Background: an optimization exercise with open tools, aiming at small area, a short achievable clock period and few clock cycles per item. Do not read the settings as production practice. The RTL was checked by simulation tests, not by an equivalence proof against the original design. Not every run is shown, and edits may drop behaviour that the tests do not exercise. No activity file was given, so power comes from the tool's default toggle rates.

$ cat design/flow/run.sh
#!/bin/bash
# synth_recipe.tcl (not shown) runs the flow's synth.tcl, then flattens the netlist and writes it again
# the make line also repeats each setting of config.mk as NAME=value (left out here)
make -C /OpenROAD-flow-scripts/flow DESIGN_CONFIG=/design/flow/config.mk WORK_HOME=/design/flow/orfs CLKGATE_MAP_FILE= SYNTH_SCRIPT=/design/flow/synth_recipe.tcl finish
$ cat design/flow/config.mk
export PLATFORM = sky130hd
export DESIGN_NAME = memory_manager
export DESIGN_NICKNAME = memory_manager
export VERILOG_FILES = /design/flow/design.v
export SDC_FILE = /design/flow/constraint.sdc
export NUM_CORES = 4
export LEC_CHECK = 0
export CAP_MARGIN = 40
export CORE_MARGIN = 2
export CORE_UTILIZATION = 30
export PLACE_DENSITY = 0.5
export SLEW_MARGIN = 30
$ cat design/flow/constraint.sdc
create_clock -name core_clock -period 10.0 [get_ports {clk}]
set_input_delay 2.0000 -clock core_clock [delete_from_list [all_inputs] [get_ports {clk}]]
set_output_delay 2.0000 -clock core_clock [all_outputs]
set_load 0.01 [all_outputs]
$ cat design/flow/design.v
module sram_dual_port #(parameter RAM_WIDTH = 40, RAM_ADDR_BITS = 16)(
input clka, 
input clkb, 
input we_A,
input we_B,
input en_A,  
input en_B,
input  [RAM_ADDR_BITS-1 : 0] addr_A, 
input  [RAM_ADDR_BITS-1 : 0] addr_B,
input  [RAM_WIDTH-1 : 0] data_iA,
input  [RAM_WIDTH-1 : 0] data_iB,
output reg [RAM_WIDTH-1 : 0] data_oA,
output reg [RAM_WIDTH-1 : 0] data_oB);
reg [0:RAM_WIDTH-1] RAM [(2**RAM_ADDR_BITS) -1:0];
always@(posedge clka)
begin
  if (en_A & we_A)
    data_oA <= data_iA;
  else
    data_oA <= RAM[addr_A];
end
always@(posedge clkb)
begin
  if (en_B & we_B)
    data_oB <= data_iB;
  else
    data_oB <= RAM[addr_B];
end
always@(posedge clka)
begin
  if (en_A & we_A)
    RAM[addr_A] <= data_iA;
end
always@(posedge clkb)
begin
  if (en_B & we_B)
    RAM[addr_B] <= data_iB;
end
endmodule
`timescale 1ns / 1ps
module free_circular_buffer
  #(parameter DEPTH_BITS = 4)
  (
  input             clk,
  input             rst,
  input             free_request_i,
  input [31:0]      free_address_i,
  input             idle,
  input             analysis,
  output reg        free_finish,
  output reg        free_request_o,
  output reg [31:0] free_address_o,
  output            empty_o
);
wire        we_a,we_b;
wire [31:0] data_iA;
wire [31:0] data_iB;
wire [31:0] data_oA;
wire [31:0] data_oB;
wire        full;
wire        empty;
reg         write_flag;
reg  [1:0]  cnt;
reg  [DEPTH_BITS-1:0]  read_ptr;
reg  [DEPTH_BITS-1:0]  write_ptr;
assign empty = read_ptr == write_ptr;
assign full = ((write_ptr + 1'b1) == read_ptr);
assign empty_o = empty;
assign data_iB = free_address_i;
assign we_b = (!full & free_request_i & !write_flag);
assign we_a = 1'b0;
always @(posedge clk)begin
  if(rst)
    free_finish <= 0;
  else if(!full & free_request_i)
    free_finish <= 1;
  else
    free_finish <= 0;
end
always @(posedge clk)begin
  if(rst)
    write_flag <= 0;
  else if(!full & free_request_i)
    write_flag <= 1;
  else
    write_flag <= 0;
end
always @(posedge clk)begin
  if(rst)
    cnt <= 0;
  else if(we_b)
    cnt <= 0;
  else
    cnt <= (cnt == 2) ? 2 : cnt+1 ;
end
always @(posedge clk)begin
  if(rst)
    read_ptr <= 0;
  else 
    read_ptr <= (analysis) ? read_ptr+1 : read_ptr;
end
always @(posedge clk)begin
  if(rst)
    write_ptr <= 0;
  else if(free_request_i & !write_flag) 
    write_ptr <= (full) ? write_ptr : write_ptr+1;
end
always @(posedge clk)begin
  if(rst)begin
    free_request_o <= 0;
    free_address_o <= 0;
  end
  else if(idle)begin
    free_request_o <= (!empty && cnt==2);
	free_address_o <= data_oA;
  end
  else begin
    free_request_o <= 0;
  end
end
sram_dual_port #(
  .RAM_WIDTH(32),      
  .RAM_ADDR_BITS(DEPTH_BITS))   
  s1
  (
   .clka(clk),
   .clkb(clk),
   .we_A(we_a),
   .we_B(we_b),
   .en_A(1'b1),
   .en_B(1'b1),
   .addr_A(read_ptr),
   .addr_B(write_ptr),
   .data_iA(32'd0),
   .data_iB(data_iB),
   .data_oA(data_oA),
   .data_oB(data_oB)
  );
endmodule
`timescale 1ns / 1ps
module newlib_based_allocator
#(parameter 
        HEAP_SIZE          = 32'h02000000  
  )
  (
  input clk,
  input rst,
  input stall_i,
  input                             allocate_request,
  input                             free_request,
  input [31:0]                      free_addr,
  input [31:0]                      allocate_size,
  input [31:0]                      heap_start_address,
  input                             read_valid,
  input [31:0]                      read_data,
  input                             write_valid,
  output reg [31:0]                 allocate_addr,
  output reg [2:0]                  allocate_finish,
  output reg                        read_request,
  output reg                        write_request,
  output reg [31:0]                 write_address,
  output reg [31:0]                 read_address,
  output reg [31:0]                 write_data,
  output                            state_idle,
  output reg [3 :0]                 write_len,
  output reg [3 :0]                 read_len,
  output                            state_analysis,
  output [31:0]                      mcounter,
  output [31:0]                      fcounter,
  output                            alloc_pending,
  output                            bc_we_a,
  output [9:0]                      bc_addr_a,
  output [31:0]                     bc_wdata_a,
  input  [31:0]                     bc_rdata_a,
  output                            bc_we_b,
  output [9:0]                      bc_addr_b,
  output [31:0]                     bc_wdata_b,
  input  [31:0]                     bc_rdata_b
);
reg [31:0] alloc_counter;
reg [31:0] free_counter;
reg [3:0] bstate;
assign mcounter = alloc_counter;
assign fcounter = free_counter;
reg allocate_request_r;
reg [1:0]idle_cnt;
reg [2:0] share_cnt;
reg [3:0]MAIN_ST;
reg [3:0]MAIN_NST;
reg [6:0] bin_at;
reg [6:0] bin_at_r;
reg [6:0] exact_bin_at;
reg [6:0] others_bin_at;
reg [7:0] search_bin_idx;
reg [7:0] search_bin_idx_r;
reg [31:0] allocate_size_align;
reg [31:0] allocate_size_r;
reg [31:0] top_size;
reg [0:127] bin_bitmap;
reg [0:127] bin_bitmap_tmp;
reg [0:127] bin_mask;
wire exact_bin_flag;
wire other_bin_flag;
wire top_bin_flag;
wire[31:0] allocate_size_tmp;
localparam INIT     = 0 ,  
           IDLE     = 1 ,  
		   BUFF     = 2 ,  
		   ANALYSIS = 3 ,  
		   EXACT    = 4 ,  
		   OTHERS   = 5 ,  
		   TOP      = 6 ,  
		   INSERT   = 7 ,  
		   FREE     = 8 ,  
		   FAIL     = 9 ,  
		   REALLOC  = 10,  
		   DONE     = 11   
		   ;
reg [2:0] MEM_CTRL_ST;
reg [2:0] MEM_CTRL_NST;
reg [2:0] read_len_cnt;
reg [2:0] write_len_cnt;
wire start_read;
wire start_write;
wire write_complete;
wire read_complete;
localparam 
  MEM_IDLE       = 0,  
  MEM_READ_REQ   = 1,  
  MEM_WAIT_READ  = 2,  
  MEM_WRITE_REQ  = 3,  
  MEM_WAIT_WRITE = 4,  
  MEM_DONE       = 5   
  ;
reg  [ 2:0] TOP_ST;
reg  [ 2:0] TOP_NST;
wire [31:0] top_allocate_address;
wire [31:0] top_write_addr;
wire [31:0] top_write_data;
wire top_write_len;
wire top_write_flag;
wire [31:0]top_addr;
localparam 
  TOP_IDLE     = 0,  
  TOP_OUTPUT   = 1,  
  TOP_SET_SIZE = 2,  
  TOP_UPDATE   = 3,  
  TOP_DONE     = 4   
  ;
reg  [ 2:0] EXACT_ST;
reg  [ 2:0] EXACT_NST;
reg  [31:0] alloc_chunk_info [0:3];
reg  [31:0] read_chunk_info;
wire last_fd;
wire last_bk;
wire exact_rw_flag;
wire exact_write_flag;
wire exact_read_flag;
wire exact_write_len;
wire [2:0]exact_read_len;
wire [31:0] exact_allocate_address;
wire [31:0] exact_write_addr;
wire [31:0] exact_write_data;
wire [31:0] exact_read_addr;
wire [31:0] exact_read_data;
localparam 
  EXACT_IDLE            = 0,  
  EXACT_OUTPUT          = 1,  
  EXACT_UNLINK_FD       = 2,  
  EXACT_UNLINK_BK       = 3,  
  EXACT_SET_NEXTCHUNK   = 4,  
  EXACT_UPDATE_EMPTY    = 5,  
  EXACT_UPDATE_NEW      = 6,  
  EXACT_DONE            = 7   
  ;
reg  [ 2:0] OTHERS_ST;
reg  [ 2:0] OTHERS_NST;
wire [ 2:0] others_read_len;
wire [31:0] others_allocate_address;
wire [31:0] others_write_addr;
wire [31:0] others_write_data;
wire [31:0] others_read_addr;
wire others_write_len;
wire others_write_flag;
wire others_read_flag;
localparam 
  OTHERS_IDLE            = 0,  
  OTHERS_OUTPUT          = 1,  
  OTHERS_SET_SIZE        = 2,  
  OTHERS_UNLINK_FD       = 3,  
  OTHERS_UNLINK_BK       = 4,  
  OTHERS_UPDATE_EMPTY    = 5,  
  OTHERS_UPDATE_NEW      = 6,  
  OTHERS_DONE            = 7
  ;
reg insert_update_cache;
reg [3:0] INSERT_ST;
reg [3:0] INSERT_NST;
reg [31:0]insert_address;
reg [31:0]insert_size;
reg [31:0]current_pointer;
reg [31:0]insert_chunk_info[0:3];
wire [31:0]insert_write_addr;
wire [31:0]insert_write_data;
wire [31:0]insert_read_addr;
wire insert_small_size;
wire search_success;
wire insert_not_empty_bin;
wire insert_smallest;
wire insert_write_flag;
wire insert_read_flag;
wire [1:0] insert_write_len;
wire [2:0] insert_read_len;
localparam 
  INSERT_IDLE           = 0 ,  
  INSERT_DELAY          = 1 ,  
  INSERT_READ_BIN       = 2 ,  
  INSERT_ANALYSIS       = 3 ,  
  INSERT_READ_CHUNK     = 4 ,  
  INSERT_LINK_FD        = 5 ,  
  INSERT_LINK_BK        = 6 ,  
  INSERT_SET_HEAD       = 7 ,  
  INSERT_SET_FOOT       = 8 ,  
  INSERT_UPDATE         = 9 ,  
  INSERT_DONE           = 10   
  ;
reg update_fd_cache;
reg previous_inuse;
reg top_check_complete;
reg [3:0] FREE_ST;
reg [3:0] FREE_NST;
reg [31:0]free_size_r;
reg [31:0]free_address_r;
wire in_top;
wire next_in_top;
wire free_write_flag;
wire free_read_flag;
wire [31:0]free_write_addr;
wire [31:0]free_write_data;
wire [31:0]free_read_addr;
wire [31:0]free_read_data;
wire [31:0]previous_address;
wire [2:0]free_read_len;
wire [2:0]free_write_len;		   
localparam 
  FREE_IDLE            = 0 ,  
  FREE_READ_SIZE       = 1 ,  
  FREE_INITIAL         = 2 ,  
  FREE_ANALYSIS        = 3 ,  
  FREE_READ_PREVIOUS   = 4 ,  
  FREE_UNLINK_FD       = 5 ,  
  FREE_UNLINK_BK       = 6 ,  
  FREE_UPDATE_EMPTY    = 7 ,  
  FREE_UPDATE_NEW      = 8 ,  
  FREE_CHECK_TOP       = 9 ,  
  FREE_UPDATE_TOP      = 10,  
  FREE_READ_NEXT       = 11,  
  FREE_CLEAR_USEBIT    = 12,  
  FREE_READ_USEBIT     = 13,  
  FREE_TOP_DONE        = 14,  
  FREE_NTOP_DONE       = 15   
  ;
integer i;
reg [8:0] bin_addr_w;
reg [8:0] bin_addr_r;
reg [31:0] bin_data_w;
reg [31:0] bin_data_r;
wire bin_we;
wire [9:0] bin_addr;
wire [31:0] bin_data_in;
wire [31:0] bin_data_out;
reg [8:0] chunk_ptr_addr_w;
reg [8:0] chunk_ptr_addr_r;
reg [31:0] chunk_ptr_w;
reg [31:0] chunk_ptr_r;
wire  chunk_ptr_we;
wire [9:0] chunk_ptr_addr;
wire [31:0] chunk_ptr_in;
wire [31:0] chunk_ptr_out;
wire [31:0]other_bin_size;
assign state_idle     = MAIN_ST == IDLE;
assign state_analysis = (MAIN_ST == FREE) & (FREE_ST == FREE_NTOP_DONE | FREE_ST == FREE_TOP_DONE);
always @(posedge clk)begin
  if(rst)begin
    allocate_addr <= 0;
	allocate_finish <= 0;
  end
  else if(TOP_ST == TOP_OUTPUT)begin
    allocate_addr <= top_allocate_address;
	allocate_finish <= 1;
  end
  else if(EXACT_ST == EXACT_OUTPUT & share_cnt == 0)begin
    allocate_addr <= exact_allocate_address;
	allocate_finish <= 1;
  end
  else if(OTHERS_ST == OTHERS_OUTPUT & share_cnt == 0)begin
    allocate_addr <= others_allocate_address;
	allocate_finish <= 1;
  end
  else if(MAIN_ST == FAIL)begin
    allocate_addr <= 0;
	allocate_finish <= 4;
  end
  else if(stall_i) begin
    allocate_addr <= allocate_addr;
    allocate_finish <= allocate_finish;
  end
  else begin
    allocate_addr <= allocate_addr;
    allocate_finish <= 0;
  end
end
assign exact_bin_flag =   
                        ((allocate_size_align<504 & (bin_bitmap[bin_at_r] | bin_bitmap[bin_at_r+1])) |  
						(bin_data_out >= allocate_size_r & bin_data_out < allocate_size_r+16 & bin_bitmap[bin_at_r] ) |
						(other_bin_size >= allocate_size_r & other_bin_size < allocate_size_r+16 & bin_bitmap[search_bin_idx_r] )
						);     
assign other_bin_flag = (MAIN_ST == ANALYSIS) & ((!search_bin_idx_r[7]) & (search_bin_idx_r >= 2 & other_bin_size >= allocate_size_r+16) | (bin_data_out >= allocate_size_r+16)) ; 
assign top_bin_flag   = (MAIN_ST == ANALYSIS) & top_size >= allocate_size_r; 
assign other_bin_size = chunk_ptr_out;
always @(*)begin
  if(allocate_size_align<504)
    exact_bin_at = bin_bitmap[bin_at_r] ? {bin_at_r} :{bin_at_r+7'd1};
  else if(bin_data_out >= allocate_size_r & bin_data_out < allocate_size_r+16 & bin_bitmap[bin_at_r])
    exact_bin_at = {bin_at_r};
  else 
    exact_bin_at = search_bin_idx_r[6:0];
end
always @(*)begin
  if(bin_data_out >= allocate_size_r+16)
    others_bin_at = bin_at_r;
  else 
    others_bin_at = search_bin_idx_r[6:0];
end
always @(posedge clk)begin
  if(MAIN_ST == INIT)
    idle_cnt <= 0;
  else if(MAIN_ST == IDLE)
    idle_cnt <= (idle_cnt == 2) ? 2'd2 : idle_cnt + 2'd1;
  else
    idle_cnt <= 0;
end
always @(posedge clk)begin
  if(MAIN_ST == INIT) begin
    free_counter <= 0;
    alloc_counter <= 0;
  end
  else begin
    if(MAIN_ST == TOP || MAIN_ST == EXACT || MAIN_ST == OTHERS || (bstate == OTHERS && MAIN_ST == INSERT))
      alloc_counter <= alloc_counter + 1;
    else
      alloc_counter <= alloc_counter;
    if(MAIN_ST == FREE || (bstate == FREE && MAIN_ST == INSERT))
      free_counter <= free_counter + 1;
    else
      free_counter <= free_counter;
  end
end
always @(posedge clk) begin
  if(MAIN_ST != MAIN_NST)
    bstate <= MAIN_ST;
  else
    bstate <= bstate;
end
always @(posedge clk)begin
  if(rst)
    MAIN_ST <= INIT;
  else 
    MAIN_ST <= MAIN_NST;
end
always @(*)begin
  case(MAIN_ST)
  INIT:
	  MAIN_NST = IDLE;
	IDLE:
	  if(allocate_request_r & idle_cnt == 2) MAIN_NST = BUFF;
	  else if(free_request)MAIN_NST = FREE;
	  else MAIN_NST = IDLE;
	BUFF:
	  MAIN_NST = ANALYSIS;
	ANALYSIS:
	  if(exact_bin_flag) MAIN_NST = EXACT;
	  else if(other_bin_flag) MAIN_NST = OTHERS;
	  else if(top_bin_flag)  MAIN_NST = TOP;
	  else MAIN_NST = FAIL;
	TOP:
	  if(TOP_ST == TOP_DONE) MAIN_NST = DONE;
	  else MAIN_NST = TOP;
	EXACT:
	  if(EXACT_ST == EXACT_DONE) MAIN_NST = DONE;
	  else MAIN_NST = EXACT;
	OTHERS:
	  if(OTHERS_ST == OTHERS_DONE) MAIN_NST = INSERT;
	  else MAIN_NST = OTHERS;
	INSERT:
	  if(INSERT_ST == INSERT_DONE) MAIN_NST = DONE;
	  else MAIN_NST = INSERT;
	FREE:
	  if(FREE_ST == FREE_TOP_DONE) MAIN_NST = DONE;
	  else if(FREE_ST == FREE_NTOP_DONE) MAIN_NST = INSERT;
	  else MAIN_NST = FREE;
	FAIL:
	  MAIN_NST = DONE;
	DONE:
	  MAIN_NST = IDLE;
	default:
	  MAIN_NST = INIT;
  endcase
end
assign bin_we = (EXACT_ST == EXACT_UPDATE_EMPTY) || (EXACT_ST == EXACT_UPDATE_NEW & read_valid) ||
				(OTHERS_ST == OTHERS_UPDATE_EMPTY) || (OTHERS_ST == OTHERS_UPDATE_NEW & read_valid ) ||
				(INSERT_ST == INSERT_UPDATE & share_cnt > 0) || (INSERT_ST == INSERT_LINK_BK & insert_update_cache) ||
				(FREE_ST == FREE_UPDATE_EMPTY) || (FREE_ST == FREE_UPDATE_NEW & read_valid ) || (FREE_ST == FREE_UNLINK_BK & update_fd_cache )
				;
assign bin_addr = {1'b0,bin_addr_w};
assign bin_data_in = bin_data_w;
always @(*)begin
  if(MAIN_ST == IDLE)
    bin_addr_w = {bin_at_r,2'd0}+9'd1;
  else if(MAIN_ST == BUFF)
    bin_addr_w = {bin_at_r,2'd0}+9'd1;
  else if(MAIN_ST == ANALYSIS)begin
    if(exact_bin_flag)
	  bin_addr_w = {exact_bin_at,2'd0}+9'd1;  
	else if(other_bin_flag)
	  bin_addr_w = {others_bin_at,2'd0}+9'd1;
	else  
      bin_addr_w = 0;
  end
  else if(FREE_ST == FREE_UNLINK_BK)  
    bin_addr_w = {bin_at_r,2'b11};    
  else if(INSERT_ST == INSERT_LINK_BK)  
    bin_addr_w = {bin_at_r,2'b11};    
  else 
    bin_addr_w = {bin_at_r,share_cnt[1:0]};
end
always @(*)begin
  if(EXACT_ST == EXACT_UPDATE_EMPTY)
    bin_data_w = 0;
  else if(EXACT_ST == EXACT_UPDATE_NEW & read_valid)
    bin_data_w = read_data;
  else if(OTHERS_ST == OTHERS_UPDATE_EMPTY)
    bin_data_w = 0;
  else if(FREE_ST == FREE_UPDATE_EMPTY)
    bin_data_w = 0;
  else if(OTHERS_ST == OTHERS_UPDATE_NEW & read_valid)
    bin_data_w = read_data;
  else if(FREE_ST == FREE_UPDATE_NEW & read_valid)
    bin_data_w = read_data;
  else if(FREE_ST == FREE_UNLINK_BK)
    bin_data_w = alloc_chunk_info[3];
  else if(INSERT_ST == INSERT_LINK_BK)
    bin_data_w = insert_address;
  else if(INSERT_ST == INSERT_UPDATE)
    bin_data_w = insert_chunk_info[share_cnt[1:0]];
  else 
    bin_data_w = bin_data_r;
end
always @(posedge clk)begin
  bin_data_r <= bin_data_w;
end
assign chunk_ptr_we = 
					  (EXACT_ST == EXACT_UPDATE_EMPTY) | (EXACT_ST == EXACT_UPDATE_NEW & read_valid) |
					  (OTHERS_ST == OTHERS_UPDATE_EMPTY) | (OTHERS_ST == OTHERS_UPDATE_NEW & read_valid) |
					  (FREE_ST == FREE_UPDATE_EMPTY) | (FREE_ST == FREE_UPDATE_NEW & read_valid) | 
					  (INSERT_ST == INSERT_UPDATE)
					  ;
assign chunk_ptr_in = chunk_ptr_w;
assign chunk_ptr_addr = (MAIN_ST == BUFF) ? {1'b0,chunk_ptr_addr_w} : {1'b1,chunk_ptr_addr_w};
always @(*)begin
  if(MAIN_ST == ANALYSIS)begin
    if(exact_bin_flag)
	  chunk_ptr_addr_w = exact_bin_at; 
	else if(other_bin_flag)
	  chunk_ptr_addr_w = others_bin_at;
	else  
      chunk_ptr_addr_w = 0;
  end
  else if(MAIN_ST == BUFF)
    chunk_ptr_addr_w = {search_bin_idx,2'd0}+9'd1;  
  else if(EXACT_ST == EXACT_UPDATE_EMPTY)
    chunk_ptr_addr_w = bin_at_r;
  else if(EXACT_ST == EXACT_UPDATE_NEW)
    chunk_ptr_addr_w = bin_at_r;
  else if(OTHERS_ST == OTHERS_UPDATE_EMPTY)
    chunk_ptr_addr_w = bin_at_r;
  else if(OTHERS_ST == OTHERS_UPDATE_NEW & read_valid)
    chunk_ptr_addr_w = bin_at_r;
  else if(FREE_ST == FREE_UPDATE_NEW & read_valid)
    chunk_ptr_addr_w = bin_at_r;
  else if(FREE_ST == FREE_READ_NEXT)
    chunk_ptr_addr_w = bin_at_r;
  else if(FREE_ST == FREE_READ_PREVIOUS)
    chunk_ptr_addr_w = bin_at_r;
  else if(INSERT_ST == INSERT_READ_BIN)
    chunk_ptr_addr_w = bin_at_r;
  else if(FREE_ST == FREE_UPDATE_EMPTY)
    chunk_ptr_addr_w = bin_at_r;
  else if(INSERT_ST == INSERT_UPDATE)
    chunk_ptr_addr_w = bin_at_r;
  else 
    chunk_ptr_addr_w = chunk_ptr_addr_r;    
end
always @(posedge clk)begin
  chunk_ptr_addr_r <= chunk_ptr_addr_w;
end
always @(*)begin
  if(EXACT_ST == EXACT_UPDATE_EMPTY)
    chunk_ptr_w = 0;
  else if(EXACT_ST == EXACT_UPDATE_NEW)
    chunk_ptr_w = alloc_chunk_info[3];
  else if(OTHERS_ST == OTHERS_UPDATE_EMPTY)
    chunk_ptr_w = 0;
  else if(FREE_ST == FREE_UPDATE_EMPTY)
    chunk_ptr_w = 0;
  else if(OTHERS_ST == OTHERS_UPDATE_NEW)
    chunk_ptr_w = alloc_chunk_info[3];
  else if(FREE_ST == FREE_UPDATE_NEW)
    chunk_ptr_w = alloc_chunk_info[3];
  else if(INSERT_ST == INSERT_UPDATE)
    chunk_ptr_w = insert_address;
  else
    chunk_ptr_w = chunk_ptr_r;
end
always @(posedge clk)begin
  chunk_ptr_r <= chunk_ptr_w;
end
always @(posedge clk)begin
  if(rst)
    allocate_request_r <= 0;
  else if(MAIN_ST == IDLE)
    allocate_request_r <= (allocate_request) ? allocate_request : 0;
  else if(MAIN_ST == ANALYSIS)
    allocate_request_r <= 0;
  else 
    allocate_request_r <= (allocate_request) ? allocate_request : allocate_request_r;
end
always @(posedge clk)begin
  if(MAIN_ST == IDLE)
	allocate_size_r <= allocate_size_align;
  else 
    allocate_size_r <= allocate_size_r;
end
always @(posedge clk)begin
  if(MAIN_ST == IDLE)
	bin_at_r <= bin_at;
  else if(MAIN_ST == ANALYSIS)begin
    if(exact_bin_flag)
	  bin_at_r <= exact_bin_at; 
	else if(other_bin_flag)
	  bin_at_r <= others_bin_at;
  end
  else if(MAIN_ST == INSERT || MAIN_ST == FREE)
    bin_at_r <= bin_at;
end
always @(posedge clk)begin
  if(MAIN_ST == BUFF)
	search_bin_idx_r <= search_bin_idx;
  else 
    search_bin_idx_r <= search_bin_idx_r;
end
assign start_write = top_write_flag | exact_write_flag | others_write_flag | free_write_flag | insert_write_flag ;
assign write_complete = write_valid & write_len_cnt==1;  
assign start_read = exact_read_flag | others_read_flag | free_read_flag | insert_read_flag;
assign read_complete = read_valid & read_len_cnt==1; 
always @(posedge clk)begin
  if(rst)
    MEM_CTRL_ST <= MEM_IDLE;
  else
    MEM_CTRL_ST <= MEM_CTRL_NST;
end
always @(*)begin
  case(MEM_CTRL_ST)
     MEM_IDLE:
	   if(start_read)
	     MEM_CTRL_NST = MEM_READ_REQ;
	   else if(start_write) MEM_CTRL_NST = MEM_WRITE_REQ;
	   else MEM_CTRL_NST = MEM_IDLE;
	 MEM_READ_REQ: 
	   MEM_CTRL_NST = MEM_WAIT_READ;
	 MEM_WAIT_READ:	 
	   if(read_complete) MEM_CTRL_NST = (exact_rw_flag) ? MEM_WRITE_REQ : MEM_DONE;
	   else MEM_CTRL_NST = MEM_WAIT_READ;
	 MEM_WRITE_REQ: 
	   MEM_CTRL_NST = MEM_WAIT_WRITE;
	 MEM_WAIT_WRITE:
	   if(write_complete) MEM_CTRL_NST = MEM_DONE;
	   else MEM_CTRL_NST = MEM_WAIT_WRITE;
     MEM_DONE:    
	   MEM_CTRL_NST = MEM_IDLE;
     default :
	   MEM_CTRL_NST = MEM_IDLE;
  endcase
end
always @(posedge clk)begin
  if(MEM_CTRL_ST == MEM_IDLE)
    read_request <= 0;
  else if(MEM_CTRL_ST == MEM_READ_REQ | ((MEM_CTRL_ST == MEM_WAIT_READ) && !read_complete))
    read_request <= 1;
  else
    read_request <= 0;
end
always @(posedge clk)begin
  if(MEM_CTRL_ST == MEM_IDLE)
    read_address <= 0;
  else if(MEM_CTRL_ST == MEM_READ_REQ)begin
    if(MAIN_ST == EXACT)
      read_address <= exact_read_addr;
    else if(MAIN_ST == OTHERS)
	  read_address <= others_read_addr;
    else if(MAIN_ST == INSERT)
      read_address <= insert_read_addr;
    else if(MAIN_ST == FREE)
      read_address <= free_read_addr;
  end
end
always @(posedge clk)begin
  if(MEM_CTRL_ST == MEM_IDLE)
    read_len <= 0;
  else if(MEM_CTRL_ST == MEM_READ_REQ)begin	
    if(MAIN_ST == EXACT)
	  read_len <= exact_read_len;
    else if(MAIN_ST == OTHERS)
	  read_len <= others_read_len;
    else if(MAIN_ST == FREE)
	  read_len <= free_read_len;
    else if(MAIN_ST == INSERT)
	  read_len <= insert_read_len;
  end
end
always @(posedge clk)begin
  if(MEM_CTRL_ST == MEM_IDLE)
    read_len_cnt <= 0;
  else if(MEM_CTRL_ST == MEM_READ_REQ)begin	
    if(MAIN_ST == EXACT)
	  read_len_cnt <= exact_read_len;
    else if(MAIN_ST == OTHERS)
	  read_len_cnt <= others_read_len;
    else if(MAIN_ST == FREE)
	  read_len_cnt <= free_read_len;
    else if(MAIN_ST == INSERT)
	  read_len_cnt <= insert_read_len;
  end
  else if(MEM_CTRL_ST == MEM_WAIT_READ & read_valid)
    read_len_cnt <= read_len_cnt - 3'd1;
end
always @(posedge clk)begin
  if(EXACT_ST == EXACT_OUTPUT)
    share_cnt <= share_cnt + 3'd1;
  else if(EXACT_ST == EXACT_UPDATE_EMPTY)
    share_cnt <= share_cnt + 3'd1;
  else if(EXACT_ST == EXACT_UPDATE_NEW & read_valid)
    share_cnt <= share_cnt + 3'd1;
  else if(OTHERS_ST == OTHERS_OUTPUT)
    share_cnt <= share_cnt + 3'd1;
  else if(OTHERS_ST == OTHERS_UPDATE_EMPTY)
    share_cnt <= share_cnt + 3'd1;
  else if(OTHERS_ST == OTHERS_UPDATE_NEW & read_valid)
    share_cnt <= share_cnt + 3'd1;
  else if(INSERT_ST == INSERT_READ_BIN)
    share_cnt <= share_cnt + 3'd1;
  else if(INSERT_ST == INSERT_SET_HEAD & write_valid)
    share_cnt <= share_cnt + 3'd1;
  else if(INSERT_ST == INSERT_READ_CHUNK & read_valid)
    share_cnt <= share_cnt + 3'd1;
  else if(INSERT_ST == INSERT_UPDATE)
    share_cnt <= share_cnt + 3'd1;
  else if(FREE_ST == FREE_UPDATE_EMPTY)
    share_cnt <= share_cnt + 3'd1;
  else if(FREE_ST == FREE_READ_PREVIOUS & read_valid)
    share_cnt <= share_cnt + 3'd1;
  else if(FREE_ST == FREE_READ_SIZE & read_valid)
    share_cnt <= share_cnt + 3'd1;
  else if(FREE_ST == FREE_READ_NEXT & read_valid)
    share_cnt <= share_cnt + 3'd1;
  else if(FREE_ST == FREE_UPDATE_NEW & read_valid)
    share_cnt <= share_cnt + 3'd1;
  else if(MEM_CTRL_ST == MEM_WAIT_READ)
    share_cnt <= share_cnt;
  else if(MEM_CTRL_ST == MEM_WAIT_WRITE)
    share_cnt <= share_cnt;
  else 
    share_cnt <= 0;
end
always @(posedge clk)begin
  if(EXACT_ST == EXACT_OUTPUT)
    alloc_chunk_info[share_cnt-1] <= bin_data_out;
  else if(OTHERS_ST == OTHERS_OUTPUT)
    alloc_chunk_info[share_cnt-1] <= bin_data_out;
  else if(INSERT_ST == INSERT_READ_BIN)
    alloc_chunk_info[share_cnt-1] <= bin_data_out;
  else if(INSERT_ST == INSERT_READ_CHUNK & read_valid)
    alloc_chunk_info[share_cnt] <= read_data;
  else if(FREE_ST == FREE_READ_PREVIOUS & read_valid)
    alloc_chunk_info[share_cnt] <= read_data;
  else if(FREE_ST == FREE_READ_SIZE & read_valid)
    alloc_chunk_info[share_cnt] <= read_data;
  else if(FREE_ST == FREE_READ_NEXT & read_valid)
    alloc_chunk_info[share_cnt] <= read_data;
end
always @(posedge clk)begin
  if(MEM_CTRL_ST == MEM_IDLE)
    write_request <= 0;
  else if(MEM_CTRL_ST == MEM_WRITE_REQ | ((MEM_CTRL_ST == MEM_WAIT_WRITE) && !write_complete))
    write_request <= 1;
  else
    write_request <= 0;
end
always @(posedge clk)begin
  if(MEM_CTRL_ST == MEM_IDLE)
    write_address <= 0;
  else if(MEM_CTRL_ST == MEM_WRITE_REQ)begin
    if(MAIN_ST == TOP) 
      write_address <= top_write_addr;
	else if(MAIN_ST == EXACT)
	  write_address <= exact_write_addr;
	else if(MAIN_ST == OTHERS)
	  write_address <= others_write_addr;
	else if(MAIN_ST == INSERT)
	  write_address <= insert_write_addr;
	else if(MAIN_ST == FREE)
	  write_address <= free_write_addr;
  end
end
always @(*)begin
  write_data = 0;
  if(MEM_CTRL_ST == MEM_WAIT_WRITE)begin
    if(MAIN_ST == TOP) 
      write_data = top_write_data;
	else if(MAIN_ST == EXACT)
	  write_data = exact_write_data;
	else if(MAIN_ST == OTHERS)
	  write_data = others_write_data;
	else if(MAIN_ST == INSERT)
	  write_data = insert_write_data;
	else if(MAIN_ST == FREE)
	  write_data = free_write_data;
  end
end
always @(posedge clk)begin
  if(MEM_CTRL_ST == MEM_IDLE)
    write_len <= 0;
  else if(MEM_CTRL_ST == MEM_WRITE_REQ)begin	
    if(MAIN_ST == TOP)
	  write_len <= top_write_len;	
    else if(MAIN_ST == EXACT)
	  write_len <= exact_write_len;
    else if(MAIN_ST == OTHERS)
	  write_len <= others_write_len;
    else if(MAIN_ST == FREE)
	  write_len <= free_write_len;
    else if(MAIN_ST == INSERT)
	  write_len <= insert_write_len;
  end
end
always @(posedge clk)begin
  if(MEM_CTRL_ST == MEM_IDLE)
    write_len_cnt <= 0;
  else if(MEM_CTRL_ST == MEM_WRITE_REQ)begin	
    if(MAIN_ST == TOP)
	  write_len_cnt <= top_write_len;	
    else if(MAIN_ST == EXACT)
	  write_len_cnt <= exact_write_len;
    else if(MAIN_ST == OTHERS)
	  write_len_cnt <= others_write_len;
    else if(MAIN_ST == FREE)
	  write_len_cnt <= free_write_len;
    else if(MAIN_ST == INSERT)
	  write_len_cnt <= insert_write_len;
  end
  else if(MEM_CTRL_ST == MEM_WAIT_WRITE & write_valid)
    write_len_cnt <= write_len_cnt - 3'd1;
end
assign top_allocate_address = top_addr+4;
assign top_write_addr = top_addr;
assign top_write_data = (allocate_size_r | 32'h1);  
assign top_write_flag = TOP_ST == TOP_SET_SIZE;
assign top_write_len = 1;
assign top_addr = heap_start_address + (HEAP_SIZE-top_size);
always @(posedge clk)begin
  if(MAIN_ST == INIT)
    top_size <= HEAP_SIZE;
  else if(TOP_ST == TOP_UPDATE)
    top_size <= top_size - allocate_size_r; 
  else if(FREE_ST == FREE_UPDATE_TOP)
    top_size <= top_size + {free_size_r[31:1],1'b0};
end 
always @(posedge clk)begin
  if(rst)
    TOP_ST <= TOP_IDLE;
  else
    TOP_ST <= TOP_NST;
end
always @(*)begin
  case(TOP_ST)
     TOP_IDLE:    
	   if(MAIN_ST == TOP) TOP_NST = TOP_OUTPUT;
	   else TOP_NST = TOP_IDLE;
	 TOP_OUTPUT:
	   TOP_NST = TOP_SET_SIZE;
	 TOP_SET_SIZE:
	   if(MEM_CTRL_ST == MEM_DONE) TOP_NST = TOP_UPDATE;
	   else TOP_NST = TOP_SET_SIZE;
	 TOP_UPDATE:
	   TOP_NST = TOP_DONE;
	 TOP_DONE:
	   TOP_NST = TOP_IDLE;
	 default: 
	   TOP_NST = TOP_IDLE;
  endcase
end
assign exact_allocate_address = chunk_ptr_out+8;
assign exact_write_addr = (EXACT_ST == EXACT_UNLINK_FD) ? alloc_chunk_info[2] + 12:
						  (EXACT_ST == EXACT_UNLINK_BK) ? alloc_chunk_info[3] +  8:
						   chunk_ptr_out + {alloc_chunk_info[1][31:1],1'b0} + 4;   
assign exact_write_data = (EXACT_ST == EXACT_UNLINK_FD) ? alloc_chunk_info[3] :
						  (EXACT_ST == EXACT_UNLINK_BK) ? alloc_chunk_info[2] :
						   {read_chunk_info[31:3],3'd1};  
assign exact_write_flag = (EXACT_ST == EXACT_UNLINK_FD & !last_fd) | (EXACT_ST == EXACT_UNLINK_BK & !last_bk);
assign exact_write_len = 1;
assign exact_read_addr = (EXACT_ST == EXACT_SET_NEXTCHUNK) ? (chunk_ptr_out + {alloc_chunk_info[1][31:1],1'b0} + 4) : 
                          alloc_chunk_info[3];  
assign exact_read_flag = (EXACT_ST == EXACT_SET_NEXTCHUNK) | (EXACT_ST == EXACT_UPDATE_NEW);
assign exact_rw_flag = EXACT_ST == EXACT_SET_NEXTCHUNK;
assign exact_read_len = (EXACT_ST == EXACT_SET_NEXTCHUNK) ? 3'd1 : 3'd4;
assign last_fd = alloc_chunk_info[2] == 0;
assign last_bk = alloc_chunk_info[3] == 0;
always @(posedge clk)begin
  if(EXACT_ST == EXACT_SET_NEXTCHUNK & read_valid)
    read_chunk_info <= read_data;
end
always @(posedge clk)begin
  if(rst)
    EXACT_ST <= EXACT_IDLE;
  else
    EXACT_ST <= EXACT_NST;
end
always @(*)begin
  case(EXACT_ST)
     EXACT_IDLE:    
	   if(MAIN_ST == EXACT) EXACT_NST = EXACT_OUTPUT;
	   else EXACT_NST = TOP_IDLE;
	 EXACT_OUTPUT:  
	   if(share_cnt == 4) EXACT_NST = EXACT_UNLINK_FD;
	   else EXACT_NST = EXACT_OUTPUT;
	 EXACT_UNLINK_FD:
	   if(MEM_CTRL_ST == MEM_DONE | last_fd) EXACT_NST = EXACT_UNLINK_BK;
	   else EXACT_NST = EXACT_UNLINK_FD;
	 EXACT_UNLINK_BK:
	   if(MEM_CTRL_ST == MEM_DONE | last_bk) EXACT_NST = EXACT_SET_NEXTCHUNK;
	   else EXACT_NST = EXACT_UNLINK_BK;
	 EXACT_SET_NEXTCHUNK:
	   if(MEM_CTRL_ST == MEM_DONE) EXACT_NST = (last_bk) ? EXACT_UPDATE_EMPTY : EXACT_UPDATE_NEW;
	   else EXACT_NST = EXACT_SET_NEXTCHUNK;
	 EXACT_UPDATE_EMPTY:
	   if(share_cnt == 3) EXACT_NST = EXACT_DONE;
	   else EXACT_NST = EXACT_UPDATE_EMPTY;
	 EXACT_UPDATE_NEW:
	   if(MEM_CTRL_ST == MEM_DONE) EXACT_NST = EXACT_DONE;
	   else EXACT_NST = EXACT_UPDATE_NEW;
	 EXACT_DONE:
	   EXACT_NST = EXACT_IDLE;
	 default: 
	   EXACT_NST = EXACT_IDLE;
  endcase
end
assign others_allocate_address = chunk_ptr_out+8;
assign others_write_addr = (OTHERS_ST == OTHERS_SET_SIZE) ? chunk_ptr_out+4 :  
						   (OTHERS_ST == OTHERS_UNLINK_FD) ? alloc_chunk_info[2] + 12 :
                           (OTHERS_ST == OTHERS_UNLINK_BK) ? alloc_chunk_info[3] +  8 : 0;
assign others_write_data = (OTHERS_ST == OTHERS_SET_SIZE) ? (allocate_size_r | 32'h1): 
						   (OTHERS_ST == OTHERS_UNLINK_FD) ? alloc_chunk_info[3] :
                           (OTHERS_ST == OTHERS_UNLINK_BK) ? alloc_chunk_info[2] : 0;
assign others_write_flag = (OTHERS_ST == OTHERS_SET_SIZE) | (OTHERS_ST == OTHERS_UNLINK_FD & !last_fd) | (OTHERS_ST == OTHERS_UNLINK_BK & !last_bk);
assign others_write_len = 1;
assign others_read_addr  = (OTHERS_ST == OTHERS_UPDATE_NEW) ? alloc_chunk_info[3] : 0; 		   
assign others_read_len   = 4;
assign others_read_flag = (OTHERS_ST == OTHERS_UPDATE_NEW);
always @(posedge clk)begin
  if(rst)
    OTHERS_ST <= OTHERS_IDLE;
  else
    OTHERS_ST <= OTHERS_NST;
end
always @(*)begin
  case(OTHERS_ST)
    OTHERS_IDLE:
	  if(MAIN_ST == OTHERS) OTHERS_NST = OTHERS_OUTPUT;
	  else OTHERS_NST = OTHERS_IDLE;
	OTHERS_OUTPUT:
      if(share_cnt == 4) OTHERS_NST = OTHERS_SET_SIZE;
	  else OTHERS_NST = OTHERS_OUTPUT;
	OTHERS_SET_SIZE:
	  if(MEM_CTRL_ST == MEM_DONE) OTHERS_NST = OTHERS_UNLINK_FD;
	  else OTHERS_NST = OTHERS_SET_SIZE;	
	OTHERS_UNLINK_FD:
	  if(MEM_CTRL_ST == MEM_DONE | last_fd) OTHERS_NST = OTHERS_UNLINK_BK;
	  else OTHERS_NST = OTHERS_UNLINK_FD;
	OTHERS_UNLINK_BK:
	  if(MEM_CTRL_ST == MEM_DONE | last_bk) OTHERS_NST = (last_bk) ? OTHERS_UPDATE_EMPTY : OTHERS_UPDATE_NEW;
	  else OTHERS_NST = OTHERS_UNLINK_BK;
	OTHERS_UPDATE_EMPTY:
	  if(share_cnt == 3) OTHERS_NST = OTHERS_DONE;
	  else OTHERS_NST = OTHERS_UPDATE_EMPTY;
	OTHERS_UPDATE_NEW: 
	  if(MEM_CTRL_ST == MEM_DONE) OTHERS_NST = OTHERS_DONE;
	  else OTHERS_NST = OTHERS_UPDATE_NEW;    
	OTHERS_DONE:
      OTHERS_NST = OTHERS_IDLE;
	default:
	  OTHERS_NST = OTHERS_IDLE;
  endcase
end
assign insert_small_size = insert_size<512;
assign insert_write_addr = (INSERT_ST == INSERT_LINK_BK & (!insert_smallest | insert_small_size)) ? current_pointer+8 :
                           (INSERT_ST == INSERT_SET_HEAD) ? insert_address+4 :  
						   (INSERT_ST == INSERT_SET_FOOT) ? insert_address+insert_size :  
						   (INSERT_ST == INSERT_LINK_BK & insert_smallest) ? current_pointer+12:
						   (INSERT_ST == INSERT_LINK_FD) ? alloc_chunk_info[2]+12 :
						   0;
assign insert_write_data = (INSERT_ST == INSERT_LINK_BK) ? insert_address :
                           (INSERT_ST == INSERT_SET_HEAD) ? insert_chunk_info[share_cnt+1] :
						   (INSERT_ST == INSERT_SET_FOOT) ? {insert_chunk_info[1][31:1],1'b0} :
						   (INSERT_ST == INSERT_LINK_FD) ? insert_address :
						   0;
assign insert_write_flag = (INSERT_ST == INSERT_LINK_BK) | (INSERT_ST == INSERT_SET_HEAD) | (INSERT_ST == INSERT_SET_FOOT) | (INSERT_ST == INSERT_LINK_FD);
assign insert_write_len  = (INSERT_ST == INSERT_SET_HEAD) ? 2'd3 : 2'd1;
assign insert_read_addr = (INSERT_ST == INSERT_READ_CHUNK) ? alloc_chunk_info[3] : 0;
assign insert_read_len  = (INSERT_ST == INSERT_READ_CHUNK) ? 3'd4 : 3'd0;
assign insert_read_flag = (INSERT_ST == INSERT_READ_CHUNK);
assign search_success = {alloc_chunk_info[1][31:1],1'b0} <= insert_size;
assign insert_not_empty_bin = bin_bitmap[bin_at_r];
assign insert_smallest = (alloc_chunk_info[3] ==  0 & {alloc_chunk_info[1][31:1],1'b0} > insert_size);
always @(posedge clk)begin
  if(OTHERS_ST == OTHERS_OUTPUT)  
    insert_size <= {alloc_chunk_info[1][31:1],1'b0} - allocate_size_r;
  else if(FREE_ST == FREE_NTOP_DONE)
    insert_size <= {free_size_r[31:1],1'b0};
end
always @(posedge clk)begin
  if(OTHERS_ST == OTHERS_OUTPUT)  
    insert_address <= chunk_ptr_out + allocate_size_r;
  else if(FREE_ST == FREE_NTOP_DONE)
    insert_address <= free_address_r;
end
always @(posedge clk)begin
  if(INSERT_ST == INSERT_READ_BIN)
    current_pointer <= chunk_ptr_out;
  else if(INSERT_ST == INSERT_ANALYSIS & !search_success & !insert_smallest)
    current_pointer <= alloc_chunk_info[3];
end
always @(posedge clk)begin
  if(INSERT_ST == INSERT_IDLE)
    insert_update_cache <= 0;
  else if(INSERT_ST == INSERT_ANALYSIS) 
    insert_update_cache <= (alloc_chunk_info[2] == 0 & alloc_chunk_info[3] == 0 & insert_smallest) | (chunk_ptr_out == alloc_chunk_info[2] & !insert_smallest);
  else if(INSERT_ST == INSERT_LINK_BK)
    insert_update_cache <= 0;
end
always @(posedge clk)begin
  if(INSERT_ST == INSERT_IDLE)begin
    insert_chunk_info[0] <= 0;
    insert_chunk_info[1] <= insert_size | 1'b1;
    insert_chunk_info[2] <= 0 ;
    insert_chunk_info[3] <= 0;	
  end 
  else if(INSERT_ST == INSERT_READ_BIN)begin
    insert_chunk_info[0] <= 0;
    insert_chunk_info[1] <= insert_size | 1'b1;
    insert_chunk_info[2] <= 0 ;
    insert_chunk_info[3] <= (insert_not_empty_bin) ? chunk_ptr_out : 0;	
  end 
  else if(INSERT_ST == INSERT_ANALYSIS)begin
    if(search_success)begin
      insert_chunk_info[2] <= alloc_chunk_info[2];
      insert_chunk_info[3] <= current_pointer;	  
	end
    else if(insert_smallest)begin
      insert_chunk_info[2] <= current_pointer;
      insert_chunk_info[3] <= 0;	  
	end
  end
end
always @(posedge clk)begin
  if(rst)
    INSERT_ST <= INSERT_IDLE;
  else
    INSERT_ST <= INSERT_NST;
end
always @(*)begin
  case(INSERT_ST)
    INSERT_IDLE:
      if(MAIN_ST == INSERT)INSERT_NST = INSERT_DELAY;
	  else INSERT_NST = INSERT_IDLE;
    INSERT_DELAY:
	  INSERT_NST = INSERT_READ_BIN;
    INSERT_READ_BIN:
      if(share_cnt == 4) begin	    
	    if(insert_not_empty_bin) INSERT_NST = (insert_small_size) ?  INSERT_LINK_BK : INSERT_ANALYSIS;
	    else INSERT_NST = INSERT_SET_HEAD;
	  end
	  else INSERT_NST = INSERT_READ_BIN;
    INSERT_ANALYSIS:
	  if(search_success)INSERT_NST = INSERT_LINK_FD;
	  else if(insert_smallest) INSERT_NST = INSERT_LINK_BK;
	  else INSERT_NST = INSERT_READ_CHUNK;
    INSERT_READ_CHUNK:
	  if(MEM_CTRL_ST == MEM_DONE) INSERT_NST = INSERT_ANALYSIS;
	  else INSERT_NST = INSERT_READ_CHUNK;  
    INSERT_LINK_FD:  
	  if(MEM_CTRL_ST == MEM_DONE | last_fd) INSERT_NST = INSERT_LINK_BK;
	  else INSERT_NST = INSERT_LINK_FD;  
    INSERT_LINK_BK:  
	  if(MEM_CTRL_ST == MEM_DONE) INSERT_NST = INSERT_SET_HEAD;
	  else INSERT_NST = INSERT_LINK_BK;     
    INSERT_SET_HEAD:
	  if(MEM_CTRL_ST == MEM_DONE) INSERT_NST = INSERT_SET_FOOT;
	  else INSERT_NST = INSERT_SET_HEAD;  
	INSERT_SET_FOOT:  
	  if(MEM_CTRL_ST == MEM_DONE) INSERT_NST = (insert_chunk_info[2] == 32'd0) ? INSERT_UPDATE : INSERT_DONE;
	  else INSERT_NST = INSERT_SET_FOOT;  
    INSERT_UPDATE:
	  if(share_cnt == 3)INSERT_NST = INSERT_DONE;
	  else INSERT_NST = INSERT_UPDATE;
    INSERT_DONE:
      INSERT_NST = 	INSERT_IDLE;
	default:
	  INSERT_NST = INSERT_IDLE;
  endcase
end
assign free_read_addr = (FREE_ST == FREE_READ_SIZE)     ? free_address_r :     
                        (FREE_ST == FREE_READ_PREVIOUS) ? free_address_r :   
                        (FREE_ST == FREE_READ_NEXT)     ? free_address_r + {free_size_r[31:1],1'b0} :
                        (FREE_ST == FREE_READ_USEBIT)   ? (free_address_r + {free_size_r[31:1],1'b0} + {alloc_chunk_info[1][31:1],1'b0})+4 : 
						(FREE_ST == FREE_UPDATE_NEW)    ? alloc_chunk_info[3] :
						0;
assign free_read_flag  = (FREE_ST == FREE_READ_SIZE) |(FREE_ST == FREE_READ_PREVIOUS) |(FREE_ST == FREE_READ_NEXT) |(FREE_ST == FREE_READ_USEBIT) | (FREE_ST == FREE_UPDATE_NEW);
assign free_read_len = (FREE_ST == FREE_READ_SIZE | FREE_ST == FREE_READ_PREVIOUS || FREE_ST == FREE_READ_NEXT || FREE_ST == FREE_UPDATE_NEW) ? 3'd4 : 3'd1;
assign free_write_addr  = (FREE_ST == FREE_UNLINK_FD)    ? alloc_chunk_info[2] + 12:  
						  (FREE_ST == FREE_UNLINK_BK)    ? alloc_chunk_info[3] +  8:  
						  (FREE_ST == FREE_CLEAR_USEBIT) ? free_address_r + {free_size_r[31:1],1'b0}+4 :		
						  (FREE_ST == FREE_INITIAL) ? free_address_r + 4 :		
                           0;						  
assign free_write_data  = (FREE_ST == FREE_UNLINK_FD)    ?  alloc_chunk_info[3] :  
						  (FREE_ST == FREE_UNLINK_BK)    ?  alloc_chunk_info[2] :
						  (FREE_ST == FREE_CLEAR_USEBIT) ? {alloc_chunk_info[1][31:1],1'b0} :
						  (FREE_ST == FREE_INITIAL)      ? 0 :
                           0;						  
assign free_write_flag = (FREE_ST == FREE_UNLINK_FD & !last_fd) |(FREE_ST == FREE_UNLINK_BK & !last_bk) |(FREE_ST == FREE_CLEAR_USEBIT) |(FREE_ST == FREE_INITIAL) ;
assign free_write_len  = (FREE_ST == FREE_UNLINK_FD  | FREE_ST == FREE_UNLINK_BK) |(FREE_ST == FREE_CLEAR_USEBIT) |(FREE_ST == FREE_INITIAL) ? 3'd1 : 3'd4;
assign in_top = (free_address_r + {free_size_r[31:1],1'b0} + 4) == top_addr;
assign next_in_top = (FREE_ST == FREE_CLEAR_USEBIT) & (({alloc_chunk_info[1][31:1],1'b0}+free_address_r + {free_size_r[31:1],1'b0}+4)==top_addr);
assign previous_address = free_address_r - alloc_chunk_info[0];
always @(posedge clk)begin
  if(FREE_ST == FREE_IDLE)begin
    free_size_r <= 0;
	free_address_r <= free_addr-8;
  end
  else if(FREE_ST == FREE_READ_SIZE & MEM_CTRL_ST == MEM_DONE)
    free_size_r <= alloc_chunk_info[1];
  else if(FREE_ST == FREE_ANALYSIS & free_size_r[0] == 0)begin
    free_address_r <= previous_address;
	free_size_r <= free_size_r + {alloc_chunk_info[0][31:1],1'b1}; 
  end
  else if(FREE_ST == FREE_READ_USEBIT & read_valid & !read_data[0]) 
    free_size_r <= free_size_r + {alloc_chunk_info[1][31:1],1'b0};
end
always @(posedge clk)begin
  if(FREE_ST == FREE_IDLE)
    previous_inuse <= 0;
  else if(FREE_ST == FREE_READ_USEBIT & read_valid)
    previous_inuse <= read_data[0];
end
always @(posedge clk)begin
  if(FREE_ST == FREE_IDLE)
    top_check_complete <= 0;
  else if(FREE_ST == FREE_CHECK_TOP)
    top_check_complete <= 1;
end
always @(posedge clk)begin
  if(FREE_ST == FREE_IDLE)
    update_fd_cache <= 0;
  else if(FREE_ST == FREE_UNLINK_FD)
    update_fd_cache <= (chunk_ptr_out == alloc_chunk_info[2]) ? 1'b1 : 1'b0;
  else if(FREE_ST == FREE_UNLINK_BK)
    update_fd_cache <= 0;
end
always @(posedge clk)begin
  if(rst)
    FREE_ST <= FREE_IDLE;
  else 
    FREE_ST <= FREE_NST;
end
always @(*)begin
  case(FREE_ST)
    FREE_IDLE:
	  if(MAIN_ST == FREE) FREE_NST = FREE_READ_SIZE;  
	  else FREE_NST = FREE_IDLE;
	FREE_READ_SIZE:
	  if(MEM_CTRL_ST == MEM_DONE)FREE_NST = FREE_INITIAL;
	  else FREE_NST = FREE_READ_SIZE;
	FREE_INITIAL:
	  if(MEM_CTRL_ST == MEM_DONE)FREE_NST = FREE_ANALYSIS;
	  else FREE_NST = FREE_INITIAL;	  
	FREE_ANALYSIS:
	  if(free_size_r[0] == 0) FREE_NST = FREE_READ_PREVIOUS;
	  else FREE_NST = FREE_CHECK_TOP;
	FREE_READ_PREVIOUS:
	  if(MEM_CTRL_ST == MEM_DONE)FREE_NST = FREE_UNLINK_FD;
	  else FREE_NST = FREE_READ_PREVIOUS;	
	FREE_UNLINK_FD:
	  if(MEM_CTRL_ST == MEM_DONE | last_fd) FREE_NST = FREE_UNLINK_BK;
	  else FREE_NST = FREE_UNLINK_FD;
	FREE_UNLINK_BK:
	  if(MEM_CTRL_ST == MEM_DONE | last_bk)begin
	    if(last_fd & last_bk) FREE_NST = FREE_UPDATE_EMPTY;
		else if(last_fd) FREE_NST = FREE_UPDATE_NEW;
		else if(top_check_complete) FREE_NST = FREE_NTOP_DONE;
		else FREE_NST = FREE_CHECK_TOP;
	  end
	  else FREE_NST = FREE_UNLINK_BK;
	FREE_CHECK_TOP:
	  if(in_top) FREE_NST = FREE_UPDATE_TOP;
	  else FREE_NST = FREE_READ_NEXT;
	FREE_READ_NEXT:
	  if(MEM_CTRL_ST == MEM_DONE)FREE_NST = FREE_CLEAR_USEBIT;
	  else FREE_NST = FREE_READ_NEXT;
	FREE_CLEAR_USEBIT:
	  if(MEM_CTRL_ST == MEM_DONE)FREE_NST = (next_in_top) ? FREE_NTOP_DONE : FREE_READ_USEBIT;
	  else FREE_NST = FREE_CLEAR_USEBIT;	  
	FREE_READ_USEBIT:
	  if(MEM_CTRL_ST == MEM_DONE)FREE_NST = (previous_inuse) ? FREE_NTOP_DONE : FREE_UNLINK_FD;
	  else FREE_NST = FREE_READ_USEBIT;	
	FREE_UPDATE_EMPTY:
	  if(share_cnt == 3) FREE_NST = (top_check_complete) ? FREE_NTOP_DONE : FREE_CHECK_TOP;
	  else FREE_NST = FREE_UPDATE_EMPTY;
	FREE_UPDATE_NEW: 
	  if(MEM_CTRL_ST == MEM_DONE) FREE_NST = (top_check_complete) ? FREE_NTOP_DONE : FREE_CHECK_TOP;
	  else FREE_NST = FREE_UPDATE_NEW;    
	FREE_UPDATE_TOP:
	  FREE_NST = FREE_TOP_DONE;
    FREE_NTOP_DONE:
	  FREE_NST = FREE_IDLE;
    FREE_TOP_DONE:
	  FREE_NST = FREE_IDLE;
	default:
	  FREE_NST = FREE_IDLE;
  endcase
end
assign bc_we_a      = bin_we;
assign bc_addr_a    = bin_addr;
assign bc_wdata_a   = bin_data_in;
assign bin_data_out = bc_rdata_a;
assign bc_we_b      = chunk_ptr_we;
assign bc_addr_b    = chunk_ptr_addr;
assign bc_wdata_b   = chunk_ptr_in;
assign chunk_ptr_out = bc_rdata_b;
assign alloc_pending = allocate_request_r;
assign allocate_size_tmp = allocate_size + 4;
always @(posedge clk)begin
  if(MAIN_ST == IDLE)begin
    if(allocate_size_tmp<16)
      allocate_size_align <= 16;
    else if(allocate_size_tmp[2:0] == 0)
      allocate_size_align <= allocate_size_tmp;
    else 
      allocate_size_align <= ((allocate_size_tmp+8) & 32'hFFFFFFF8); 
  end
  else if(MAIN_ST == INSERT) 
    allocate_size_align <= insert_size;
  else if(MAIN_ST == FREE) 
    allocate_size_align <= {alloc_chunk_info[1][31:1],1'b0};
end
always @(*)begin
  bin_at =                                                     
    (((allocate_size_align >> 9) ==    0) ?       (allocate_size_align >>  3): 
     ((allocate_size_align >> 9) <=    4) ?  7'd56  + (allocate_size_align >>  6): 
     ((allocate_size_align >> 9) <=   20) ?  7'd91  + (allocate_size_align >>  9): 
     ((allocate_size_align >> 9) <=   84) ?  7'd110 + (allocate_size_align >> 12): 
     ((allocate_size_align >> 9) <=  340) ?  7'd119 + (allocate_size_align >> 15): 
     ((allocate_size_align >> 9) <= 1364) ?  7'd124 + (allocate_size_align >> 18): 
                                             7'd126);
end
always @(posedge clk)begin
  if(MAIN_ST == INIT)
    bin_bitmap <= 0;
  else if(EXACT_ST == EXACT_UPDATE_EMPTY)
    bin_bitmap[bin_at_r] <= 0;
  else if(OTHERS_ST == OTHERS_UPDATE_EMPTY)
    bin_bitmap[bin_at_r] <= 0;
  else if(FREE_ST == FREE_UPDATE_EMPTY)
    bin_bitmap[bin_at_r ]  <= 0;
  else if(INSERT_ST == INSERT_UPDATE)
    bin_bitmap[bin_at_r] <= 1;
end
always @(*)begin
  for(i=0;i<128;i=i+1)begin
    bin_mask[i] = (i>bin_at_r) ? 1'b1 : 1'b0;
  end
end
always @(*)begin
  bin_bitmap_tmp = bin_bitmap & bin_mask;
end
always @(*)begin
         if (bin_bitmap_tmp[0  ])  search_bin_idx  =  0  ;
	else if (bin_bitmap_tmp[1  ])  search_bin_idx  =  1  ;
	else if (bin_bitmap_tmp[2  ])  search_bin_idx  =  2  ;
	else if (bin_bitmap_tmp[3  ])  search_bin_idx  =  3  ;
	else if (bin_bitmap_tmp[4  ])  search_bin_idx  =  4  ;
	else if (bin_bitmap_tmp[5  ])  search_bin_idx  =  5  ;
	else if (bin_bitmap_tmp[6  ])  search_bin_idx  =  6  ;
	else if (bin_bitmap_tmp[7  ])  search_bin_idx  =  7  ;
	else if (bin_bitmap_tmp[8  ])  search_bin_idx  =  8  ;
	else if (bin_bitmap_tmp[9  ])  search_bin_idx  =  9  ;
	else if (bin_bitmap_tmp[10 ])  search_bin_idx  =  10 ;
	else if (bin_bitmap_tmp[11 ])  search_bin_idx  =  11 ;
	else if (bin_bitmap_tmp[12 ])  search_bin_idx  =  12 ;
	else if (bin_bitmap_tmp[13 ])  search_bin_idx  =  13 ;
	else if (bin_bitmap_tmp[14 ])  search_bin_idx  =  14 ;
	else if (bin_bitmap_tmp[15 ])  search_bin_idx  =  15 ;
	else if (bin_bitmap_tmp[16 ])  search_bin_idx  =  16 ;
	else if (bin_bitmap_tmp[17 ])  search_bin_idx  =  17 ;
	else if (bin_bitmap_tmp[18 ])  search_bin_idx  =  18 ;
	else if (bin_bitmap_tmp[19 ])  search_bin_idx  =  19 ;
	else if (bin_bitmap_tmp[20 ])  search_bin_idx  =  20 ;
	else if (bin_bitmap_tmp[21 ])  search_bin_idx  =  21 ;
	else if (bin_bitmap_tmp[22 ])  search_bin_idx  =  22 ;
	else if (bin_bitmap_tmp[23 ])  search_bin_idx  =  23 ;
	else if (bin_bitmap_tmp[24 ])  search_bin_idx  =  24 ;
	else if (bin_bitmap_tmp[25 ])  search_bin_idx  =  25 ;
	else if (bin_bitmap_tmp[26 ])  search_bin_idx  =  26 ;
	else if (bin_bitmap_tmp[27 ])  search_bin_idx  =  27 ;
	else if (bin_bitmap_tmp[28 ])  search_bin_idx  =  28 ;
	else if (bin_bitmap_tmp[29 ])  search_bin_idx  =  29 ;
	else if (bin_bitmap_tmp[30 ])  search_bin_idx  =  30 ;
	else if (bin_bitmap_tmp[31 ])  search_bin_idx  =  31 ;
	else if (bin_bitmap_tmp[32 ])  search_bin_idx  =  32 ;
	else if (bin_bitmap_tmp[33 ])  search_bin_idx  =  33 ;
	else if (bin_bitmap_tmp[34 ])  search_bin_idx  =  34 ;
	else if (bin_bitmap_tmp[35 ])  search_bin_idx  =  35 ;
	else if (bin_bitmap_tmp[36 ])  search_bin_idx  =  36 ;
	else if (bin_bitmap_tmp[37 ])  search_bin_idx  =  37 ;
	else if (bin_bitmap_tmp[38 ])  search_bin_idx  =  38 ;
	else if (bin_bitmap_tmp[39 ])  search_bin_idx  =  39 ;
	else if (bin_bitmap_tmp[40 ])  search_bin_idx  =  40 ;
	else if (bin_bitmap_tmp[41 ])  search_bin_idx  =  41 ;
	else if (bin_bitmap_tmp[42 ])  search_bin_idx  =  42 ;
	else if (bin_bitmap_tmp[43 ])  search_bin_idx  =  43 ;
	else if (bin_bitmap_tmp[44 ])  search_bin_idx  =  44 ;
	else if (bin_bitmap_tmp[45 ])  search_bin_idx  =  45 ;
	else if (bin_bitmap_tmp[46 ])  search_bin_idx  =  46 ;
	else if (bin_bitmap_tmp[47 ])  search_bin_idx  =  47 ;
	else if (bin_bitmap_tmp[48 ])  search_bin_idx  =  48 ;
	else if (bin_bitmap_tmp[49 ])  search_bin_idx  =  49 ;
	else if (bin_bitmap_tmp[50 ])  search_bin_idx  =  50 ;
	else if (bin_bitmap_tmp[51 ])  search_bin_idx  =  51 ;
	else if (bin_bitmap_tmp[52 ])  search_bin_idx  =  52 ;
	else if (bin_bitmap_tmp[53 ])  search_bin_idx  =  53 ;
	else if (bin_bitmap_tmp[54 ])  search_bin_idx  =  54 ;
	else if (bin_bitmap_tmp[55 ])  search_bin_idx  =  55 ;
	else if (bin_bitmap_tmp[56 ])  search_bin_idx  =  56 ;
	else if (bin_bitmap_tmp[57 ])  search_bin_idx  =  57 ;
	else if (bin_bitmap_tmp[58 ])  search_bin_idx  =  58 ;
	else if (bin_bitmap_tmp[59 ])  search_bin_idx  =  59 ;
	else if (bin_bitmap_tmp[60 ])  search_bin_idx  =  60 ;
	else if (bin_bitmap_tmp[61 ])  search_bin_idx  =  61 ;
	else if (bin_bitmap_tmp[62 ])  search_bin_idx  =  62 ;
	else if (bin_bitmap_tmp[63 ])  search_bin_idx  =  63 ;
	else if (bin_bitmap_tmp[64 ])  search_bin_idx  =  64 ;
	else if (bin_bitmap_tmp[65 ])  search_bin_idx  =  65 ;
	else if (bin_bitmap_tmp[66 ])  search_bin_idx  =  66 ;
	else if (bin_bitmap_tmp[67 ])  search_bin_idx  =  67 ;
	else if (bin_bitmap_tmp[68 ])  search_bin_idx  =  68 ;
	else if (bin_bitmap_tmp[69 ])  search_bin_idx  =  69 ;
	else if (bin_bitmap_tmp[70 ])  search_bin_idx  =  70 ;
	else if (bin_bitmap_tmp[71 ])  search_bin_idx  =  71 ;
	else if (bin_bitmap_tmp[72 ])  search_bin_idx  =  72 ;
	else if (bin_bitmap_tmp[73 ])  search_bin_idx  =  73 ;
	else if (bin_bitmap_tmp[74 ])  search_bin_idx  =  74 ;
	else if (bin_bitmap_tmp[75 ])  search_bin_idx  =  75 ;
	else if (bin_bitmap_tmp[76 ])  search_bin_idx  =  76 ;
	else if (bin_bitmap_tmp[77 ])  search_bin_idx  =  77 ;
	else if (bin_bitmap_tmp[78 ])  search_bin_idx  =  78 ;
	else if (bin_bitmap_tmp[79 ])  search_bin_idx  =  79 ;
	else if (bin_bitmap_tmp[80 ])  search_bin_idx  =  80 ;
	else if (bin_bitmap_tmp[81 ])  search_bin_idx  =  81 ;
	else if (bin_bitmap_tmp[82 ])  search_bin_idx  =  82 ;
	else if (bin_bitmap_tmp[83 ])  search_bin_idx  =  83 ;
	else if (bin_bitmap_tmp[84 ])  search_bin_idx  =  84 ;
	else if (bin_bitmap_tmp[85 ])  search_bin_idx  =  85 ;
	else if (bin_bitmap_tmp[86 ])  search_bin_idx  =  86 ;
	else if (bin_bitmap_tmp[87 ])  search_bin_idx  =  87 ;
	else if (bin_bitmap_tmp[88 ])  search_bin_idx  =  88 ;
	else if (bin_bitmap_tmp[89 ])  search_bin_idx  =  89 ;
	else if (bin_bitmap_tmp[90 ])  search_bin_idx  =  90 ;
	else if (bin_bitmap_tmp[91 ])  search_bin_idx  =  91 ;
	else if (bin_bitmap_tmp[92 ])  search_bin_idx  =  92 ;
	else if (bin_bitmap_tmp[93 ])  search_bin_idx  =  93 ;
	else if (bin_bitmap_tmp[94 ])  search_bin_idx  =  94 ;
	else if (bin_bitmap_tmp[95 ])  search_bin_idx  =  95 ;
	else if (bin_bitmap_tmp[96 ])  search_bin_idx  =  96 ;
	else if (bin_bitmap_tmp[97 ])  search_bin_idx  =  97 ;
	else if (bin_bitmap_tmp[98 ])  search_bin_idx  =  98 ;
	else if (bin_bitmap_tmp[99 ])  search_bin_idx  =  99 ;
	else if (bin_bitmap_tmp[100])  search_bin_idx  =  100;
	else if (bin_bitmap_tmp[101])  search_bin_idx  =  101;
	else if (bin_bitmap_tmp[102])  search_bin_idx  =  102;
	else if (bin_bitmap_tmp[103])  search_bin_idx  =  103;
	else if (bin_bitmap_tmp[104])  search_bin_idx  =  104;
	else if (bin_bitmap_tmp[105])  search_bin_idx  =  105;
	else if (bin_bitmap_tmp[106])  search_bin_idx  =  106;
	else if (bin_bitmap_tmp[107])  search_bin_idx  =  107;
	else if (bin_bitmap_tmp[108])  search_bin_idx  =  108;
	else if (bin_bitmap_tmp[109])  search_bin_idx  =  109;
	else if (bin_bitmap_tmp[110])  search_bin_idx  =  110;
	else if (bin_bitmap_tmp[111])  search_bin_idx  =  111;
	else if (bin_bitmap_tmp[112])  search_bin_idx  =  112; 
	else if (bin_bitmap_tmp[113])  search_bin_idx  =  113;
	else if (bin_bitmap_tmp[114])  search_bin_idx  =  114;
	else if (bin_bitmap_tmp[115])  search_bin_idx  =  115;
	else if (bin_bitmap_tmp[116])  search_bin_idx  =  116;
	else if (bin_bitmap_tmp[117])  search_bin_idx  =  117;
	else if (bin_bitmap_tmp[118])  search_bin_idx  =  118;
	else if (bin_bitmap_tmp[119])  search_bin_idx  =  119;
	else if (bin_bitmap_tmp[120])  search_bin_idx  =  120;
	else if (bin_bitmap_tmp[121])  search_bin_idx  =  121;
	else if (bin_bitmap_tmp[122])  search_bin_idx  =  122;
	else if (bin_bitmap_tmp[123])  search_bin_idx  =  123;
	else if (bin_bitmap_tmp[124])  search_bin_idx  =  124;
	else if (bin_bitmap_tmp[125])  search_bin_idx  =  125;
	else if (bin_bitmap_tmp[126])  search_bin_idx  =  126;
	else if (bin_bitmap_tmp[127])  search_bin_idx  = 127;
	else search_bin_idx = 128;
end
endmodule
`timescale 1ns / 1ps
module memory_manager #(parameter XLEN = 32, parameter HEAP_SIZE = 32'h02000000
)
(
    input clk,
    input rst,
    input stall_i,
    input allocate_request,
    input [31:0] allocate_size,
    input free_request,
    input [31:0] free_addr,
    output [31:0] allocate_addr,
    output allocate_finish,
    output free_finish,
    output busy,
    output                     dmm_strobe,
    output                     dmm_rw,
    output  [XLEN-1 : 0]       dmm_addr,
    output  [XLEN-1 : 0]       dmm_data_o,
    input   [XLEN-1 : 0]       dmm_data_i,
    input                      dmm_ready_i,
    output                     bc_we_a,
    output  [9:0]              bc_addr_a,
    output  [31:0]             bc_wdata_a,
    input   [31:0]             bc_rdata_a,
    output                     bc_we_b,
    output  [9:0]              bc_addr_b,
    output  [31:0]             bc_wdata_b,
    input   [31:0]             bc_rdata_b
);
localparam Idle = 0,
           DMM = 1,
           CORE = 2;
reg  [1:0] S, S_nst;
wire                         state_idle;
wire                         state_analysis;
wire                         free_request_o;
wire [31:0]                  free_address_o;
wire                         read_request;
wire [31:0]                  read_address, read_address_tmp;
wire                         write_request;
wire [31:0]                  write_address, write_address_tmp;
wire                         write_valid;
wire [31:0]                  write_data;
wire [3:0]                   write_len;
wire [3:0]                   read_len;
wire                         read_valid;
wire [31:0]                  read_data;
reg  [3:0]                   read_cnt;
reg  [3:0]                   write_cnt;
wire                         mm_strobe;
wire                         mm_rw;
wire [31:0]                   mm_address;
wire                         mm_finish;
reg                          mm_strobe_r;
wire [2:0]  allocate_finish_w;
wire        alloc_pending;
wire        fifo_empty;
assign dmm_strobe = (S == DMM) ? mm_strobe_r : 1'b0;
assign dmm_rw     = (S == DMM) ? mm_rw : 1'b0;
assign dmm_addr   = (S == DMM) ? mm_address : 32'd0;
assign dmm_data_o = (S == DMM) ? write_data : 32'd0;
assign allocate_finish = |allocate_finish_w;
assign busy = !state_idle | alloc_pending | !fifo_empty | free_request_o | (S != Idle) | mm_strobe_r;
assign mm_strobe = write_request || read_request;
assign mm_rw = write_request ? 1 : 0;
assign mm_address = write_request ? write_address_tmp :
                    read_request ? read_address_tmp :
                    0;
assign mm_finish = write_request ? ((write_cnt == write_len-1) && dmm_ready_i) ||  (write_cnt == write_len):
                   read_request ? ((read_cnt == read_len-1) && dmm_ready_i)  ||  (read_cnt == read_len):
                   0;
assign write_valid = (S == DMM && dmm_ready_i);
assign read_valid = (S == DMM && dmm_ready_i);
assign read_data = dmm_data_i;
assign read_address_tmp = read_address + (read_cnt * 4);
assign write_address_tmp = write_address + (write_cnt * 4); 
always @(posedge clk) begin
    if (rst) S <= Idle;
    else     S <= S_nst;
end
always @(*) begin
    case(S)
        Idle:
            if(mm_strobe_r) S_nst = DMM;
            else S_nst = Idle;
        DMM:
            if(mm_finish) S_nst = Idle;
            else S_nst = DMM;
        default:
            S_nst = Idle;
  endcase
end
always @(posedge clk) begin
    if(rst) mm_strobe_r <= 0;
    else if(S == Idle) mm_strobe_r <= mm_strobe;
    else if(S == DMM && !mm_finish && dmm_ready_i) mm_strobe_r <= 1;
    else mm_strobe_r <= 0;
end
always @(posedge clk) begin
    if(S == Idle) write_cnt <= 0;
    else if (S == DMM && dmm_ready_i) write_cnt <= write_cnt + 1;
    else  write_cnt <= write_cnt;
end
always @(posedge clk) begin
    if(S == Idle) read_cnt <= 0;
    else if (S == DMM && dmm_ready_i) read_cnt <= read_cnt + 1;
    else  read_cnt <= read_cnt;
end
newlib_based_allocator #(.HEAP_SIZE(HEAP_SIZE)) allocator(
   .clk(clk), 
   .rst(rst), 
   .stall_i(stall_i),
   .allocate_request(allocate_request),
   .free_request(free_request_o), 
   .free_addr(free_address_o), 
   .allocate_size(allocate_size),
   .heap_start_address(32'h90110004),
   .allocate_addr(allocate_addr), 
   .allocate_finish(allocate_finish_w),
   .read_valid(read_valid),
   .read_data(read_data), 
   .write_valid(write_valid),  
   .read_request(read_request), 
   .write_request(write_request), 
   .read_address(read_address),  
   .write_address(write_address), 
   .write_data(write_data),
   .write_len(write_len),
   .read_len(read_len),
   .state_idle(state_idle), 
   .state_analysis(state_analysis),
   .mcounter(),
   .fcounter(),
   .alloc_pending(alloc_pending),
   .bc_we_a(bc_we_a),
   .bc_addr_a(bc_addr_a),
   .bc_wdata_a(bc_wdata_a),
   .bc_rdata_a(bc_rdata_a),
   .bc_we_b(bc_we_b),
   .bc_addr_b(bc_addr_b),
   .bc_wdata_b(bc_wdata_b),
   .bc_rdata_b(bc_rdata_b)
);
free_circular_buffer c1(
  .clk(clk), 
  .rst(rst), 
  .free_request_i(free_request), 
  .free_address_i(free_addr), 
  .idle(state_idle), 
  .analysis(state_analysis), 
  .free_finish(free_finish), 
  .free_request_o(free_request_o), 
  .free_address_o(free_address_o),
  .empty_o(fifo_empty)
);       
endmodule
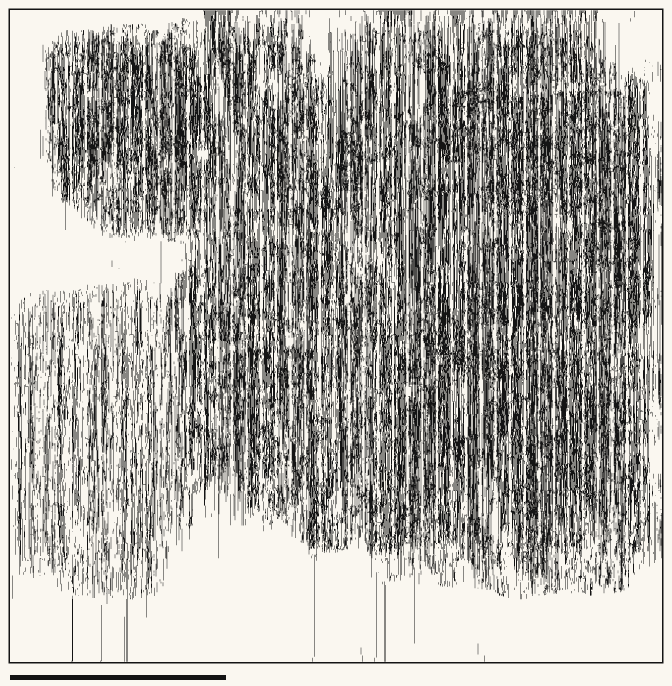
run_1/met2.png
Scale bar: 200 um.
share of all routed wire: 42%
nets with wire on the layer: 10625
wire length on this layer: 275 mm
longest straight run: 241 um
via count: 108k
met2 GRT Util: 0.506

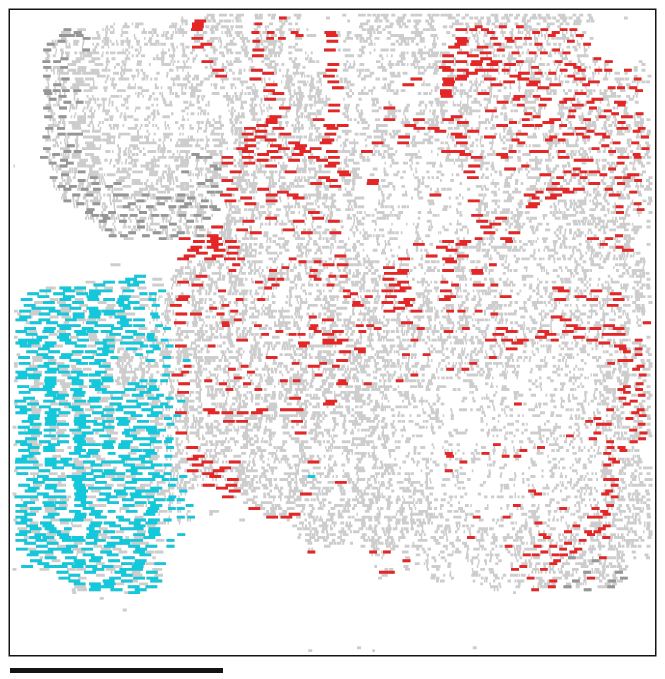
run_1/hierarchy.png
Scale bar: 200 um. Other sequential cells in the stronger gray, the rest of the logic in the fainter gray.
legend:
  cyan:
    scope: `c1`
    sequential_cells: 588
  red:
    scope: `allocator`
    sequential_cells: 741
not colored: 138

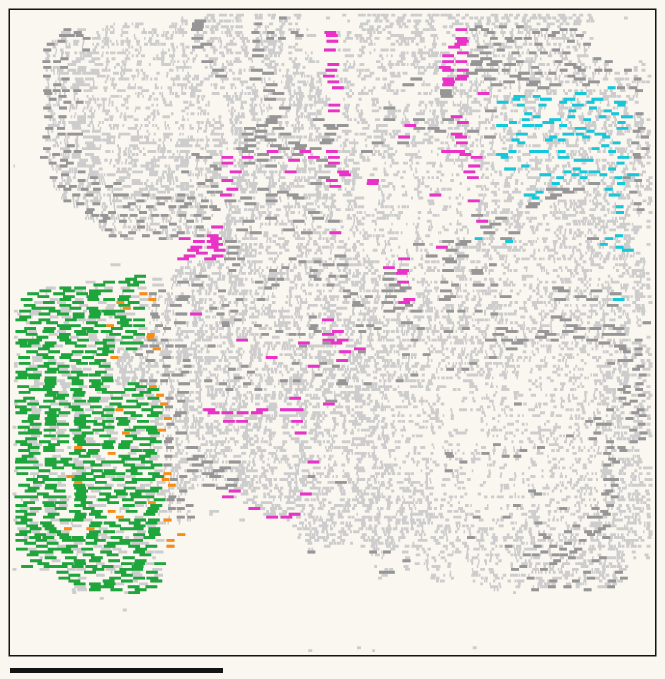
run_1/registers.png
Scale bar: 200 um. Other sequential cells in the stronger gray, the rest of the logic in the fainter gray.
legend:
  orange:
    signal: `c1.s1.data_oA`
    sequential_cells: 32
  green:
    signal: `c1.s1.RAM`
    sequential_cells: 512
  magenta:
    signal: `allocator.alloc_chunk_info`
    sequential_cells: 128
  cyan:
    signal: `allocator.insert_chunk_info`
    sequential_cells: 95
    where: upper right
not colored: 700
total sequential power: 7.52 mW
Sequential Area: 38500 um^2
Seq/total area: 0.304
final core utilization: 0.352

-- run 1: placed cells by master (no fill, tap or decap), types with 188 or more instances in the layout --
cell type / count
o211ai_1: 201
xor2_1: 355
o21ai_0: 835
a211oi_1: 210
mux4_2: 279
clkbuf_16: 188
nand2_1: 1299
buf_4: 484
ha_1: 664
nor3_1: 207
a21oi_1: 874
nand3_1: 296
dfxtp_1: 552
edfxtp_1: 910
nor2_1: 1029
inv_1: 337
clkdlybuf4s50_1: 350
xnor2_1: 482
-- run 1: per-stage QoR --
stage | hold WS, ps | util | worst slack, ps
4_1_cts | 352 | 0.351 | 753
2_1_floorplan | 399 | - | 2780
3_5_place_dp | 408 | 0.334 | 775
6_report | 350 | 0.352 | 595
5_1_grt | 374 | 0.352 | 344
3_3_place_gp | 404 | 0.332 | 706
-- run 1: cell families (layout without fill, tap and decap cells) --
group | count (synthesis) | count (layout) | synth area share
AOI/OAI and AO/OA | 3496 | 3496 | 0.210
muxes | 443 | 443 | 0.0737
buffers and inverters | 1121 | 1587 | 0.0392
and+or+nand+nor | 3811 | 3811 | 0.163
other | 1 | 64 | 0.0000347
DFF | 1467 | 1467 | 0.356
xor gates and xnor gates | 883 | 883 | 0.0735
adders and majority gates | 710 | 710 | 0.0851
-- run 1: routing by layer --
metal  track usage  share of wire
met2         0.506           0.42
met4         0.258          0.087
met3         0.103           0.11
met1         0.428           0.38
met5       0.00418         0.0017
-- run 1: final timing paths --
kind,endpoint,start,cells after the start
setup / recovery,bc_addr_a[7],bc_rdata_b[1],15
hold / removal,allocator.allocate_size_r[2],allocator.allocate_size_align[2],0
setup reg to reg,allocator.read_address[31],allocator.free_address_r[2],23
hold reg to reg,allocator.allocate_size_r[2],allocator.allocate_size_align[2],0
-- run 1: worst register-to-register path: cells and delay by family, from the launching register on --
| family | cells | cell delay (ps) |
|---|---|---|
| AO/OA/AOI/OAI | 14 | 3860 |
| XOR/XNOR | 2 | 820 |
| adder cells (fa/ha/maj) | 3 | 1060 |
| buffers and inverters | 2 | 520 |
| flip-flops | 1 | 840 |
| multiplexers | 1 | 100 |
| AND/OR/NAND/NOR | 1 | 120 |
-- run 1: cell type report --
cell class / count / area (um^2)
sequential: 1467 / 38500
clock inverter: 81 / 972
fill: 37177 / 232000
antenna: 63 / 158
tap: 4773 / 5970
timing repair buffer: 909 / 8020
clock buffer: 252 / 5170
multi-input combinational: 9344 / 66400
inverter: 345 / 1300
==> impl_metrics.py, run 1 <==
metrics = {
    "synthesis": {
        "synthFlopType": "edfxtp_1",
        "yosys-top-cells-count": "nand2_1 (1305), nor2_1 (1065), edfxtp_1 (910), a21oi_1 (880), o21ai_0 (841)",
        "yosys.area.top_type": "edfxtp_1",
        "synth_seq_area_share": 0.356,
        "avgSynthCellArea_um2": 9.07,
        "synth_area_leaders": "edfxtp_1 (25%), dfxtp_1 (10%), ha_1 (7.7%), mux4_2 (5.8%), nand2_1 (4.5%)",
    },
    "global_route": {
        "grt_pass1_wl_um": 874000,
        "grt_pass1_vias": 99438,
        "antenna_found_initial": 113,
        "grt.overflow.total": 0,
    },
    "power": {
        "p_comb_mw": 8.26,
        "p_sw_mw": 9.30,
        "sequentialPowerShare": 0.329,
        "p_int_mw": 13.5,
        "total_power_mw": 22.8,
        "pwr.group.clock_mw": 7.05,
        "top_power_group": "combinational cells",
        "p_comb_frac": 0.362,
    },
    "placed_design": {
        "dp.cells": 16816,
        "io_buffers": 351,
    },
    "layout": {
        "regMostFlops": "c1.s1.RAM",
        "reg_top3": "c1.s1.RAM x512, allocator.alloc_chunk_info x128, allocator.insert_chunk_info x95",
    },
    "setup_path": {
        "end_kind": "output pin",
        "crit_required_ps": 8000,
        "crit_path_start_kind": "primary input",
        "worst_ep_arrival_time_ps": 7410,
        "slowest_stage": "clkdlybuf4s50_1",
    },
    "clocking": {
        "cts_buffers": 181,
        "htree_levels": 4,
        "cts-root-buf": "clkbuf_16",
        "holdBufCountCts": 0,
        "clk_pin_slew_worst_paths_ps": 60,
        "cts_buffer_depth": 4,
    },
    "die": {
        "num_rows": 220,
        "core_area_um2": 359000,
        "die_w_um": 605,
        "io_pins": 353,
    },
    "routing": {
        "drt_iter0_drc": 16300,
        "drc": 0,
        "drt_pass1_iterations": 12,
        "via_per_inst": 6.29,
        "ant_nets": 0,
    },
    "timing": {
        "slew_headroom": 0.172,
        "slew_viol_final": 0,
        "worst_pin_slew_ps": 1240,
        "skew_ps": 96.6,
    },
    "hold_path": {
        "hold_path.class": "reg -> reg",
    },
    "run_status": {
        "status": "timing/DRC/antenna clean",
    },
}
Testbench counts for the RTL of run 1, summed over its fixed seeds: cycles 592,913, ops 8,878.
==> run 2: a larger rewrite; changed files in full <==
==> design/flow/design.v <==
`timescale 1ns / 1ps
module memory_manager #(parameter XLEN = 32, parameter HEAP_SIZE = 32'h02000000
)
(
    input clk,
    input rst,
    input stall_i,
    input allocate_request,
    input [31:0] allocate_size,
    input free_request,
    input [31:0] free_addr,
    output [31:0] allocate_addr,
    output reg allocate_finish,
    output reg free_finish,
    output busy,
    output                     dmm_strobe,
    output                     dmm_rw,
    output  [XLEN-1 : 0]       dmm_addr,
    output  [XLEN-1 : 0]       dmm_data_o,
    input   [XLEN-1 : 0]       dmm_data_i,
    input                      dmm_ready_i,
    output reg                 bc_we_a,
    output reg [9:0]           bc_addr_a,
    output reg [31:0]          bc_wdata_a,
    input   [31:0]             bc_rdata_a,
    output reg                 bc_we_b,
    output reg [9:0]           bc_addr_b,
    output reg [31:0]          bc_wdata_b,
    input   [31:0]             bc_rdata_b
);
localparam [22:0] H_START = 23'h022000;
localparam [22:0] H_END   = H_START + HEAP_SIZE[25:3];
localparam [5:0]
  S_IDLE = 6'd0,
  S_AD0  = 6'd1,    
  S_AD1  = 6'd2,    
  S_AD1X = 6'd3,    
  S_AD1Y = 6'd4,
  S_AD1L = 6'd5,    
  S_AD1M = 6'd6,    
  S_AD1N = 6'd7,    
  S_AD2  = 6'd8,    
  S_AD2B = 6'd9,    
  S_AD3  = 6'd10,   
  S_TOPW = 6'd11,   
  S_XRN  = 6'd12,   
  S_XWN  = 6'd13,   
  S_XUNBK= 6'd14,   
  S_OSZ  = 6'd15,   
  S_OUNBK= 6'd16,   
  S_OCLR = 6'd17,   
  S_UPD1 = 6'd18,   
  S_UPD3 = 6'd19,   
  S_UPDW = 6'd20,   
  S_FRS  = 6'd21,   
  S_FRP  = 6'd22,   
  S_FPF  = 6'd23,   
  S_FPB  = 6'd24,   
  S_UFD  = 6'd25,   
  S_UBK  = 6'd26,   
  S_FCT  = 6'd27,   
  S_FRN  = 6'd28,   
  S_FCU  = 6'd29,   
  S_FRU  = 6'd30,   
  S_FNF  = 6'd31,   
  S_FNB  = 6'd32,   
  S_INS  = 6'd33,   
  S_I0   = 6'd34,   
  S_I1   = 6'd35,
  S_I2   = 6'd36,
  S_IAN  = 6'd37,   
  S_IRS  = 6'd38,
  S_IRB  = 6'd39,
  S_ILF  = 6'd40,   
  S_ILB  = 6'd41,   
  S_IH1  = 6'd42,   
  S_IH2  = 6'd43,   
  S_IH3  = 6'd44,   
  S_IFT  = 6'd45;   
localparam [1:0] LM_SUCC = 2'd0, LM_SMALLEST = 2'd1, LM_SMALL = 2'd2;
function [6:0] bin_of(input [22:0] s);
  reg [22:0] q;
  begin
    q = s >> 6;
    if (q == 0)          bin_of = s[6:0];
    else if (q <= 4)     bin_of = 7'd56  + s[9:3];
    else if (q <= 20)    bin_of = 7'd91  + s[12:6];
    else if (q <= 84)    bin_of = 7'd110 + s[15:9];
    else if (q <= 340)   bin_of = 7'd119 + s[18:12];
    else if (q <= 1364)  bin_of = 7'd124 + s[21:15];
    else                 bin_of = 7'd126;
  end
endfunction
function [1:0] word_of(input [22:0] s);
  begin
    if (s < 23'd32)       word_of = 2'd0;
    else if (s < 23'd64)  word_of = 2'd1;
    else if (s < 23'd320) word_of = 2'd2;
    else                  word_of = 2'd3;
  end
endfunction
function [2:0] ffs8(input [7:0] v);
  begin
    if      (v[0]) ffs8 = 3'd0;
    else if (v[1]) ffs8 = 3'd1;
    else if (v[2]) ffs8 = 3'd2;
    else if (v[3]) ffs8 = 3'd3;
    else if (v[4]) ffs8 = 3'd4;
    else if (v[5]) ffs8 = 3'd5;
    else if (v[6]) ffs8 = 3'd6;
    else           ffs8 = 3'd7;
  end
endfunction
function [4:0] ffs32(input [31:0] v);
  begin
    if      (|v[7:0])   ffs32 = {2'd0, ffs8(v[7:0])};
    else if (|v[15:8])  ffs32 = {2'd1, ffs8(v[15:8])};
    else if (|v[23:16]) ffs32 = {2'd2, ffs8(v[23:16])};
    else                ffs32 = {2'd3, ffs8(v[31:24])};
  end
endfunction
reg  [5:0]   st;
reg          pend;           
reg          rdw;            
reg  [22:0]  R_r;            
reg          r_big;          
reg  [22:0]  R_p;            
reg  [22:0]  R_s;            
reg  [22:0]  R_t;            
reg  [22:0]  R_fd, R_bk;     
reg  [22:0]  R_c;            
reg  [6:0]   u;              
reg  [6:0]   b_r;            
reg  [7:0]   srch_r;         
reg          bm_b;           
reg          sel_b1;         
reg  [22:0]  top_h;          
reg  [3:0]   nz;             
reg          is_free, is_oth, nphase, upd, dirty, iscached;
reg  [1:0]   lmode;
reg          fq_v;
reg  [22:0]  fq_a;
reg  [22:0]  res_h;          
reg          res_v;          
reg          fr_seen;
wire idle = (st == S_IDLE);
wire [22:0] res_u = res_h + 23'd1;
assign allocate_addr = res_v ? {6'b100100, res_u, 3'b000} : 32'd0;
wire new_free    = free_request & !fr_seen & !free_finish;
wire acc_alloc   = idle & allocate_request & !allocate_finish;
wire take_fifo   = idle & !acc_alloc & fq_v;
wire take_direct = idle & !acc_alloc & !fq_v & new_free;
wire fifo_push   = new_free & !fq_v & !take_direct;
wire fwait       = is_free & fr_seen & !fq_v;
assign busy = !idle | fq_v | pend;
wire [26:0] asz_sum = {1'b0, allocate_size[25:0]} + 27'd11;
wire        asz_big = (|allocate_size[31:26]) | asz_sum[26] | (asz_sum[25:3] > 23'h400000);
wire [22:0] asz_u   = (allocate_size[25:0] < 26'd5) ? 23'd2 : asz_sum[25:3];
wire [22:0] fa_h    = (take_fifo ? fq_a : free_addr[25:3]) - 23'd1;
wire        small_req = (R_r < 23'd63);
wire [63:0] bm64   = {bc_rdata_b, bc_rdata_a};           
wire [5:0]  rb     = R_r[5:0];
wire [5:0]  rb1    = rb + 6'd1;
wire        bm_b0  = bm64[rb];
wire        bm_b1  = bm64[rb1];
wire [63:0] m64    = bm64 & ({64{1'b1}} << rb);
wire        any_lo = |m64;
wire [5:0]  f_lo   = (|m64[31:0]) ? {1'b0, ffs32(m64[31:0])} : {1'b1, ffs32(m64[63:32])};
wire [1:0]  w_hi   = nz[2] ? 2'd2 : 2'd3;                 
wire [1:0]  bw     = b_r[6:5];
reg  [1:0]  w2;
reg         w2_v;
always @(*) begin
  w2_v = 1'b1;
  if      (bw < 2'd1 && nz[1]) w2 = 2'd1;
  else if (bw < 2'd2 && nz[2]) w2 = 2'd2;
  else if (bw < 2'd3 && nz[3]) w2 = 2'd3;
  else begin w2 = 2'd3; w2_v = 1'b0; end
end
wire [31:0] wa_gt  = bc_rdata_a & (32'hFFFFFFFE << b_r[4:0]);
wire [7:0]  srch   = (|wa_gt) ? {1'b0, bw, ffs32(wa_gt)} :
                     w2_v     ? {1'b0, w2, ffs32(bc_rdata_b)} : 8'd128;
wire [31:0] ubit   = 32'd1 << u[4:0];
wire [31:0] w_clr  = bc_rdata_a & ~ubit;
wire [31:0] w_set  = bc_rdata_a | ubit;
wire        bm_u   = bc_rdata_a[u[4:0]];
wire [22:0] rd     = dmm_data_i[25:3];         
wire [22:0] hsel   = sel_b1 ? bc_rdata_b[22:0] : bc_rdata_a[22:0];
wire        p_sub  = (st == S_FRP);
wire [22:0] p_b    = (st == S_FRP) ? rd : (st == S_OUNBK) ? R_r : R_s;
wire [22:0] addP   = R_p + (p_b ^ {23{p_sub}}) + {22'd0, p_sub};
wire        s_sub  = !((st == S_FRP) | (st == S_FNB));
wire [22:0] s_b    = (st == S_FRP) ? rd : (st == S_OUNBK) ? R_r : R_t;
wire [23:0] addS   = {1'b0, R_s} + {1'b0, s_b ^ {23{s_sub}}} + {23'd0, s_sub};
wire        c_ad3  = (st == S_AD3);
wire        c_fcu  = (st == S_FCU);
wire [22:0] c_a    = c_ad3 ? hsel : c_fcu ? R_c : top_h;
wire [22:0] c_b    = c_ad3 ? R_s  : c_fcu ? R_t : R_r;
wire [22:0] addC   = c_a + c_b;
wire        top_ok = !r_big & (addC <= H_END);            
wire        i_le   = addS[23];                            
wire        i_small = (R_bk == 23'd0) & !i_le;
wire        cp_eq  = (bc_rdata_b[22:0] == R_fd);          
wire [22:0] Ab1    = bm_b ? bc_rdata_a[22:0] : 23'd0;
wire [22:0] OS     = bc_rdata_b[22:0];
wire [23:0] d_a    = {1'b0, Ab1} - {1'b0, R_r};
wire [23:0] d_o    = {1'b0, OS} - {1'b0, R_r};
wire        a_in   = bm_b & !d_a[23] & (d_a[22:1] == 22'd0);
wire        a_big  = !d_a[23] & (d_a[22:1] != 22'd0);
wire        o_in   = !srch_r[7] & !d_o[23] & (d_o[22:1] == 22'd0);
wire        o_big  = !srch_r[7] & (srch_r >= 8'd2) & !d_o[23] & (d_o[22:1] != 22'd0);
wire [22:0] bin_in = (st == S_AD1) ? R_r : (st == S_INS) ? R_s : R_t;
wire [6:0]  bin_o  = bin_of(bin_in);
wire [1:0]  ins_w  = word_of(R_s);
reg        acc_en, acc_rw;
reg [22:0] wd_v;
reg        wd_b;
reg [1:0]  a_base;           
reg        a_p1, a_lo;       
always @(*) begin
  acc_en = 1'b0; acc_rw = 1'b0; wd_v = 23'd0; wd_b = 1'b0;
  a_base = 2'd0; a_p1 = 1'b0; a_lo = 1'b0;
  case (st)
    S_TOPW:  begin acc_en = 1'b1; acc_rw = 1'b1; wd_v = R_r; wd_b = 1'b1; a_base = 2'd1; a_lo = 1'b1; end
    S_XRN:   begin acc_en = 1'b1; a_base = 2'd1; a_lo = 1'b1; end
    S_XWN:   begin acc_en = 1'b1; acc_rw = 1'b1; wd_v = R_t; wd_b = 1'b1; a_base = 2'd1; a_lo = 1'b1; end
    S_XUNBK: begin acc_en = (R_bk != 23'd0); acc_rw = 1'b1; a_base = 2'd2; a_p1 = 1'b1; end
    S_OSZ:   begin acc_en = 1'b1; acc_rw = 1'b1; wd_v = R_r; wd_b = 1'b1; a_lo = 1'b1; end
    S_OUNBK: begin acc_en = (R_bk != 23'd0); acc_rw = 1'b1; a_base = 2'd2; a_p1 = 1'b1; end
    S_UPD1:  begin acc_en = u[6]; a_base = 2'd2; a_lo = 1'b1; end
    S_UPD3:  begin acc_en = 1'b1; a_base = 2'd2; a_p1 = 1'b1; a_lo = 1'b1; end
    S_FRS:   begin acc_en = 1'b1; a_lo = 1'b1; end
    S_FRP:   begin acc_en = 1'b1; end
    S_FPF:   begin acc_en = 1'b1; a_p1 = 1'b1; end
    S_FPB:   begin acc_en = 1'b1; a_p1 = 1'b1; a_lo = 1'b1; end
    S_UFD:   begin acc_en = (R_fd != 23'd0); acc_rw = 1'b1; wd_v = R_bk; a_base = 2'd3; a_p1 = 1'b1; a_lo = 1'b1; end
    S_UBK:   begin acc_en = (R_bk != 23'd0); acc_rw = 1'b1; wd_v = R_fd; a_base = 2'd2; a_p1 = 1'b1; end
    S_FRN:   begin acc_en = 1'b1; a_base = 2'd1; a_lo = 1'b1; end
    S_FCU:   begin acc_en = 1'b1; acc_rw = 1'b1; wd_v = R_t; a_base = 2'd1; a_lo = 1'b1; end
    S_FRU:   begin acc_en = 1'b1; a_base = 2'd3; a_lo = 1'b1; end
    S_FNF:   begin acc_en = 1'b1; a_base = 2'd1; a_p1 = 1'b1; end
    S_FNB:   begin acc_en = 1'b1; a_base = 2'd1; a_p1 = 1'b1; a_lo = 1'b1; end
    S_IRS:   begin acc_en = 1'b1; a_base = 2'd1; a_lo = 1'b1; end
    S_IRB:   begin acc_en = 1'b1; a_base = 2'd1; a_p1 = 1'b1; a_lo = 1'b1; end
    S_ILF:   begin acc_en = (R_fd != 23'd0); acc_rw = 1'b1; wd_v = R_p; a_base = 2'd3; a_p1 = 1'b1; a_lo = 1'b1; end
    S_ILB:   begin acc_en = 1'b1; acc_rw = 1'b1; wd_v = R_p; a_base = 2'd1; a_p1 = 1'b1; a_lo = (lmode == LM_SMALLEST); end
    S_IH1:   begin acc_en = dirty; acc_rw = 1'b1; wd_v = R_s; wd_b = 1'b1; a_lo = 1'b1; end
    S_IH2:   begin acc_en = 1'b1; acc_rw = 1'b1; wd_v = R_fd; a_p1 = 1'b1; end
    S_IH3:   begin acc_en = 1'b1; acc_rw = 1'b1; wd_v = R_bk; a_p1 = 1'b1; a_lo = 1'b1; end
    S_IFT:   begin acc_en = 1'b1; acc_rw = 1'b1; wd_v = R_s; a_base = 2'd1; end
    default: ;
  endcase
end
wire strobe  = acc_en & !pend & !rdw & !(acc_rw & fwait);
wire wr_go   = strobe & acc_rw;              
wire rd_done = rdw & dmm_ready_i;            
wire skip    = !acc_en;
wire res_ok  = !pend | dmm_ready_i;
wire [22:0] a_b = (a_base == 2'd0) ? R_p : (a_base == 2'd1) ? R_c :
                  (a_base == 2'd2) ? R_bk : R_fd;
wire [22:0] a_h = a_b + {22'd0, a_p1};
assign dmm_strobe = strobe;
assign dmm_rw     = acc_rw;
assign dmm_addr   = {6'b100100, a_h, a_lo, 2'b00};
assign dmm_data_o = {6'd0, wd_v, 2'b00, wd_b};
always @(*) begin
  bc_we_a = 1'b0; bc_addr_a = 10'd0; bc_wdata_a = 32'd0;
  bc_we_b = 1'b0; bc_addr_b = 10'd0; bc_wdata_b = 32'd0;
  case (st)
    S_IDLE, S_AD0: begin                
      bc_addr_a = 10'd0;
      bc_addr_b = 10'd4;
    end
    S_AD1: begin                        
      bc_addr_a = {4'b1000, rb};
      bc_addr_b = {4'b1000, rb1};
    end
    S_AD1X: bc_addr_a = {6'd0, w_hi, 2'd0};
    S_AD1L: begin
      bc_addr_a = {6'd0, bw, 2'd0};
      bc_addr_b = {6'd0, w2, 2'd0};
    end
    S_AD1N, S_AD2: begin
      bc_addr_a = {1'b0, b_r, 2'd1};
      bc_addr_b = {1'b0, srch_r[6:0], 2'd1};
    end
    S_AD2B: bc_addr_a = {3'b100, u};
    S_AD3, S_XRN, S_OSZ: begin
      bc_addr_a = {1'b0, u, 2'd1};
      bc_addr_b = {1'b0, u, 2'd3};
    end
    S_XWN, S_OUNBK: bc_addr_a = {6'd0, u[6:5], 2'd0};
    S_XUNBK: begin
      bc_we_a = (R_bk == 23'd0); bc_addr_a = {6'd0, u[6:5], 2'd0}; bc_wdata_a = w_clr;
    end
    S_OCLR: begin
      bc_we_a = 1'b1; bc_addr_a = {6'd0, u[6:5], 2'd0}; bc_wdata_a = w_clr;
    end
    S_UPD3: begin
      bc_we_a = 1'b1; bc_addr_a = {1'b0, u, 2'd1}; bc_wdata_a = {9'd0, u[6] ? R_t : {16'd0, u}};
      bc_we_b = 1'b1; bc_addr_b = {3'b100, u};     bc_wdata_b = {9'd0, R_bk};
    end
    S_UPDW: begin
      bc_we_a = 1'b1; bc_addr_a = {1'b0, u, 2'd3}; bc_wdata_a = {9'd0, R_t};
    end
    S_FPB, S_FNB: bc_addr_b = {3'b100, u};
    S_UFD: begin
      bc_addr_a = {6'd0, u[6:5], 2'd0};
      bc_addr_b = {3'b100, u};
    end
    S_UBK: begin
      if (R_fd == 23'd0 && R_bk == 23'd0) begin
        bc_we_a = 1'b1; bc_addr_a = {6'd0, u[6:5], 2'd0}; bc_wdata_a = w_clr;
      end else begin
        bc_we_a = iscached; bc_addr_a = {1'b0, u, 2'd3}; bc_wdata_a = {9'd0, R_bk};
      end
    end
    S_INS: bc_addr_a = {6'd0, ins_w, 2'd0};
    S_I0: begin
      if (bm_u) begin
        bc_addr_a = {1'b0, u, 2'd1};
        bc_addr_b = {3'b100, u};
      end else begin
        bc_we_a = 1'b1; bc_addr_a = {6'd0, u[6:5], 2'd0}; bc_wdata_a = w_set;
      end
    end
    S_I1: begin
      bc_addr_a = {1'b0, u, 2'd3};
      bc_addr_b = {3'b100, u};
    end
    S_I2, S_IAN, S_IRS, S_IRB: bc_addr_b = {3'b100, u};
    S_ILB: begin
      bc_we_a = upd; bc_addr_a = {1'b0, u, 2'd3}; bc_wdata_a = {9'd0, R_p};
    end
    S_IH2: begin
      bc_we_a = (R_fd == 23'd0); bc_addr_a = {1'b0, u, 2'd1}; bc_wdata_a = {9'd0, R_s};
      bc_we_b = (R_fd == 23'd0); bc_addr_b = {3'b100, u};     bc_wdata_b = {9'd0, R_p};
    end
    S_IH3: begin
      bc_we_a = (R_fd == 23'd0); bc_addr_a = {1'b0, u, 2'd3}; bc_wdata_a = {9'd0, R_bk};
    end
    default: ;
  endcase
end
always @(posedge clk) begin
  if (rst) begin
    st <= S_IDLE;
    pend <= 1'b0;
    rdw <= 1'b0;
    top_h <= H_START;
    nz <= 4'd0;
    allocate_finish <= 1'b0;
    res_v <= 1'b0;
    res_h <= 23'd0;
    free_finish <= 1'b0;
    fq_v <= 1'b0;
    fr_seen <= 1'b0;
    is_free <= 1'b0;
  end else begin
    if (strobe) begin
      pend <= 1'b1;
      rdw  <= !acc_rw;
    end else if (dmm_ready_i) begin
      pend <= 1'b0;
      rdw  <= 1'b0;
    end
    free_finish <= take_direct | fifo_push | (free_request & fr_seen);
    if (!free_request) fr_seen <= 1'b0;
    else if (take_direct | fifo_push) fr_seen <= 1'b1;
    if (fifo_push) begin
      fq_v <= 1'b1;
      fq_a <= free_addr[25:3];
    end else if (take_fifo)
      fq_v <= 1'b0;
    if (allocate_finish & !stall_i)
      allocate_finish <= 1'b0;
    if (bc_we_a && bc_addr_a[9:4] == 6'd0 && bc_addr_a[1:0] == 2'd0)
      nz[bc_addr_a[3:2]] <= |bc_wdata_a;
    case (st)
      S_IDLE: begin
        if (acc_alloc) begin
          R_r <= asz_u;
          r_big <= asz_big;
          is_free <= 1'b0;
          is_oth <= 1'b0;
          st <= S_AD1;
        end else if (take_fifo | take_direct) begin
          R_p <= fa_h;
          is_free <= 1'b1;
          is_oth <= 1'b0;
          nphase <= 1'b0;
          dirty <= 1'b0;
          st <= S_FRS;
        end
      end
      S_AD0: st <= S_AD1;
      S_AD1: begin
        b_r <= bin_o;
        if (!r_big & !small_req) begin
          st <= S_AD1L;
        end else if (!r_big & (bm_b0 | bm_b1)) begin   
          u <= {1'b0, bm_b0 ? rb : rb1};
          sel_b1 <= !bm_b0 & res_ok;
          R_s <= {17'd0, bm_b0 ? rb : rb1};
          st <= res_ok ? S_AD3 : S_AD2B;
        end else if (!r_big & any_lo) begin          
          u <= {1'b0, f_lo};
          sel_b1 <= 1'b0;
          is_oth <= 1'b1;
          st <= S_AD2B;
        end else if (!r_big & (nz[2] | nz[3])) begin  
          st <= S_AD1X;
        end else if (!res_ok) begin
          st <= S_AD0;
        end else begin
          if (top_ok) begin
            res_v <= 1'b1; res_h <= top_h; R_c <= top_h;
            st <= S_TOPW;
          end else begin
            res_v <= 1'b0;
            st <= S_IDLE;
          end
          allocate_finish <= 1'b1;
        end
      end
      S_AD1X: st <= S_AD1Y;
      S_AD1Y: begin
        u <= {w_hi, ffs32(bc_rdata_a)};
        sel_b1 <= 1'b0;
        is_oth <= 1'b1;
        st <= S_AD2B;
      end
      S_AD1L: st <= S_AD1M;
      S_AD1M: begin
        bm_b <= bc_rdata_a[b_r[4:0]];
        srch_r <= srch;
        st <= S_AD1N;
      end
      S_AD1N: st <= S_AD2;
      S_AD2: begin
        sel_b1 <= 1'b0;
        if (a_in | o_in) begin
          u <= a_in ? b_r : srch_r[6:0];
          R_s <= a_in ? Ab1 : OS;
          st <= S_AD2B;
        end else if (a_big | o_big) begin
          u <= a_big ? b_r : srch_r[6:0];
          is_oth <= 1'b1;
          st <= S_AD2B;
        end else if (res_ok) begin
          if (top_ok) begin
            res_v <= 1'b1; res_h <= top_h; R_c <= top_h;
            st <= S_TOPW;
          end else begin
            res_v <= 1'b0;
            st <= S_IDLE;
          end
          allocate_finish <= 1'b1;
        end
      end
      S_AD2B: if (res_ok) st <= S_AD3;
      S_AD3: begin
        R_p <= hsel;
        res_v <= 1'b1;
        res_h <= hsel;
        allocate_finish <= 1'b1;
        R_c <= addC;                                   
        st <= is_oth ? S_OSZ : S_XRN;
      end
      S_TOPW: if (wr_go) begin
        top_h <= addC;
        st <= S_IDLE;
      end
      S_XRN: begin
        R_bk <= bc_rdata_b[22:0];
        if (rd_done) begin
          R_t <= rd;
          st <= S_XWN;
        end
      end
      S_XWN: if (wr_go) st <= S_XUNBK;
      S_XUNBK: if (skip | wr_go) st <= (R_bk == 23'd0) ? S_IDLE : S_UPD1;
      S_OSZ: begin
        R_s <= bc_rdata_a[22:0];
        R_bk <= bc_rdata_b[22:0];
        if (wr_go) st <= S_OUNBK;
      end
      S_OUNBK: if (skip | wr_go) begin
        R_p <= addP;
        R_s <= addS[22:0];
        dirty <= 1'b1;
        st <= (R_bk == 23'd0) ? S_OCLR : S_UPD1;
      end
      S_OCLR: st <= S_INS;
      S_UPD1: if (skip | rd_done) begin
        if (rd_done) R_t <= rd;
        st <= S_UPD3;
      end
      S_UPD3: if (rd_done) begin
        R_t <= rd;
        st <= S_UPDW;
      end
      S_UPDW: begin
        if (is_free) st <= nphase ? S_INS : S_FCT;
        else if (is_oth) st <= S_INS;
        else st <= S_IDLE;
      end
      S_FRS: if (rd_done) begin
        R_s <= rd;
        st <= dmm_data_i[0] ? S_FCT : S_FRP;
      end
      S_FRP: if (rd_done) begin
        R_t <= rd;
        R_p <= addP;
        R_s <= addS[22:0];
        dirty <= 1'b1;
        st <= S_FPF;
      end
      S_FPF: begin
        u <= bin_o;
        if (rd_done) begin
          R_fd <= rd;
          st <= S_FPB;
        end
      end
      S_FPB: if (rd_done) begin
        R_bk <= rd;
        st <= S_UFD;
      end
      S_UFD: begin
        iscached <= cp_eq;
        if (skip | wr_go) st <= S_UBK;
      end
      S_UBK: if (skip | wr_go) begin
        if (R_fd == 23'd0 && R_bk != 23'd0)
          st <= S_UPD1;
        else
          st <= nphase ? S_INS : S_FCT;
      end
      S_FCT: begin
        if (addP == top_h) begin
          top_h <= R_p;
          st <= S_IDLE;
        end else begin
          R_c <= addP;
          st <= S_FRN;
        end
      end
      S_FRN: if (rd_done) begin
        R_t <= rd;
        st <= S_FCU;
      end
      S_FCU: begin
        nphase <= 1'b1;
        u <= bin_o;
        R_fd <= addC;                                  
        if (wr_go) st <= (addC == top_h) ? S_INS : S_FRU;
      end
      S_FRU: if (rd_done) st <= dmm_data_i[0] ? S_INS : S_FNF;
      S_FNF: if (rd_done) begin
        R_fd <= rd;
        st <= S_FNB;
      end
      S_FNB: if (rd_done) begin
        R_bk <= rd;
        R_s <= addS[22:0];
        dirty <= 1'b1;
        st <= S_UFD;
      end
      S_INS: begin
        u <= bin_o;
        st <= S_I0;
      end
      S_I0: begin
        if (bm_u) st <= S_I1;
        else begin
          R_fd <= 23'd0; R_bk <= 23'd0;
          st <= S_IH1;
        end
      end
      S_I1: begin
        R_c <= bc_rdata_b[22:0];
        R_t <= bc_rdata_a[22:0];
        if (R_s < 23'd64) begin
          R_fd <= 23'd0; R_bk <= bc_rdata_b[22:0];
          lmode <= LM_SMALL; upd <= 1'b0;
          st <= S_ILB;
        end else
          st <= S_I2;
      end
      S_I2: begin
        R_bk <= bc_rdata_a[22:0];
        R_fd <= 23'd0;
        st <= S_IAN;
      end
      S_IAN: begin
        upd <= ((R_fd == 23'd0) & (R_bk == 23'd0) & i_small) | (cp_eq & !i_small);
        if (i_le) begin
          lmode <= LM_SUCC;
          st <= S_ILF;
        end else if (i_small) begin
          lmode <= LM_SMALLEST;
          st <= S_ILB;
        end else begin
          R_fd <= R_c;
          R_c <= R_bk;
          st <= S_IRS;
        end
      end
      S_IRS: if (rd_done) begin
        R_t <= rd;
        st <= S_IRB;
      end
      S_IRB: if (rd_done) begin
        R_bk <= rd;
        st <= S_IAN;
      end
      S_ILF: if (skip | wr_go) st <= S_ILB;
      S_ILB: if (wr_go) begin
        if (lmode == LM_SUCC) begin
          R_bk <= R_c;
        end else if (lmode == LM_SMALLEST) begin
          R_fd <= R_c; R_bk <= 23'd0;
        end
        st <= S_IH1;
      end
      S_IH1: begin
        R_c <= addP;                                   
        if (skip | wr_go) st <= S_IH2;
      end
      S_IH2: if (wr_go) st <= S_IH3;
      S_IH3: if (wr_go) st <= S_IFT;
      S_IFT: if (wr_go) st <= S_IDLE;
      default: st <= S_IDLE;
    endcase
  end
end
endmodule
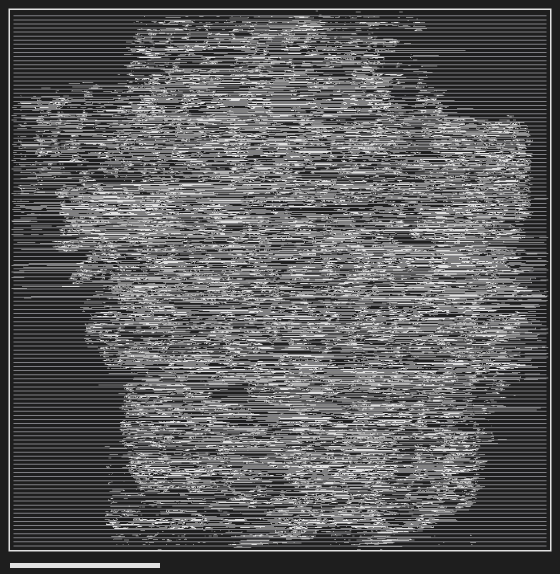
run_2/met1.png
Scale bar: 100 um. Supply wires on this layer in gray.
share of all routed wire: 39%
longest straight run: 76.1 um
main direction: horizontal
wire length on this layer: 92.6 mm
nets with wire on the layer: 5131
via count: 46.1k
final WL: 238000 um
M1 GR Usage: 0.455

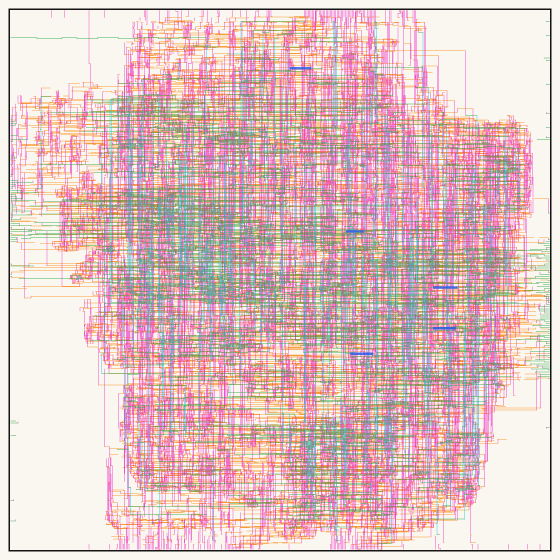
run_2/metal_stack.png
legend:
  magenta:
    layer: met2
    wire_length: 95.3 mm
  blue:
    layer: met5
    wire_length: 65.3 um
  cyan:
    layer: met4
    wire_length: 17100 um
  green:
    layer: met3
    wire_length: 33.2 mm
  orange:
    layer: met1
    wire_length: 92.6 mm
GR Util All Layers: 0.350
wire length per cell: 34.7 um

==> run 2 against run 1 <==
- still clean
- sequential share of layout area shrank 13 points
- combinational power shrank 18%
- hold slack gained 170 ps
- sequential power shrank 73%
- synthesized area shrank 65%
- setup slack gained 890 ps
- first-iteration DRC count shrank 48%
- critical endpoint is now R_c[8]
- highest routed layer unchanged
==> impl_metrics.py, run 2 <==
metrics = {
    "power": {
        "total_power_mw": 10.4,
        "sequentialPowerShare": 0.198,
        "p_int_mw": 4.77,
        "p_sw_mw": 5.62,
        "p_comb_frac": 0.654,
    },
    "die": {
        "core_area_um2": 126000,
        "die_w_um": 360,
        "num_rows": 130,
        "io_pins": 353,
    },
    "placed_design": {
        "dp.cells": 6779,
        "io_buffers": 303,
    },
    "clocking": {
        "clk_pin_slew_worst_paths_ps": 50,
        "cts_buffers": 42,
        "holdBufCountCts": 0,
        "htree_levels": 2,
        "cts_buffer_depth": 3,
        "cts-root-buf": "clkbuf_16",
    },
    "setup_path": {
        "end_kind": "register",
        "rr_worst_depth": 21,
        "slowest_stage": "o32ai_2",
        "crit_end": "R_c[8]",
        "timing.rr.end": "top_h[7]",
        "crit_path_start_kind": "primary input",
        "startpoint": "bc_rdata_b[1]",
        "cp.depth": 19,
        "r2r_start": "st[2]",
    },
    "synthesis": {
        "synth_area_leaders": "edfxtp_1 (17%), nand2_1 (5.2%), nor2_1 (4.8%), a21oi_1 (4.8%), ha_1 (4.4%)",
        "yosys-top-cells-count": "nand2_1 (524), nor2_1 (487), a21oi_1 (364), o21ai_0 (317), clkbuf_1 (303)",
        "yosys.area.top_type": "edfxtp_1",
        "synth_seq_area_share": 0.204,
        "synth-seq-cells": 279,
        "avgSynthCellArea_um2": 7.58,
        "synthFlopType": "edfxtp_1",
    },
    "layout": {
        "fin_util": 0.356,
        "final_cell_mix": "nand2_1 (524), nor2_1 (476), a21oi_1 (363)",
        "final_common_cell": "nand2_1",
    },
    "global_route": {
        "grt_pass1_wl_um": 329000,
        "antenna_found_initial": 22,
        "grt_pass1_vias": 41699,
        "grt.overflow.total": 0,
    },
    "timing": {
        "skew_ps": 63.8,
        "slew_headroom": 0.174,
        "worst_pin_slew_ps": 1240,
        "setup_slack_ps": 1480,
        "hold_slack_ps": 522,
        "slew_viol_final": 0,
    },
    "routing": {
        "drc": 0,
        "ant_nets": 0,
        "drt_pass1_iterations": 11,
    },
    "hold_path": {
        "hold_path.class": "reg -> reg",
        "hold_start": "allocate_finish",
    },
    "run_status": {
        "status": "timing/DRC/antenna clean",
    },
}
Testbench counts for the RTL of run 2, summed over its fixed seeds: cycles 193,020, ops 8,878.
-- run 2: changes by cell type in the layout (fill, tap and decap cells not counted), sizes merged, moves of 249 or more --
| cell | change |
|---|---|
| o21ai | -521 |
| dfxtp | -494 |
| xor2 | -249 |
| nor2 | -576 |
| a21oi | -516 |
| xnor2 | -364 |
| nand2 | -781 |
| ha | -532 |
| buf | -322 |
| edfxtp | -694 |
-- run 2: per-layer routing --
metal	GRT usage	routed length [um]	vias to the layer above
li1	-	-	19496
met1	0.455	92600	22153
met2	0.496	95300	3616
met3	0.124	33200	776
met4	0.204	17100	10
met5	0	65	-
-- run 2: cell type report --
| class | count | area (um^2) |
|---|---|---|
| Fill cell | 13197 | 81000 |
| Tap cell | 1650 | 2060 |
| Multi-Input combinational cell | 4188 | 28200 |
| Clock inverter | 20 | 176 |
| Timing Repair Buffer | 533 | 4830 |
| Antenna cell | 10 | 25.0 |
| Sequential cell | 279 | 7750 |
| Inverter | 137 | 514 |
| Clock buffer | 55 | 1170 |
-- run 2: worst min-delay path, cell delays in order, from the launching register on --
cell	delay, ps
dfxtp_1	330
nand2_1	80
a21oi_1	60
-- run 2: power by group through the flow --
| stage | registers (mW) | clock network, mW | logic (mW) |
|---|---|---|---|
| after detailed placement | 2.03 | 0 | 6.47 |
| after global routing | 2.03 | 1.59 | 7.11 |
| final | 2.05 | 1.54 | 6.79 |
| after global placement | 2.05 | 0 | 6.43 |
| after floorplan | 1.71 | 0 | 4.15 |
| after CTS | 2.01 | 1.55 | 6.50 |
-- run 2: worst min path at each step --
stage | to | depth (start not counted)
after floorplan | top_h[16] | 2
after global placement | st[1] | 2
after detailed placement | st[1] | 2
after CTS | st[1] | 2
after global routing | allocate_finish | 2
final | allocate_finish | 2
-- run 2: kinds of logic (layout without fill, tap and decap cells) --
family / after synthesis / count (layout) / share of synthesized area
and+or+nand+nor: 1827 / 1827 / 0.234
AOI/OAI and AO/OA: 1696 / 1696 / 0.309
buffers and inverters: 584 / 745 / 0.0638
DFF: 279 / 279 / 0.204
xor gates and xnor gates: 260 / 260 / 0.0615
muxes: 234 / 234 / 0.0810
adders and majority gates: 139 / 139 / 0.0467
other: 2 / 42 / 0.000197
## Run 3: large edit since run 2, in outline
design/flow/design.v: 638 -> 722 lines; modules unchanged: 0
  memory_manager: edited, 637 -> 721 lines
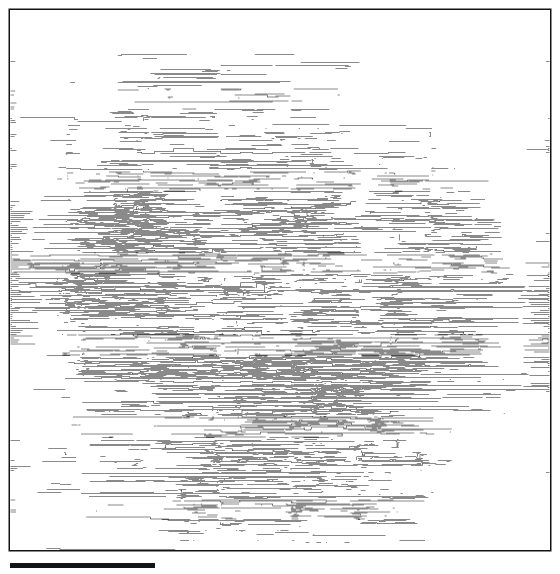
run_3/met3.png
Scale bar: 100 um.
share of all routed wire: 16%
nets with wire on the layer: 1212
main direction: horizontal
longest straight run: 199 um
routing usage on met3: 0.145
final WL: 263000 um
via count: 50.3k

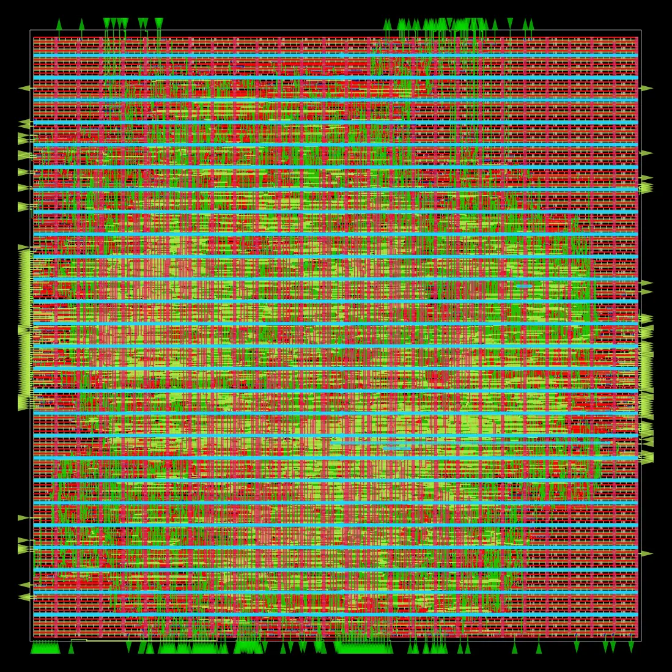
run_3/layout.png
final non-filler cell total: 7425
overall die width: 372 um
Die ar.: 138000 um^2
final instance area: 47700 um^2
# IOs: 353

==> run 3 against run 2 <==
- still clean on timing, DRC and antenna
- synthesized cell count is 8.9% higher
- via count grew 9.2%
- fmax rose by 0.63%
- final cell count rose by 8.0%
- wire length grew 10%
- sequential cell count increased by 3
- clock power rose by 12%
- critical endpoint is now dmm_addr[22]
- largest power group unchanged
- highest routed layer unchanged
==> impl_metrics.py, run 3 <==
metrics = {
    "power": {
        "total_power_mw": 11.1,
    },
    "timing": {
        "worst_pin_slew_ps": 1030,
        "skew_ps": 46.0,
        "slew_headroom": 0.309,
        "slew_viol_final": 0,
    },
    "global_route": {
        "grt.overflow.total": 0,
        "grt_usage": 0.364,
        "grt_pass1_vias": 45198,
        "met1_usage": 0.481,
        "grt_pass1_wl_um": 360000,
        "met2_usage": 0.487,
    },
    "routing": {
        "drt_iter0_drc": 9433,
        "met3_length_um": 40800,
        "ant_nets": 0,
        "met1_length_um": 102000,
        "routed.top_layer": "met5",
        "post_drt_wl_per_cell_um": 35.4,
        "drt_pass1_iterations": 14,
        "via_per_inst": 6.77,
        "drc": 0,
        "route.met2.wl_um": 100000,
    },
    "run_status": {
        "status": "timing/DRC/antenna clean",
    },
    "die": {
        "core_area_um2": 134000,
    },
    "layout": {
        "fin_util": 0.357,
        "final_common_cell": "nand2_1",
        "fillers": 14204,
    },
    "hold_path": {
        "hold_start": "nz[1]",
        "holdPathStages": 2,
    },
    "clocking": {
        "htree_levels": 2,
        "cts_buffers": 44,
        "clk_pin_slew_worst_paths_ps": 60,
        "cts-root-buf": "clkbuf_16",
        "holdBufCountCts": 0,
        "cts_buffer_depth": 3,
    },
    "setup_path": {
        "cp.depth": 15,
        "r2r_start": "st[2]",
        "worst_ep_arrival_time_ps": 6460,
        "slowest_stage": "dfxtp_2",
        "timing.rr.end": "res_h[10]",
        "rr_worst_depth": 22,
    },
    "placed_design": {
        "io_buffers": 303,
    },
    "synthesis": {
        "synth_area_leaders": "edfxtp_1 (16%), nand2_1 (5.6%), nor2_1 (4.9%), xnor2_1 (4.5%), mux2i_1 (4.3%)",
        "yosys.area.top_type": "edfxtp_1",
        "avgSynthCellArea_um2": 7.42,
    },
}
Testbench counts for the RTL of run 3, summed over its fixed seeds: cycles 138,520, ops 8,878.
-- run 3: changes by cell type in the layout (fill, tap and decap cells not counted), moves of 24 or more --
cell     before  now
nand3_1     142  167
xnor2_1     139  207
inv_1       131  155
a31oi_1      81   56
a21oi_1     363  306
a22oi_1      71  108
o22ai_1      42   67
nand2_1     524  600
mux2i_1     136  174
and3_1       32   76
nor2b_1      44   69
nor2_1      476  520
nand4_1      56  102
buf_4       197  261
-- run 3: worst max-delay path by stage --
stage                         to  slack [ps]
floorplan                 R_c[0]        1450
global placement       res_h[22]        1770
detailed placement     res_h[10]        1770
CTS                 dmm_addr[25]        1770
global route        dmm_addr[22]        1480
finish              dmm_addr[22]        1540
-- run 3: tightest hold or removal path, delay by kind of cell (launching register included) --
kind / cells / cell delay [ps]
DFF: 1 / 320
and+or+nand+nor: 2 / 120
-- run 3: logic make-up (layout without fill, tap and decap cells) --
| kind of cell | after synthesis | in the layout | synth area share |
|---|---|---|---|
| fa+ha+maj | 140 | 140 | 0.0441 |
| xor+xnor | 300 | 300 | 0.0648 |
| buf+inv | 689 | 835 | 0.0691 |
| other cells | 2 | 44 | 0.000185 |
| compound gates | 1697 | 1697 | 0.291 |
| flops | 282 | 282 | 0.193 |
| simple gates | 2069 | 2069 | 0.248 |
| mux | 290 | 290 | 0.0896 |
-- run 3: stage by stage --
step	setup WS [ps]	instances	area [um^2]	hold slack, ps
final	1540	7425	47700	490
after global routing	1480	7416	47700	512
after CTS	1770	7407	47600	484
after floorplan	1450	5499	40700	446
after detailed placement	1770	7326	46100	475
after global placement	1770	7299	45900	464
-- run 3: cell type report --
| type | instances | area (um^2) | area share |
|---|---|---|---|
| antenna | 12 | 30.0 | 0.000629 |
| tap | 1768 | 2210 | 0.0463 |
| multi-input combinational | 4528 | 30300 | 0.634 |
| sequential | 282 | 7840 | 0.164 |
| clock inverter | 30 | 365 | 0.00765 |
| clock buffer | 51 | 1150 | 0.0241 |
| timing repair buffer | 590 | 5260 | 0.110 |
| inverter | 164 | 616 | 0.0129 |
-- run 3: where the power goes --
group	leakage, nW	switching [mW]	internal [mW]
clock network	0.736	0.716	1.01
registers	2.50	0.527	1.59
logic	14.3	4.68	2.53
## Run 4: large edit since run 3, in outline
design/flow/design.v: 722 -> 820 lines; modules unchanged: 0
  memory_manager: edited, 721 -> 819 lines
--- a/design/flow/config.mk
+++ b/design/flow/config.mk
@@ -10,3 +10,4 @@
 export CORE_UTILIZATION = 30
 export PLACE_DENSITY = 0.5
+export SETUP_SLACK_MARGIN = 5
 export SLEW_MARGIN = 30
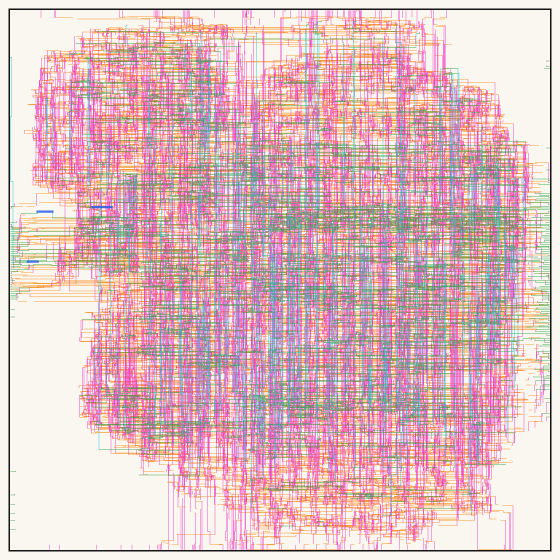
run_4/metal_stack.png
legend:
  magenta:
    layer: met2
    wire_length: 122 mm
  blue:
    layer: met5
    wire_length: 32.2 um
  orange:
    layer: met1
    wire_length: 119 mm
  green:
    layer: met3
    wire_length: 33.7 mm
  cyan:
    layer: met4
    wire_length: 23.3 mm
GR Util All Layers: 0.346
via count: 56.7k
wire length per cell: 34.2 um

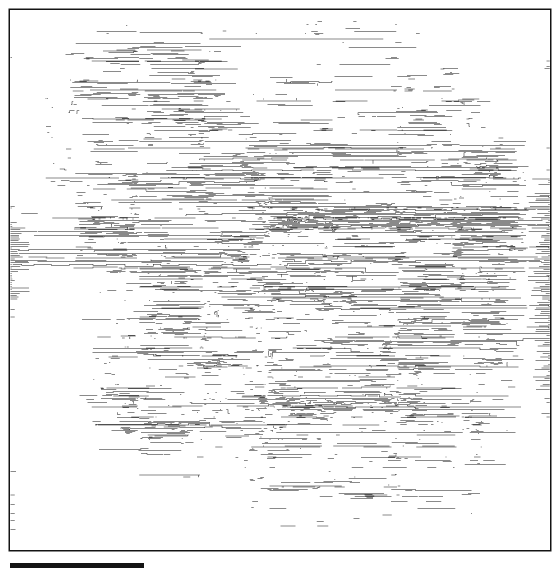
run_4/met3.png
Scale bar: 100 um.
nets with wire on the layer: 1295
main direction: horizontal
wire length on this layer: 33.7 mm
longest straight run: 176 um
routing usage on met3: 0.0778
final WL: 298000 um

==> run 4 against run 3 <==
- still clean
- final cell count up 17%
- non-clock buffer count is 295 higher
- clock power is 35% higher
- critical path depth grew 12
- register-to-register slack gained 2000 ps
- sequential share of layout area is 1.8 points higher
- hold slack worse by 25 ps
- fmax rose by 57%
- sequential power increased by 25%
- synthesized cell count up 13%
- setup slack improved by 3100 ps
- critical path type is now reg -> reg
==> impl_metrics.py, run 4 <==
metrics = {
    "routing": {
        "ant_nets": 0,
        "drt_pass1_iterations": 14,
        "drt_iter0_drc": 9948,
        "drc": 0,
        "via_per_inst": 6.51,
    },
    "placed_design": {
        "place_area_um2": 53300,
        "dp_hpwl_um": 220000,
        "gp_congestion": 1.03,
        "io_buffers": 276,
    },
    "layout": {
        "final_cell_mix": "nand2_1 (593), nor2_1 (541), buf_4 (483)",
        "drive_above_1_share": 0.219,
        "final_common_cell": "nand2_1",
        "syn_to_final_growth_pct": 29.0,
        "layout.nets": 6949,
        "fillers": 16186,
        "design_area_um2": 62000,
    },
    "clocking": {
        "cts_buffer_depth": 3,
        "clk_pin_slew_worst_paths_ps": 60,
        "cts-root-buf": "clkbuf_16",
        "clock_latency_ps": 730,
        "cts.sinks": 432,
        "holdBufCountCts": 0,
        "post_cts_resize_count": 654,
        "cts_tree": "built",
        "post_cts_buffers": 250,
        "htree_levels": 2,
        "cts_buffers": 61,
    },
    "power": {
        "peakVddDrop_v": 0.000159,
        "p_comb_frac": 0.613,
        "power.density_nw_per_um2": 207,
        "switching_share": 0.496,
        "total_power_mw": 12.8,
        "leakage_nw": 23.3,
        "sequentialPowerShare": 0.205,
        "p_sw_mw": 6.36,
        "p_int_mw": 6.46,
        "clock_power_share": 0.182,
    },
    "run_status": {
        "status": "timing/DRC/antenna clean",
    },
    "global_route": {
        "met1_usage": 0.462,
        "grt_pass1_vias": 51323,
        "grt_start_max_net_pins": 112,
        "grt.overflow.total": 0,
        "met2_usage": 0.501,
        "grt_pass1_wl_um": 406000,
        "grt_most_used_layer": "met2",
        "antenna_found_initial": 20,
    },
    "setup_path": {
        "crit_path_start_kind": "register",
        "worst_ep_arrival_time_ps": 6050,
        "end_kind": "register",
        "crit_required_ps": 10640,
        "worst-setup-path-type": "reg -> reg",
        "timing.critical_path.fanout_max": 7,
    },
    "die": {
        "die_h_um": 404,
        "core_area_um2": 159000,
        "die-area_um2": 163000,
        "num_rows": 146,
        "io_pins": 353,
        "die_w_um": 404,
        "start_util": 0.303,
    },
    "synthesis": {
        "yosysTopAreaCellShare": 0.162,
        "syn_inst": 6182,
        "yosysWarningCount": 1,
        "synth_seq_area_share": 0.234,
        "synthMostInstantiatedCell": "nand2_1",
        "syn_area_um2": 48100,
        "synthFlopType": "edfxtp_1",
        "synth_area_leaders": "edfxtp_1 (16%), dfxtp_1 (7.2%), a21oi_1 (5.0%), ha_1 (5.0%), nand2_1 (4.8%)",
        "synth.distinct_cells": 122,
        "synth-seq-cells": 432,
        "avgSynthCellArea_um2": 7.78,
        "synth-edff-count": 259,
        "yosys-top-cells-count": "nand2_1 (609), nor2_1 (579), a21oi_1 (480), clkbuf_1 (425), o21ai_0 (420)",
        "ys_async_sr_fraction": 0,
        "yosys.area.top_type": "edfxtp_1",
    },
    "timing": {
        "skew_ps": 49.2,
        "rsz0062_at_grt": "yes",
        "slew_viol_final": 0,
        "period_minus_slack_ps": 5400,
        "fmax_mhz": 185,
        "tns_ps": 0,
        "slew_headroom": 0.330,
        "hold_viol": 0,
        "period_share": 0.540,
        "setup_viol": 0,
        "worst_pin_slew_ps": 995,
    },
    "run": {
        "cap_violations": 0,
    },
    "hold_path": {
        "hold_path.class": "reg -> reg",
    },
}
Testbench counts for the RTL of run 4, summed over its fixed seeds: cycles 147,625, ops 8,878.
-- run 4: stage by stage --
step                      cells  setup WS [ps]  hold slack (ps)  utilization
final                      8712           4600              465        0.391
after global routing       8706           4300              492        0.391
after CTS                  8580           4530              466        0.377
after detailed placement   8202           2230              458        0.336
after global placement     8174           2120              453        0.334
after floorplan            6221           4580              436            -
-- run 4: cell families after synthesis --
family | Yosys count | synth area share
compound gates | 1976 | 0.280
xor+xnor | 334 | 0.0614
fa+ha+maj | 198 | 0.0525
buf+inv | 792 | 0.0687
flops | 432 | 0.234
mux | 353 | 0.0939
other cells | 2 | 0.000156
simple gates | 2095 | 0.209
-- run 4: worst max-delay path, stage by stage, from the launching register on --
cell and delay, ps:
dfxtp_4 370, nor2_4 130, o31ai_4 80, a211oi_2 200
o31ai_2 90, a21boi_1 210, o31ai_2 100, a211oi_2 300
o31ai_2 110, a211o_1 340, a21oi_2 200, o21ai_2 90
buf_4 150, nor4_4 220, buf_4 170, nor2_1 50
a2111oi_2 230, ha_2 260, a41oi_4 50, a2111oi_4 430
buf_6 230, a21oi_4 70, a221oi_4 230, buf_6 150
o31ai_4 90, buf_12 170, or3_4 430, o22ai_2 160
-- run 4: cell type report --
type / instances / area (um^2) / share of cell area
repair buffers: 885 / 8330 / 0.134
inverters: 200 / 797 / 0.0129
diodes: 6 / 15.0 / 0.000242
multi-input cells: 5005 / 36900 / 0.596
flip-flops and latches: 432 / 11300 / 0.182
clock inverters: 27 / 277 / 0.00446
clock buffers: 85 / 1770 / 0.0286
well taps: 2072 / 2590 / 0.0418
-- run 4: power by group through the flow --
stage	Clock (mW)	Sequential, mW	Combinational (mW)
6_report	2.33	2.63	7.86
5_1_grt	2.39	2.63	8.12
4_1_cts	2.34	2.61	7.14
3_5_place_dp	0	2.73	6.09
3_3_place_gp	0	2.73	6.06
2_1_floorplan	0	2.48	3.63
-- run 4: routing by layer --
metal / part of all wire / vias up
li1: - / 24084
met1: 0.40 / 27582
met2: 0.41 / 4119
met3: 0.11 / 898
met4: 0.078 / 6
met5: 0.00011 / -
-- run 4: final timing paths --
kind                               start   endpoint  slack (ps)  depth (start not counted)
worst min-delay path              sh[39]     sh[39]         460                          2
worst max register to register  register  res_u[21]        4600                         27
worst min register to register    sh[39]     sh[39]         460                          2
worst max-delay path            register  res_u[21]        4600                         27
==> run 4 -> run 5 <==
--- a/design/flow/config.mk
+++ b/design/flow/config.mk
@@ -9,5 +9,5 @@
 export CORE_MARGIN = 2
 export CORE_UTILIZATION = 30
 export PLACE_DENSITY = 0.5
-export SETUP_SLACK_MARGIN = 5
+export SETUP_SLACK_MARGIN = 4
 export SLEW_MARGIN = 30
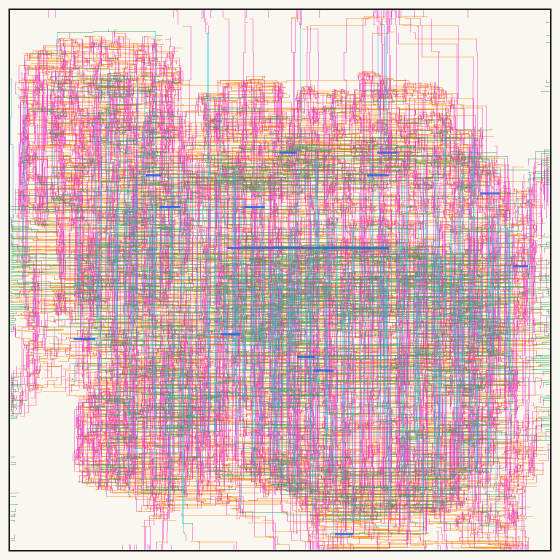
run_5/metal_stack.png
legend:
  orange:
    layer: met1
    wire_length: 119 mm
  cyan:
    layer: met4
    wire_length: 24.8 mm
  blue:
    layer: met5
    wire_length: 284 um
  magenta:
    layer: met2
    wire_length: 126 mm
  green:
    layer: met3
    wire_length: 39.8 mm

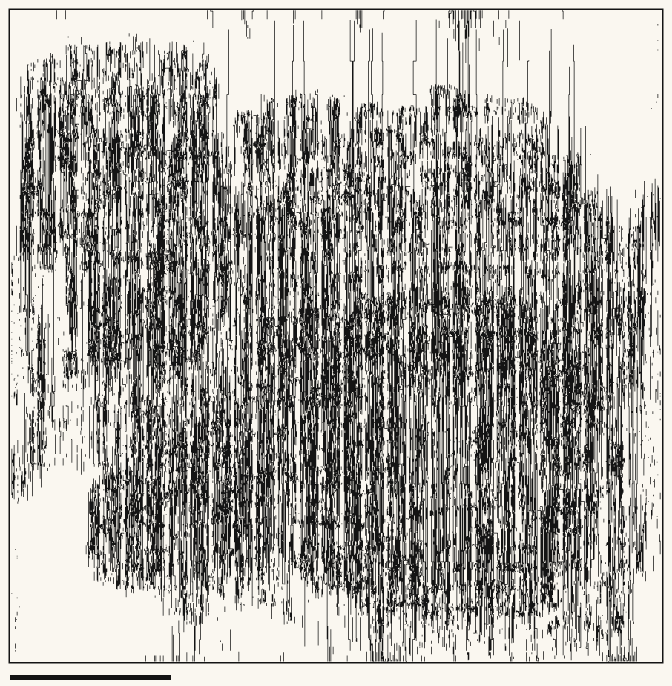
run_5/met2.png
Scale bar: 100 um.
longest straight run: 122 um
main direction: vertical
nets with wire on the layer: 5409

==> run 5 against run 4 <==
- register-to-register slack got worse by 580 ps
- clock power about the same
- utilization decreased by 3.2 points
- critical path depth decreased by 9
- sequential cell count unchanged
- final area decreased by 8.3%
- fmax decreased by 11%
- clock skew increased by 18 ps
- power decreased by 8.0%
- critical path type is now in -> reg
- critical endpoint is now bmu
- largest power group unchanged
- highest routed layer unchanged
==> impl_metrics.py, run 5 <==
metrics = {
    "layout": {
        "design.seq.count": 432,
        "clkCellAreaFrac": 0.0348,
        "comb.multi_input.count": 5000,
        "multi_input_area_um2": 34700,
        "regArea_um2": 11300,
        "antenna_cells": 11,
        "final_cell_mix": "nand2_1 (608), nor2_1 (566), a21oi_1 (468)",
        "layout.nets": 6681,
    },
    "timing": {
        "period_minus_slack_ps": 6080,
        "skew_ps": 66.9,
        "worst_pin_slew_ps": 1110,
        "tns_ps": 0,
    },
    "placed_design": {
        "io_buffers": 276,
        "dp_hpwl_um": 238000,
    },
    "routing": {
        "routed_wl_um": 310000,
        "ant_nets": 0,
        "drt_iter0_drc": 9057,
        "drt_pass1_iterations": 12,
        "drc": 0,
    },
    "clocking": {
        "cts-root-buf": "clkbuf_16",
        "cts_buffer_depth": 3,
        "cts_buffers": 60,
        "cts_tree": "built",
    },
    "global_route": {
        "grt_start_max_net_pins": 112,
        "grt.overflow.total": 0,
        "grt_pass1_wl_um": 420000,
        "grt_pass1_vias": 50834,
    },
    "synthesis": {
        "syn_area_um2": 48100,
        "synth_seq_area_share": 0.234,
        "synthMostInstantiatedCell": "nand2_1",
        "synth_area_leaders": "edfxtp_1 (16%), dfxtp_1 (7.2%), a21oi_1 (5.0%), ha_1 (5.0%), nand2_1 (4.8%)",
    },
    "setup_path": {
        "path_cells": "clkdlybuf4s18_2 -> or4b_1 -> o311a_2 -> ha_1 -> o311ai_0 -> nor4_2 -> buf_4 -> and4_1 -> a22oi_2 -> nor3_2 -> o311ai_4 -> nand2_4 -> mux2i_1 -> mux2i_1 -> mux2i_1 -> mux2i_1 -> mux2_2 -> a22oi_1",
        "timing.critical_path.fanout_max": 9,
        "startpoint": "dmm_data_i[14]",
        "r2r_setup_slack_ps": 4020,
        "rr_worst_depth": 16,
        "worst-setup-path-type": "in -> reg",
        "crit_top_cell": "mux2i_1",
        "worst_ep_arrival_time_ps": 6590,
        "timing.rr.end": "ma_h[19]",
        "crit_path_start_kind": "primary input",
        "slowest_stage": "o311ai_4",
        "cpPeakStageDelay_ps": 540,
    },
    "die": {
        "start_util": 0.303,
        "die-area_um2": 163000,
        "io_pins": 353,
    },
    "run_status": {
        "status": "timing/DRC/antenna clean",
    },
    "hold_path": {
        "hold_path.class": "reg -> reg",
    },
    "power": {
        "peakVddDrop_v": 0.000162,
    },
}
==> run 5: changes by cell type in the layout (fill, tap and decap cells not counted), sizes merged, moves of 2 or more <==
cell and change:
clkdlybuf4s50 +57, clkbuf -14, clkinvlp -7, clkinv +3, dlymetal6s2s -14, buf -278
dlygate4sd2 -16, bufbuf -3, diode +5, inv +13, or2 -2
==> run 5: worst min path at each step <==
stage / startpoint / end / slack [ps] / cells past startpoint
finish: sh[39] / sh[39] / 460 / 2
global route: sh[39] / sh[39] / 500 / 2
CTS: sh[39] / sh[39] / 460 / 2
detailed placement: sh[39] / sh[39] / 450 / 2
global placement: sh[39] / sh[39] / 450 / 2
floorplan: sh[39] / sh[39] / 440 / 2
==> run 5: worst max-delay path: cells and delay by family <==
family                     cells  cell delay, ps
and+or+nand+nor                5            1170
muxes                          5            1070
buffers and inverters          2             540
adders and majority gates      1             230
AOI/OAI and AO/OA              5            1550
==> run 5: metrics by stage <==
stage,util,power (mW),instances,hold slack (ps),area [um^2]
after floorplan,-,6.06,6221,436,48200
after global placement,0.334,8.89,8220,448,53100
after detailed placement,0.336,8.95,8247,450,53400
after CTS,0.353,11.4,8389,459,56000
after global routing,0.358,12.1,8442,495,56800
final,0.358,11.8,8451,461,56900
==> run 5: report_power, final <==
group	internal [mW]	leakage, nW	switching [mW]
registers	2.26	3.75	0.361
clock network	1.27	0.982	1.03
logic	2.23	16.2	4.64
==> run 5: metal layers <==
metal / global-route usage / vias up / part of all wire / wire length (um)
met5: 0 / - / 0.00092 / 284
met4: 0.233 / 28 / 0.080 / 24800
met3: 0.123 / 983 / 0.13 / 39800
met2: 0.524 / 4124 / 0.41 / 126000
met1: 0.457 / 27059 / 0.38 / 119000
li1: - / 23581 / - / -
==> run 5: repair_timing <==
item | CTS | global route
resized for setup | 122 | 118
setup endpoints to repair | 160 | 131
cloned | 2 | 1
pin swaps | 11 | 28
setup buffers | 27 | 34
endpoints found under the hold margin | 0 | 0
==> run 5: kinds of logic after synthesis <==
| logic type | synth area share |
|---|---|
| multiplexers | 0.0939 |
| XOR/XNOR | 0.0614 |
| AND/OR/NAND/NOR | 0.209 |
| buffers and inverters | 0.0687 |
| adder cells (fa/ha/maj) | 0.0525 |
| flip-flops | 0.234 |
| other | 0.000156 |
| AO/OA/AOI/OAI | 0.280 |

-- what the ideal ports hide --
Ports are ideal in the flow. The routed layouts listed here were re-timed in OpenROAD.
Step 1 assumes that a clkbuf_16 drives the clock port and a buf_2 every other input.
Step 2 also shifts input and output timing later by t, the mid clock arrival at the registers, as if the neighbouring blocks saw the same clock.
a / b / c = ideal / step 1 / step 2; a / b = the first two.
| run | shift t [ns] | setup slack, ns | cell pins on the clock port's net |
|---|---|---|---|
| run 1 | 0.991 | 0.595 / 0.531 / 0.565 | 1 |
| run 2 | 0.720 | 1.484 / 1.523 / 0.816 | 1 |
| run 3 | 0.727 | 1.538 / 1.460 / 1.457 | 1 |
| run 4 | 0.788 | 4.597 / 4.597 / 3.849 | 1 |
| run 5 | 0.815 | 3.923 / 3.944 / 3.163 | 1 |
After both steps every run listed still meets setup and hold. The setup slack of run 5, which loses most, moves by +0.021 ns with the drivers and by -0.760 ns with both steps.
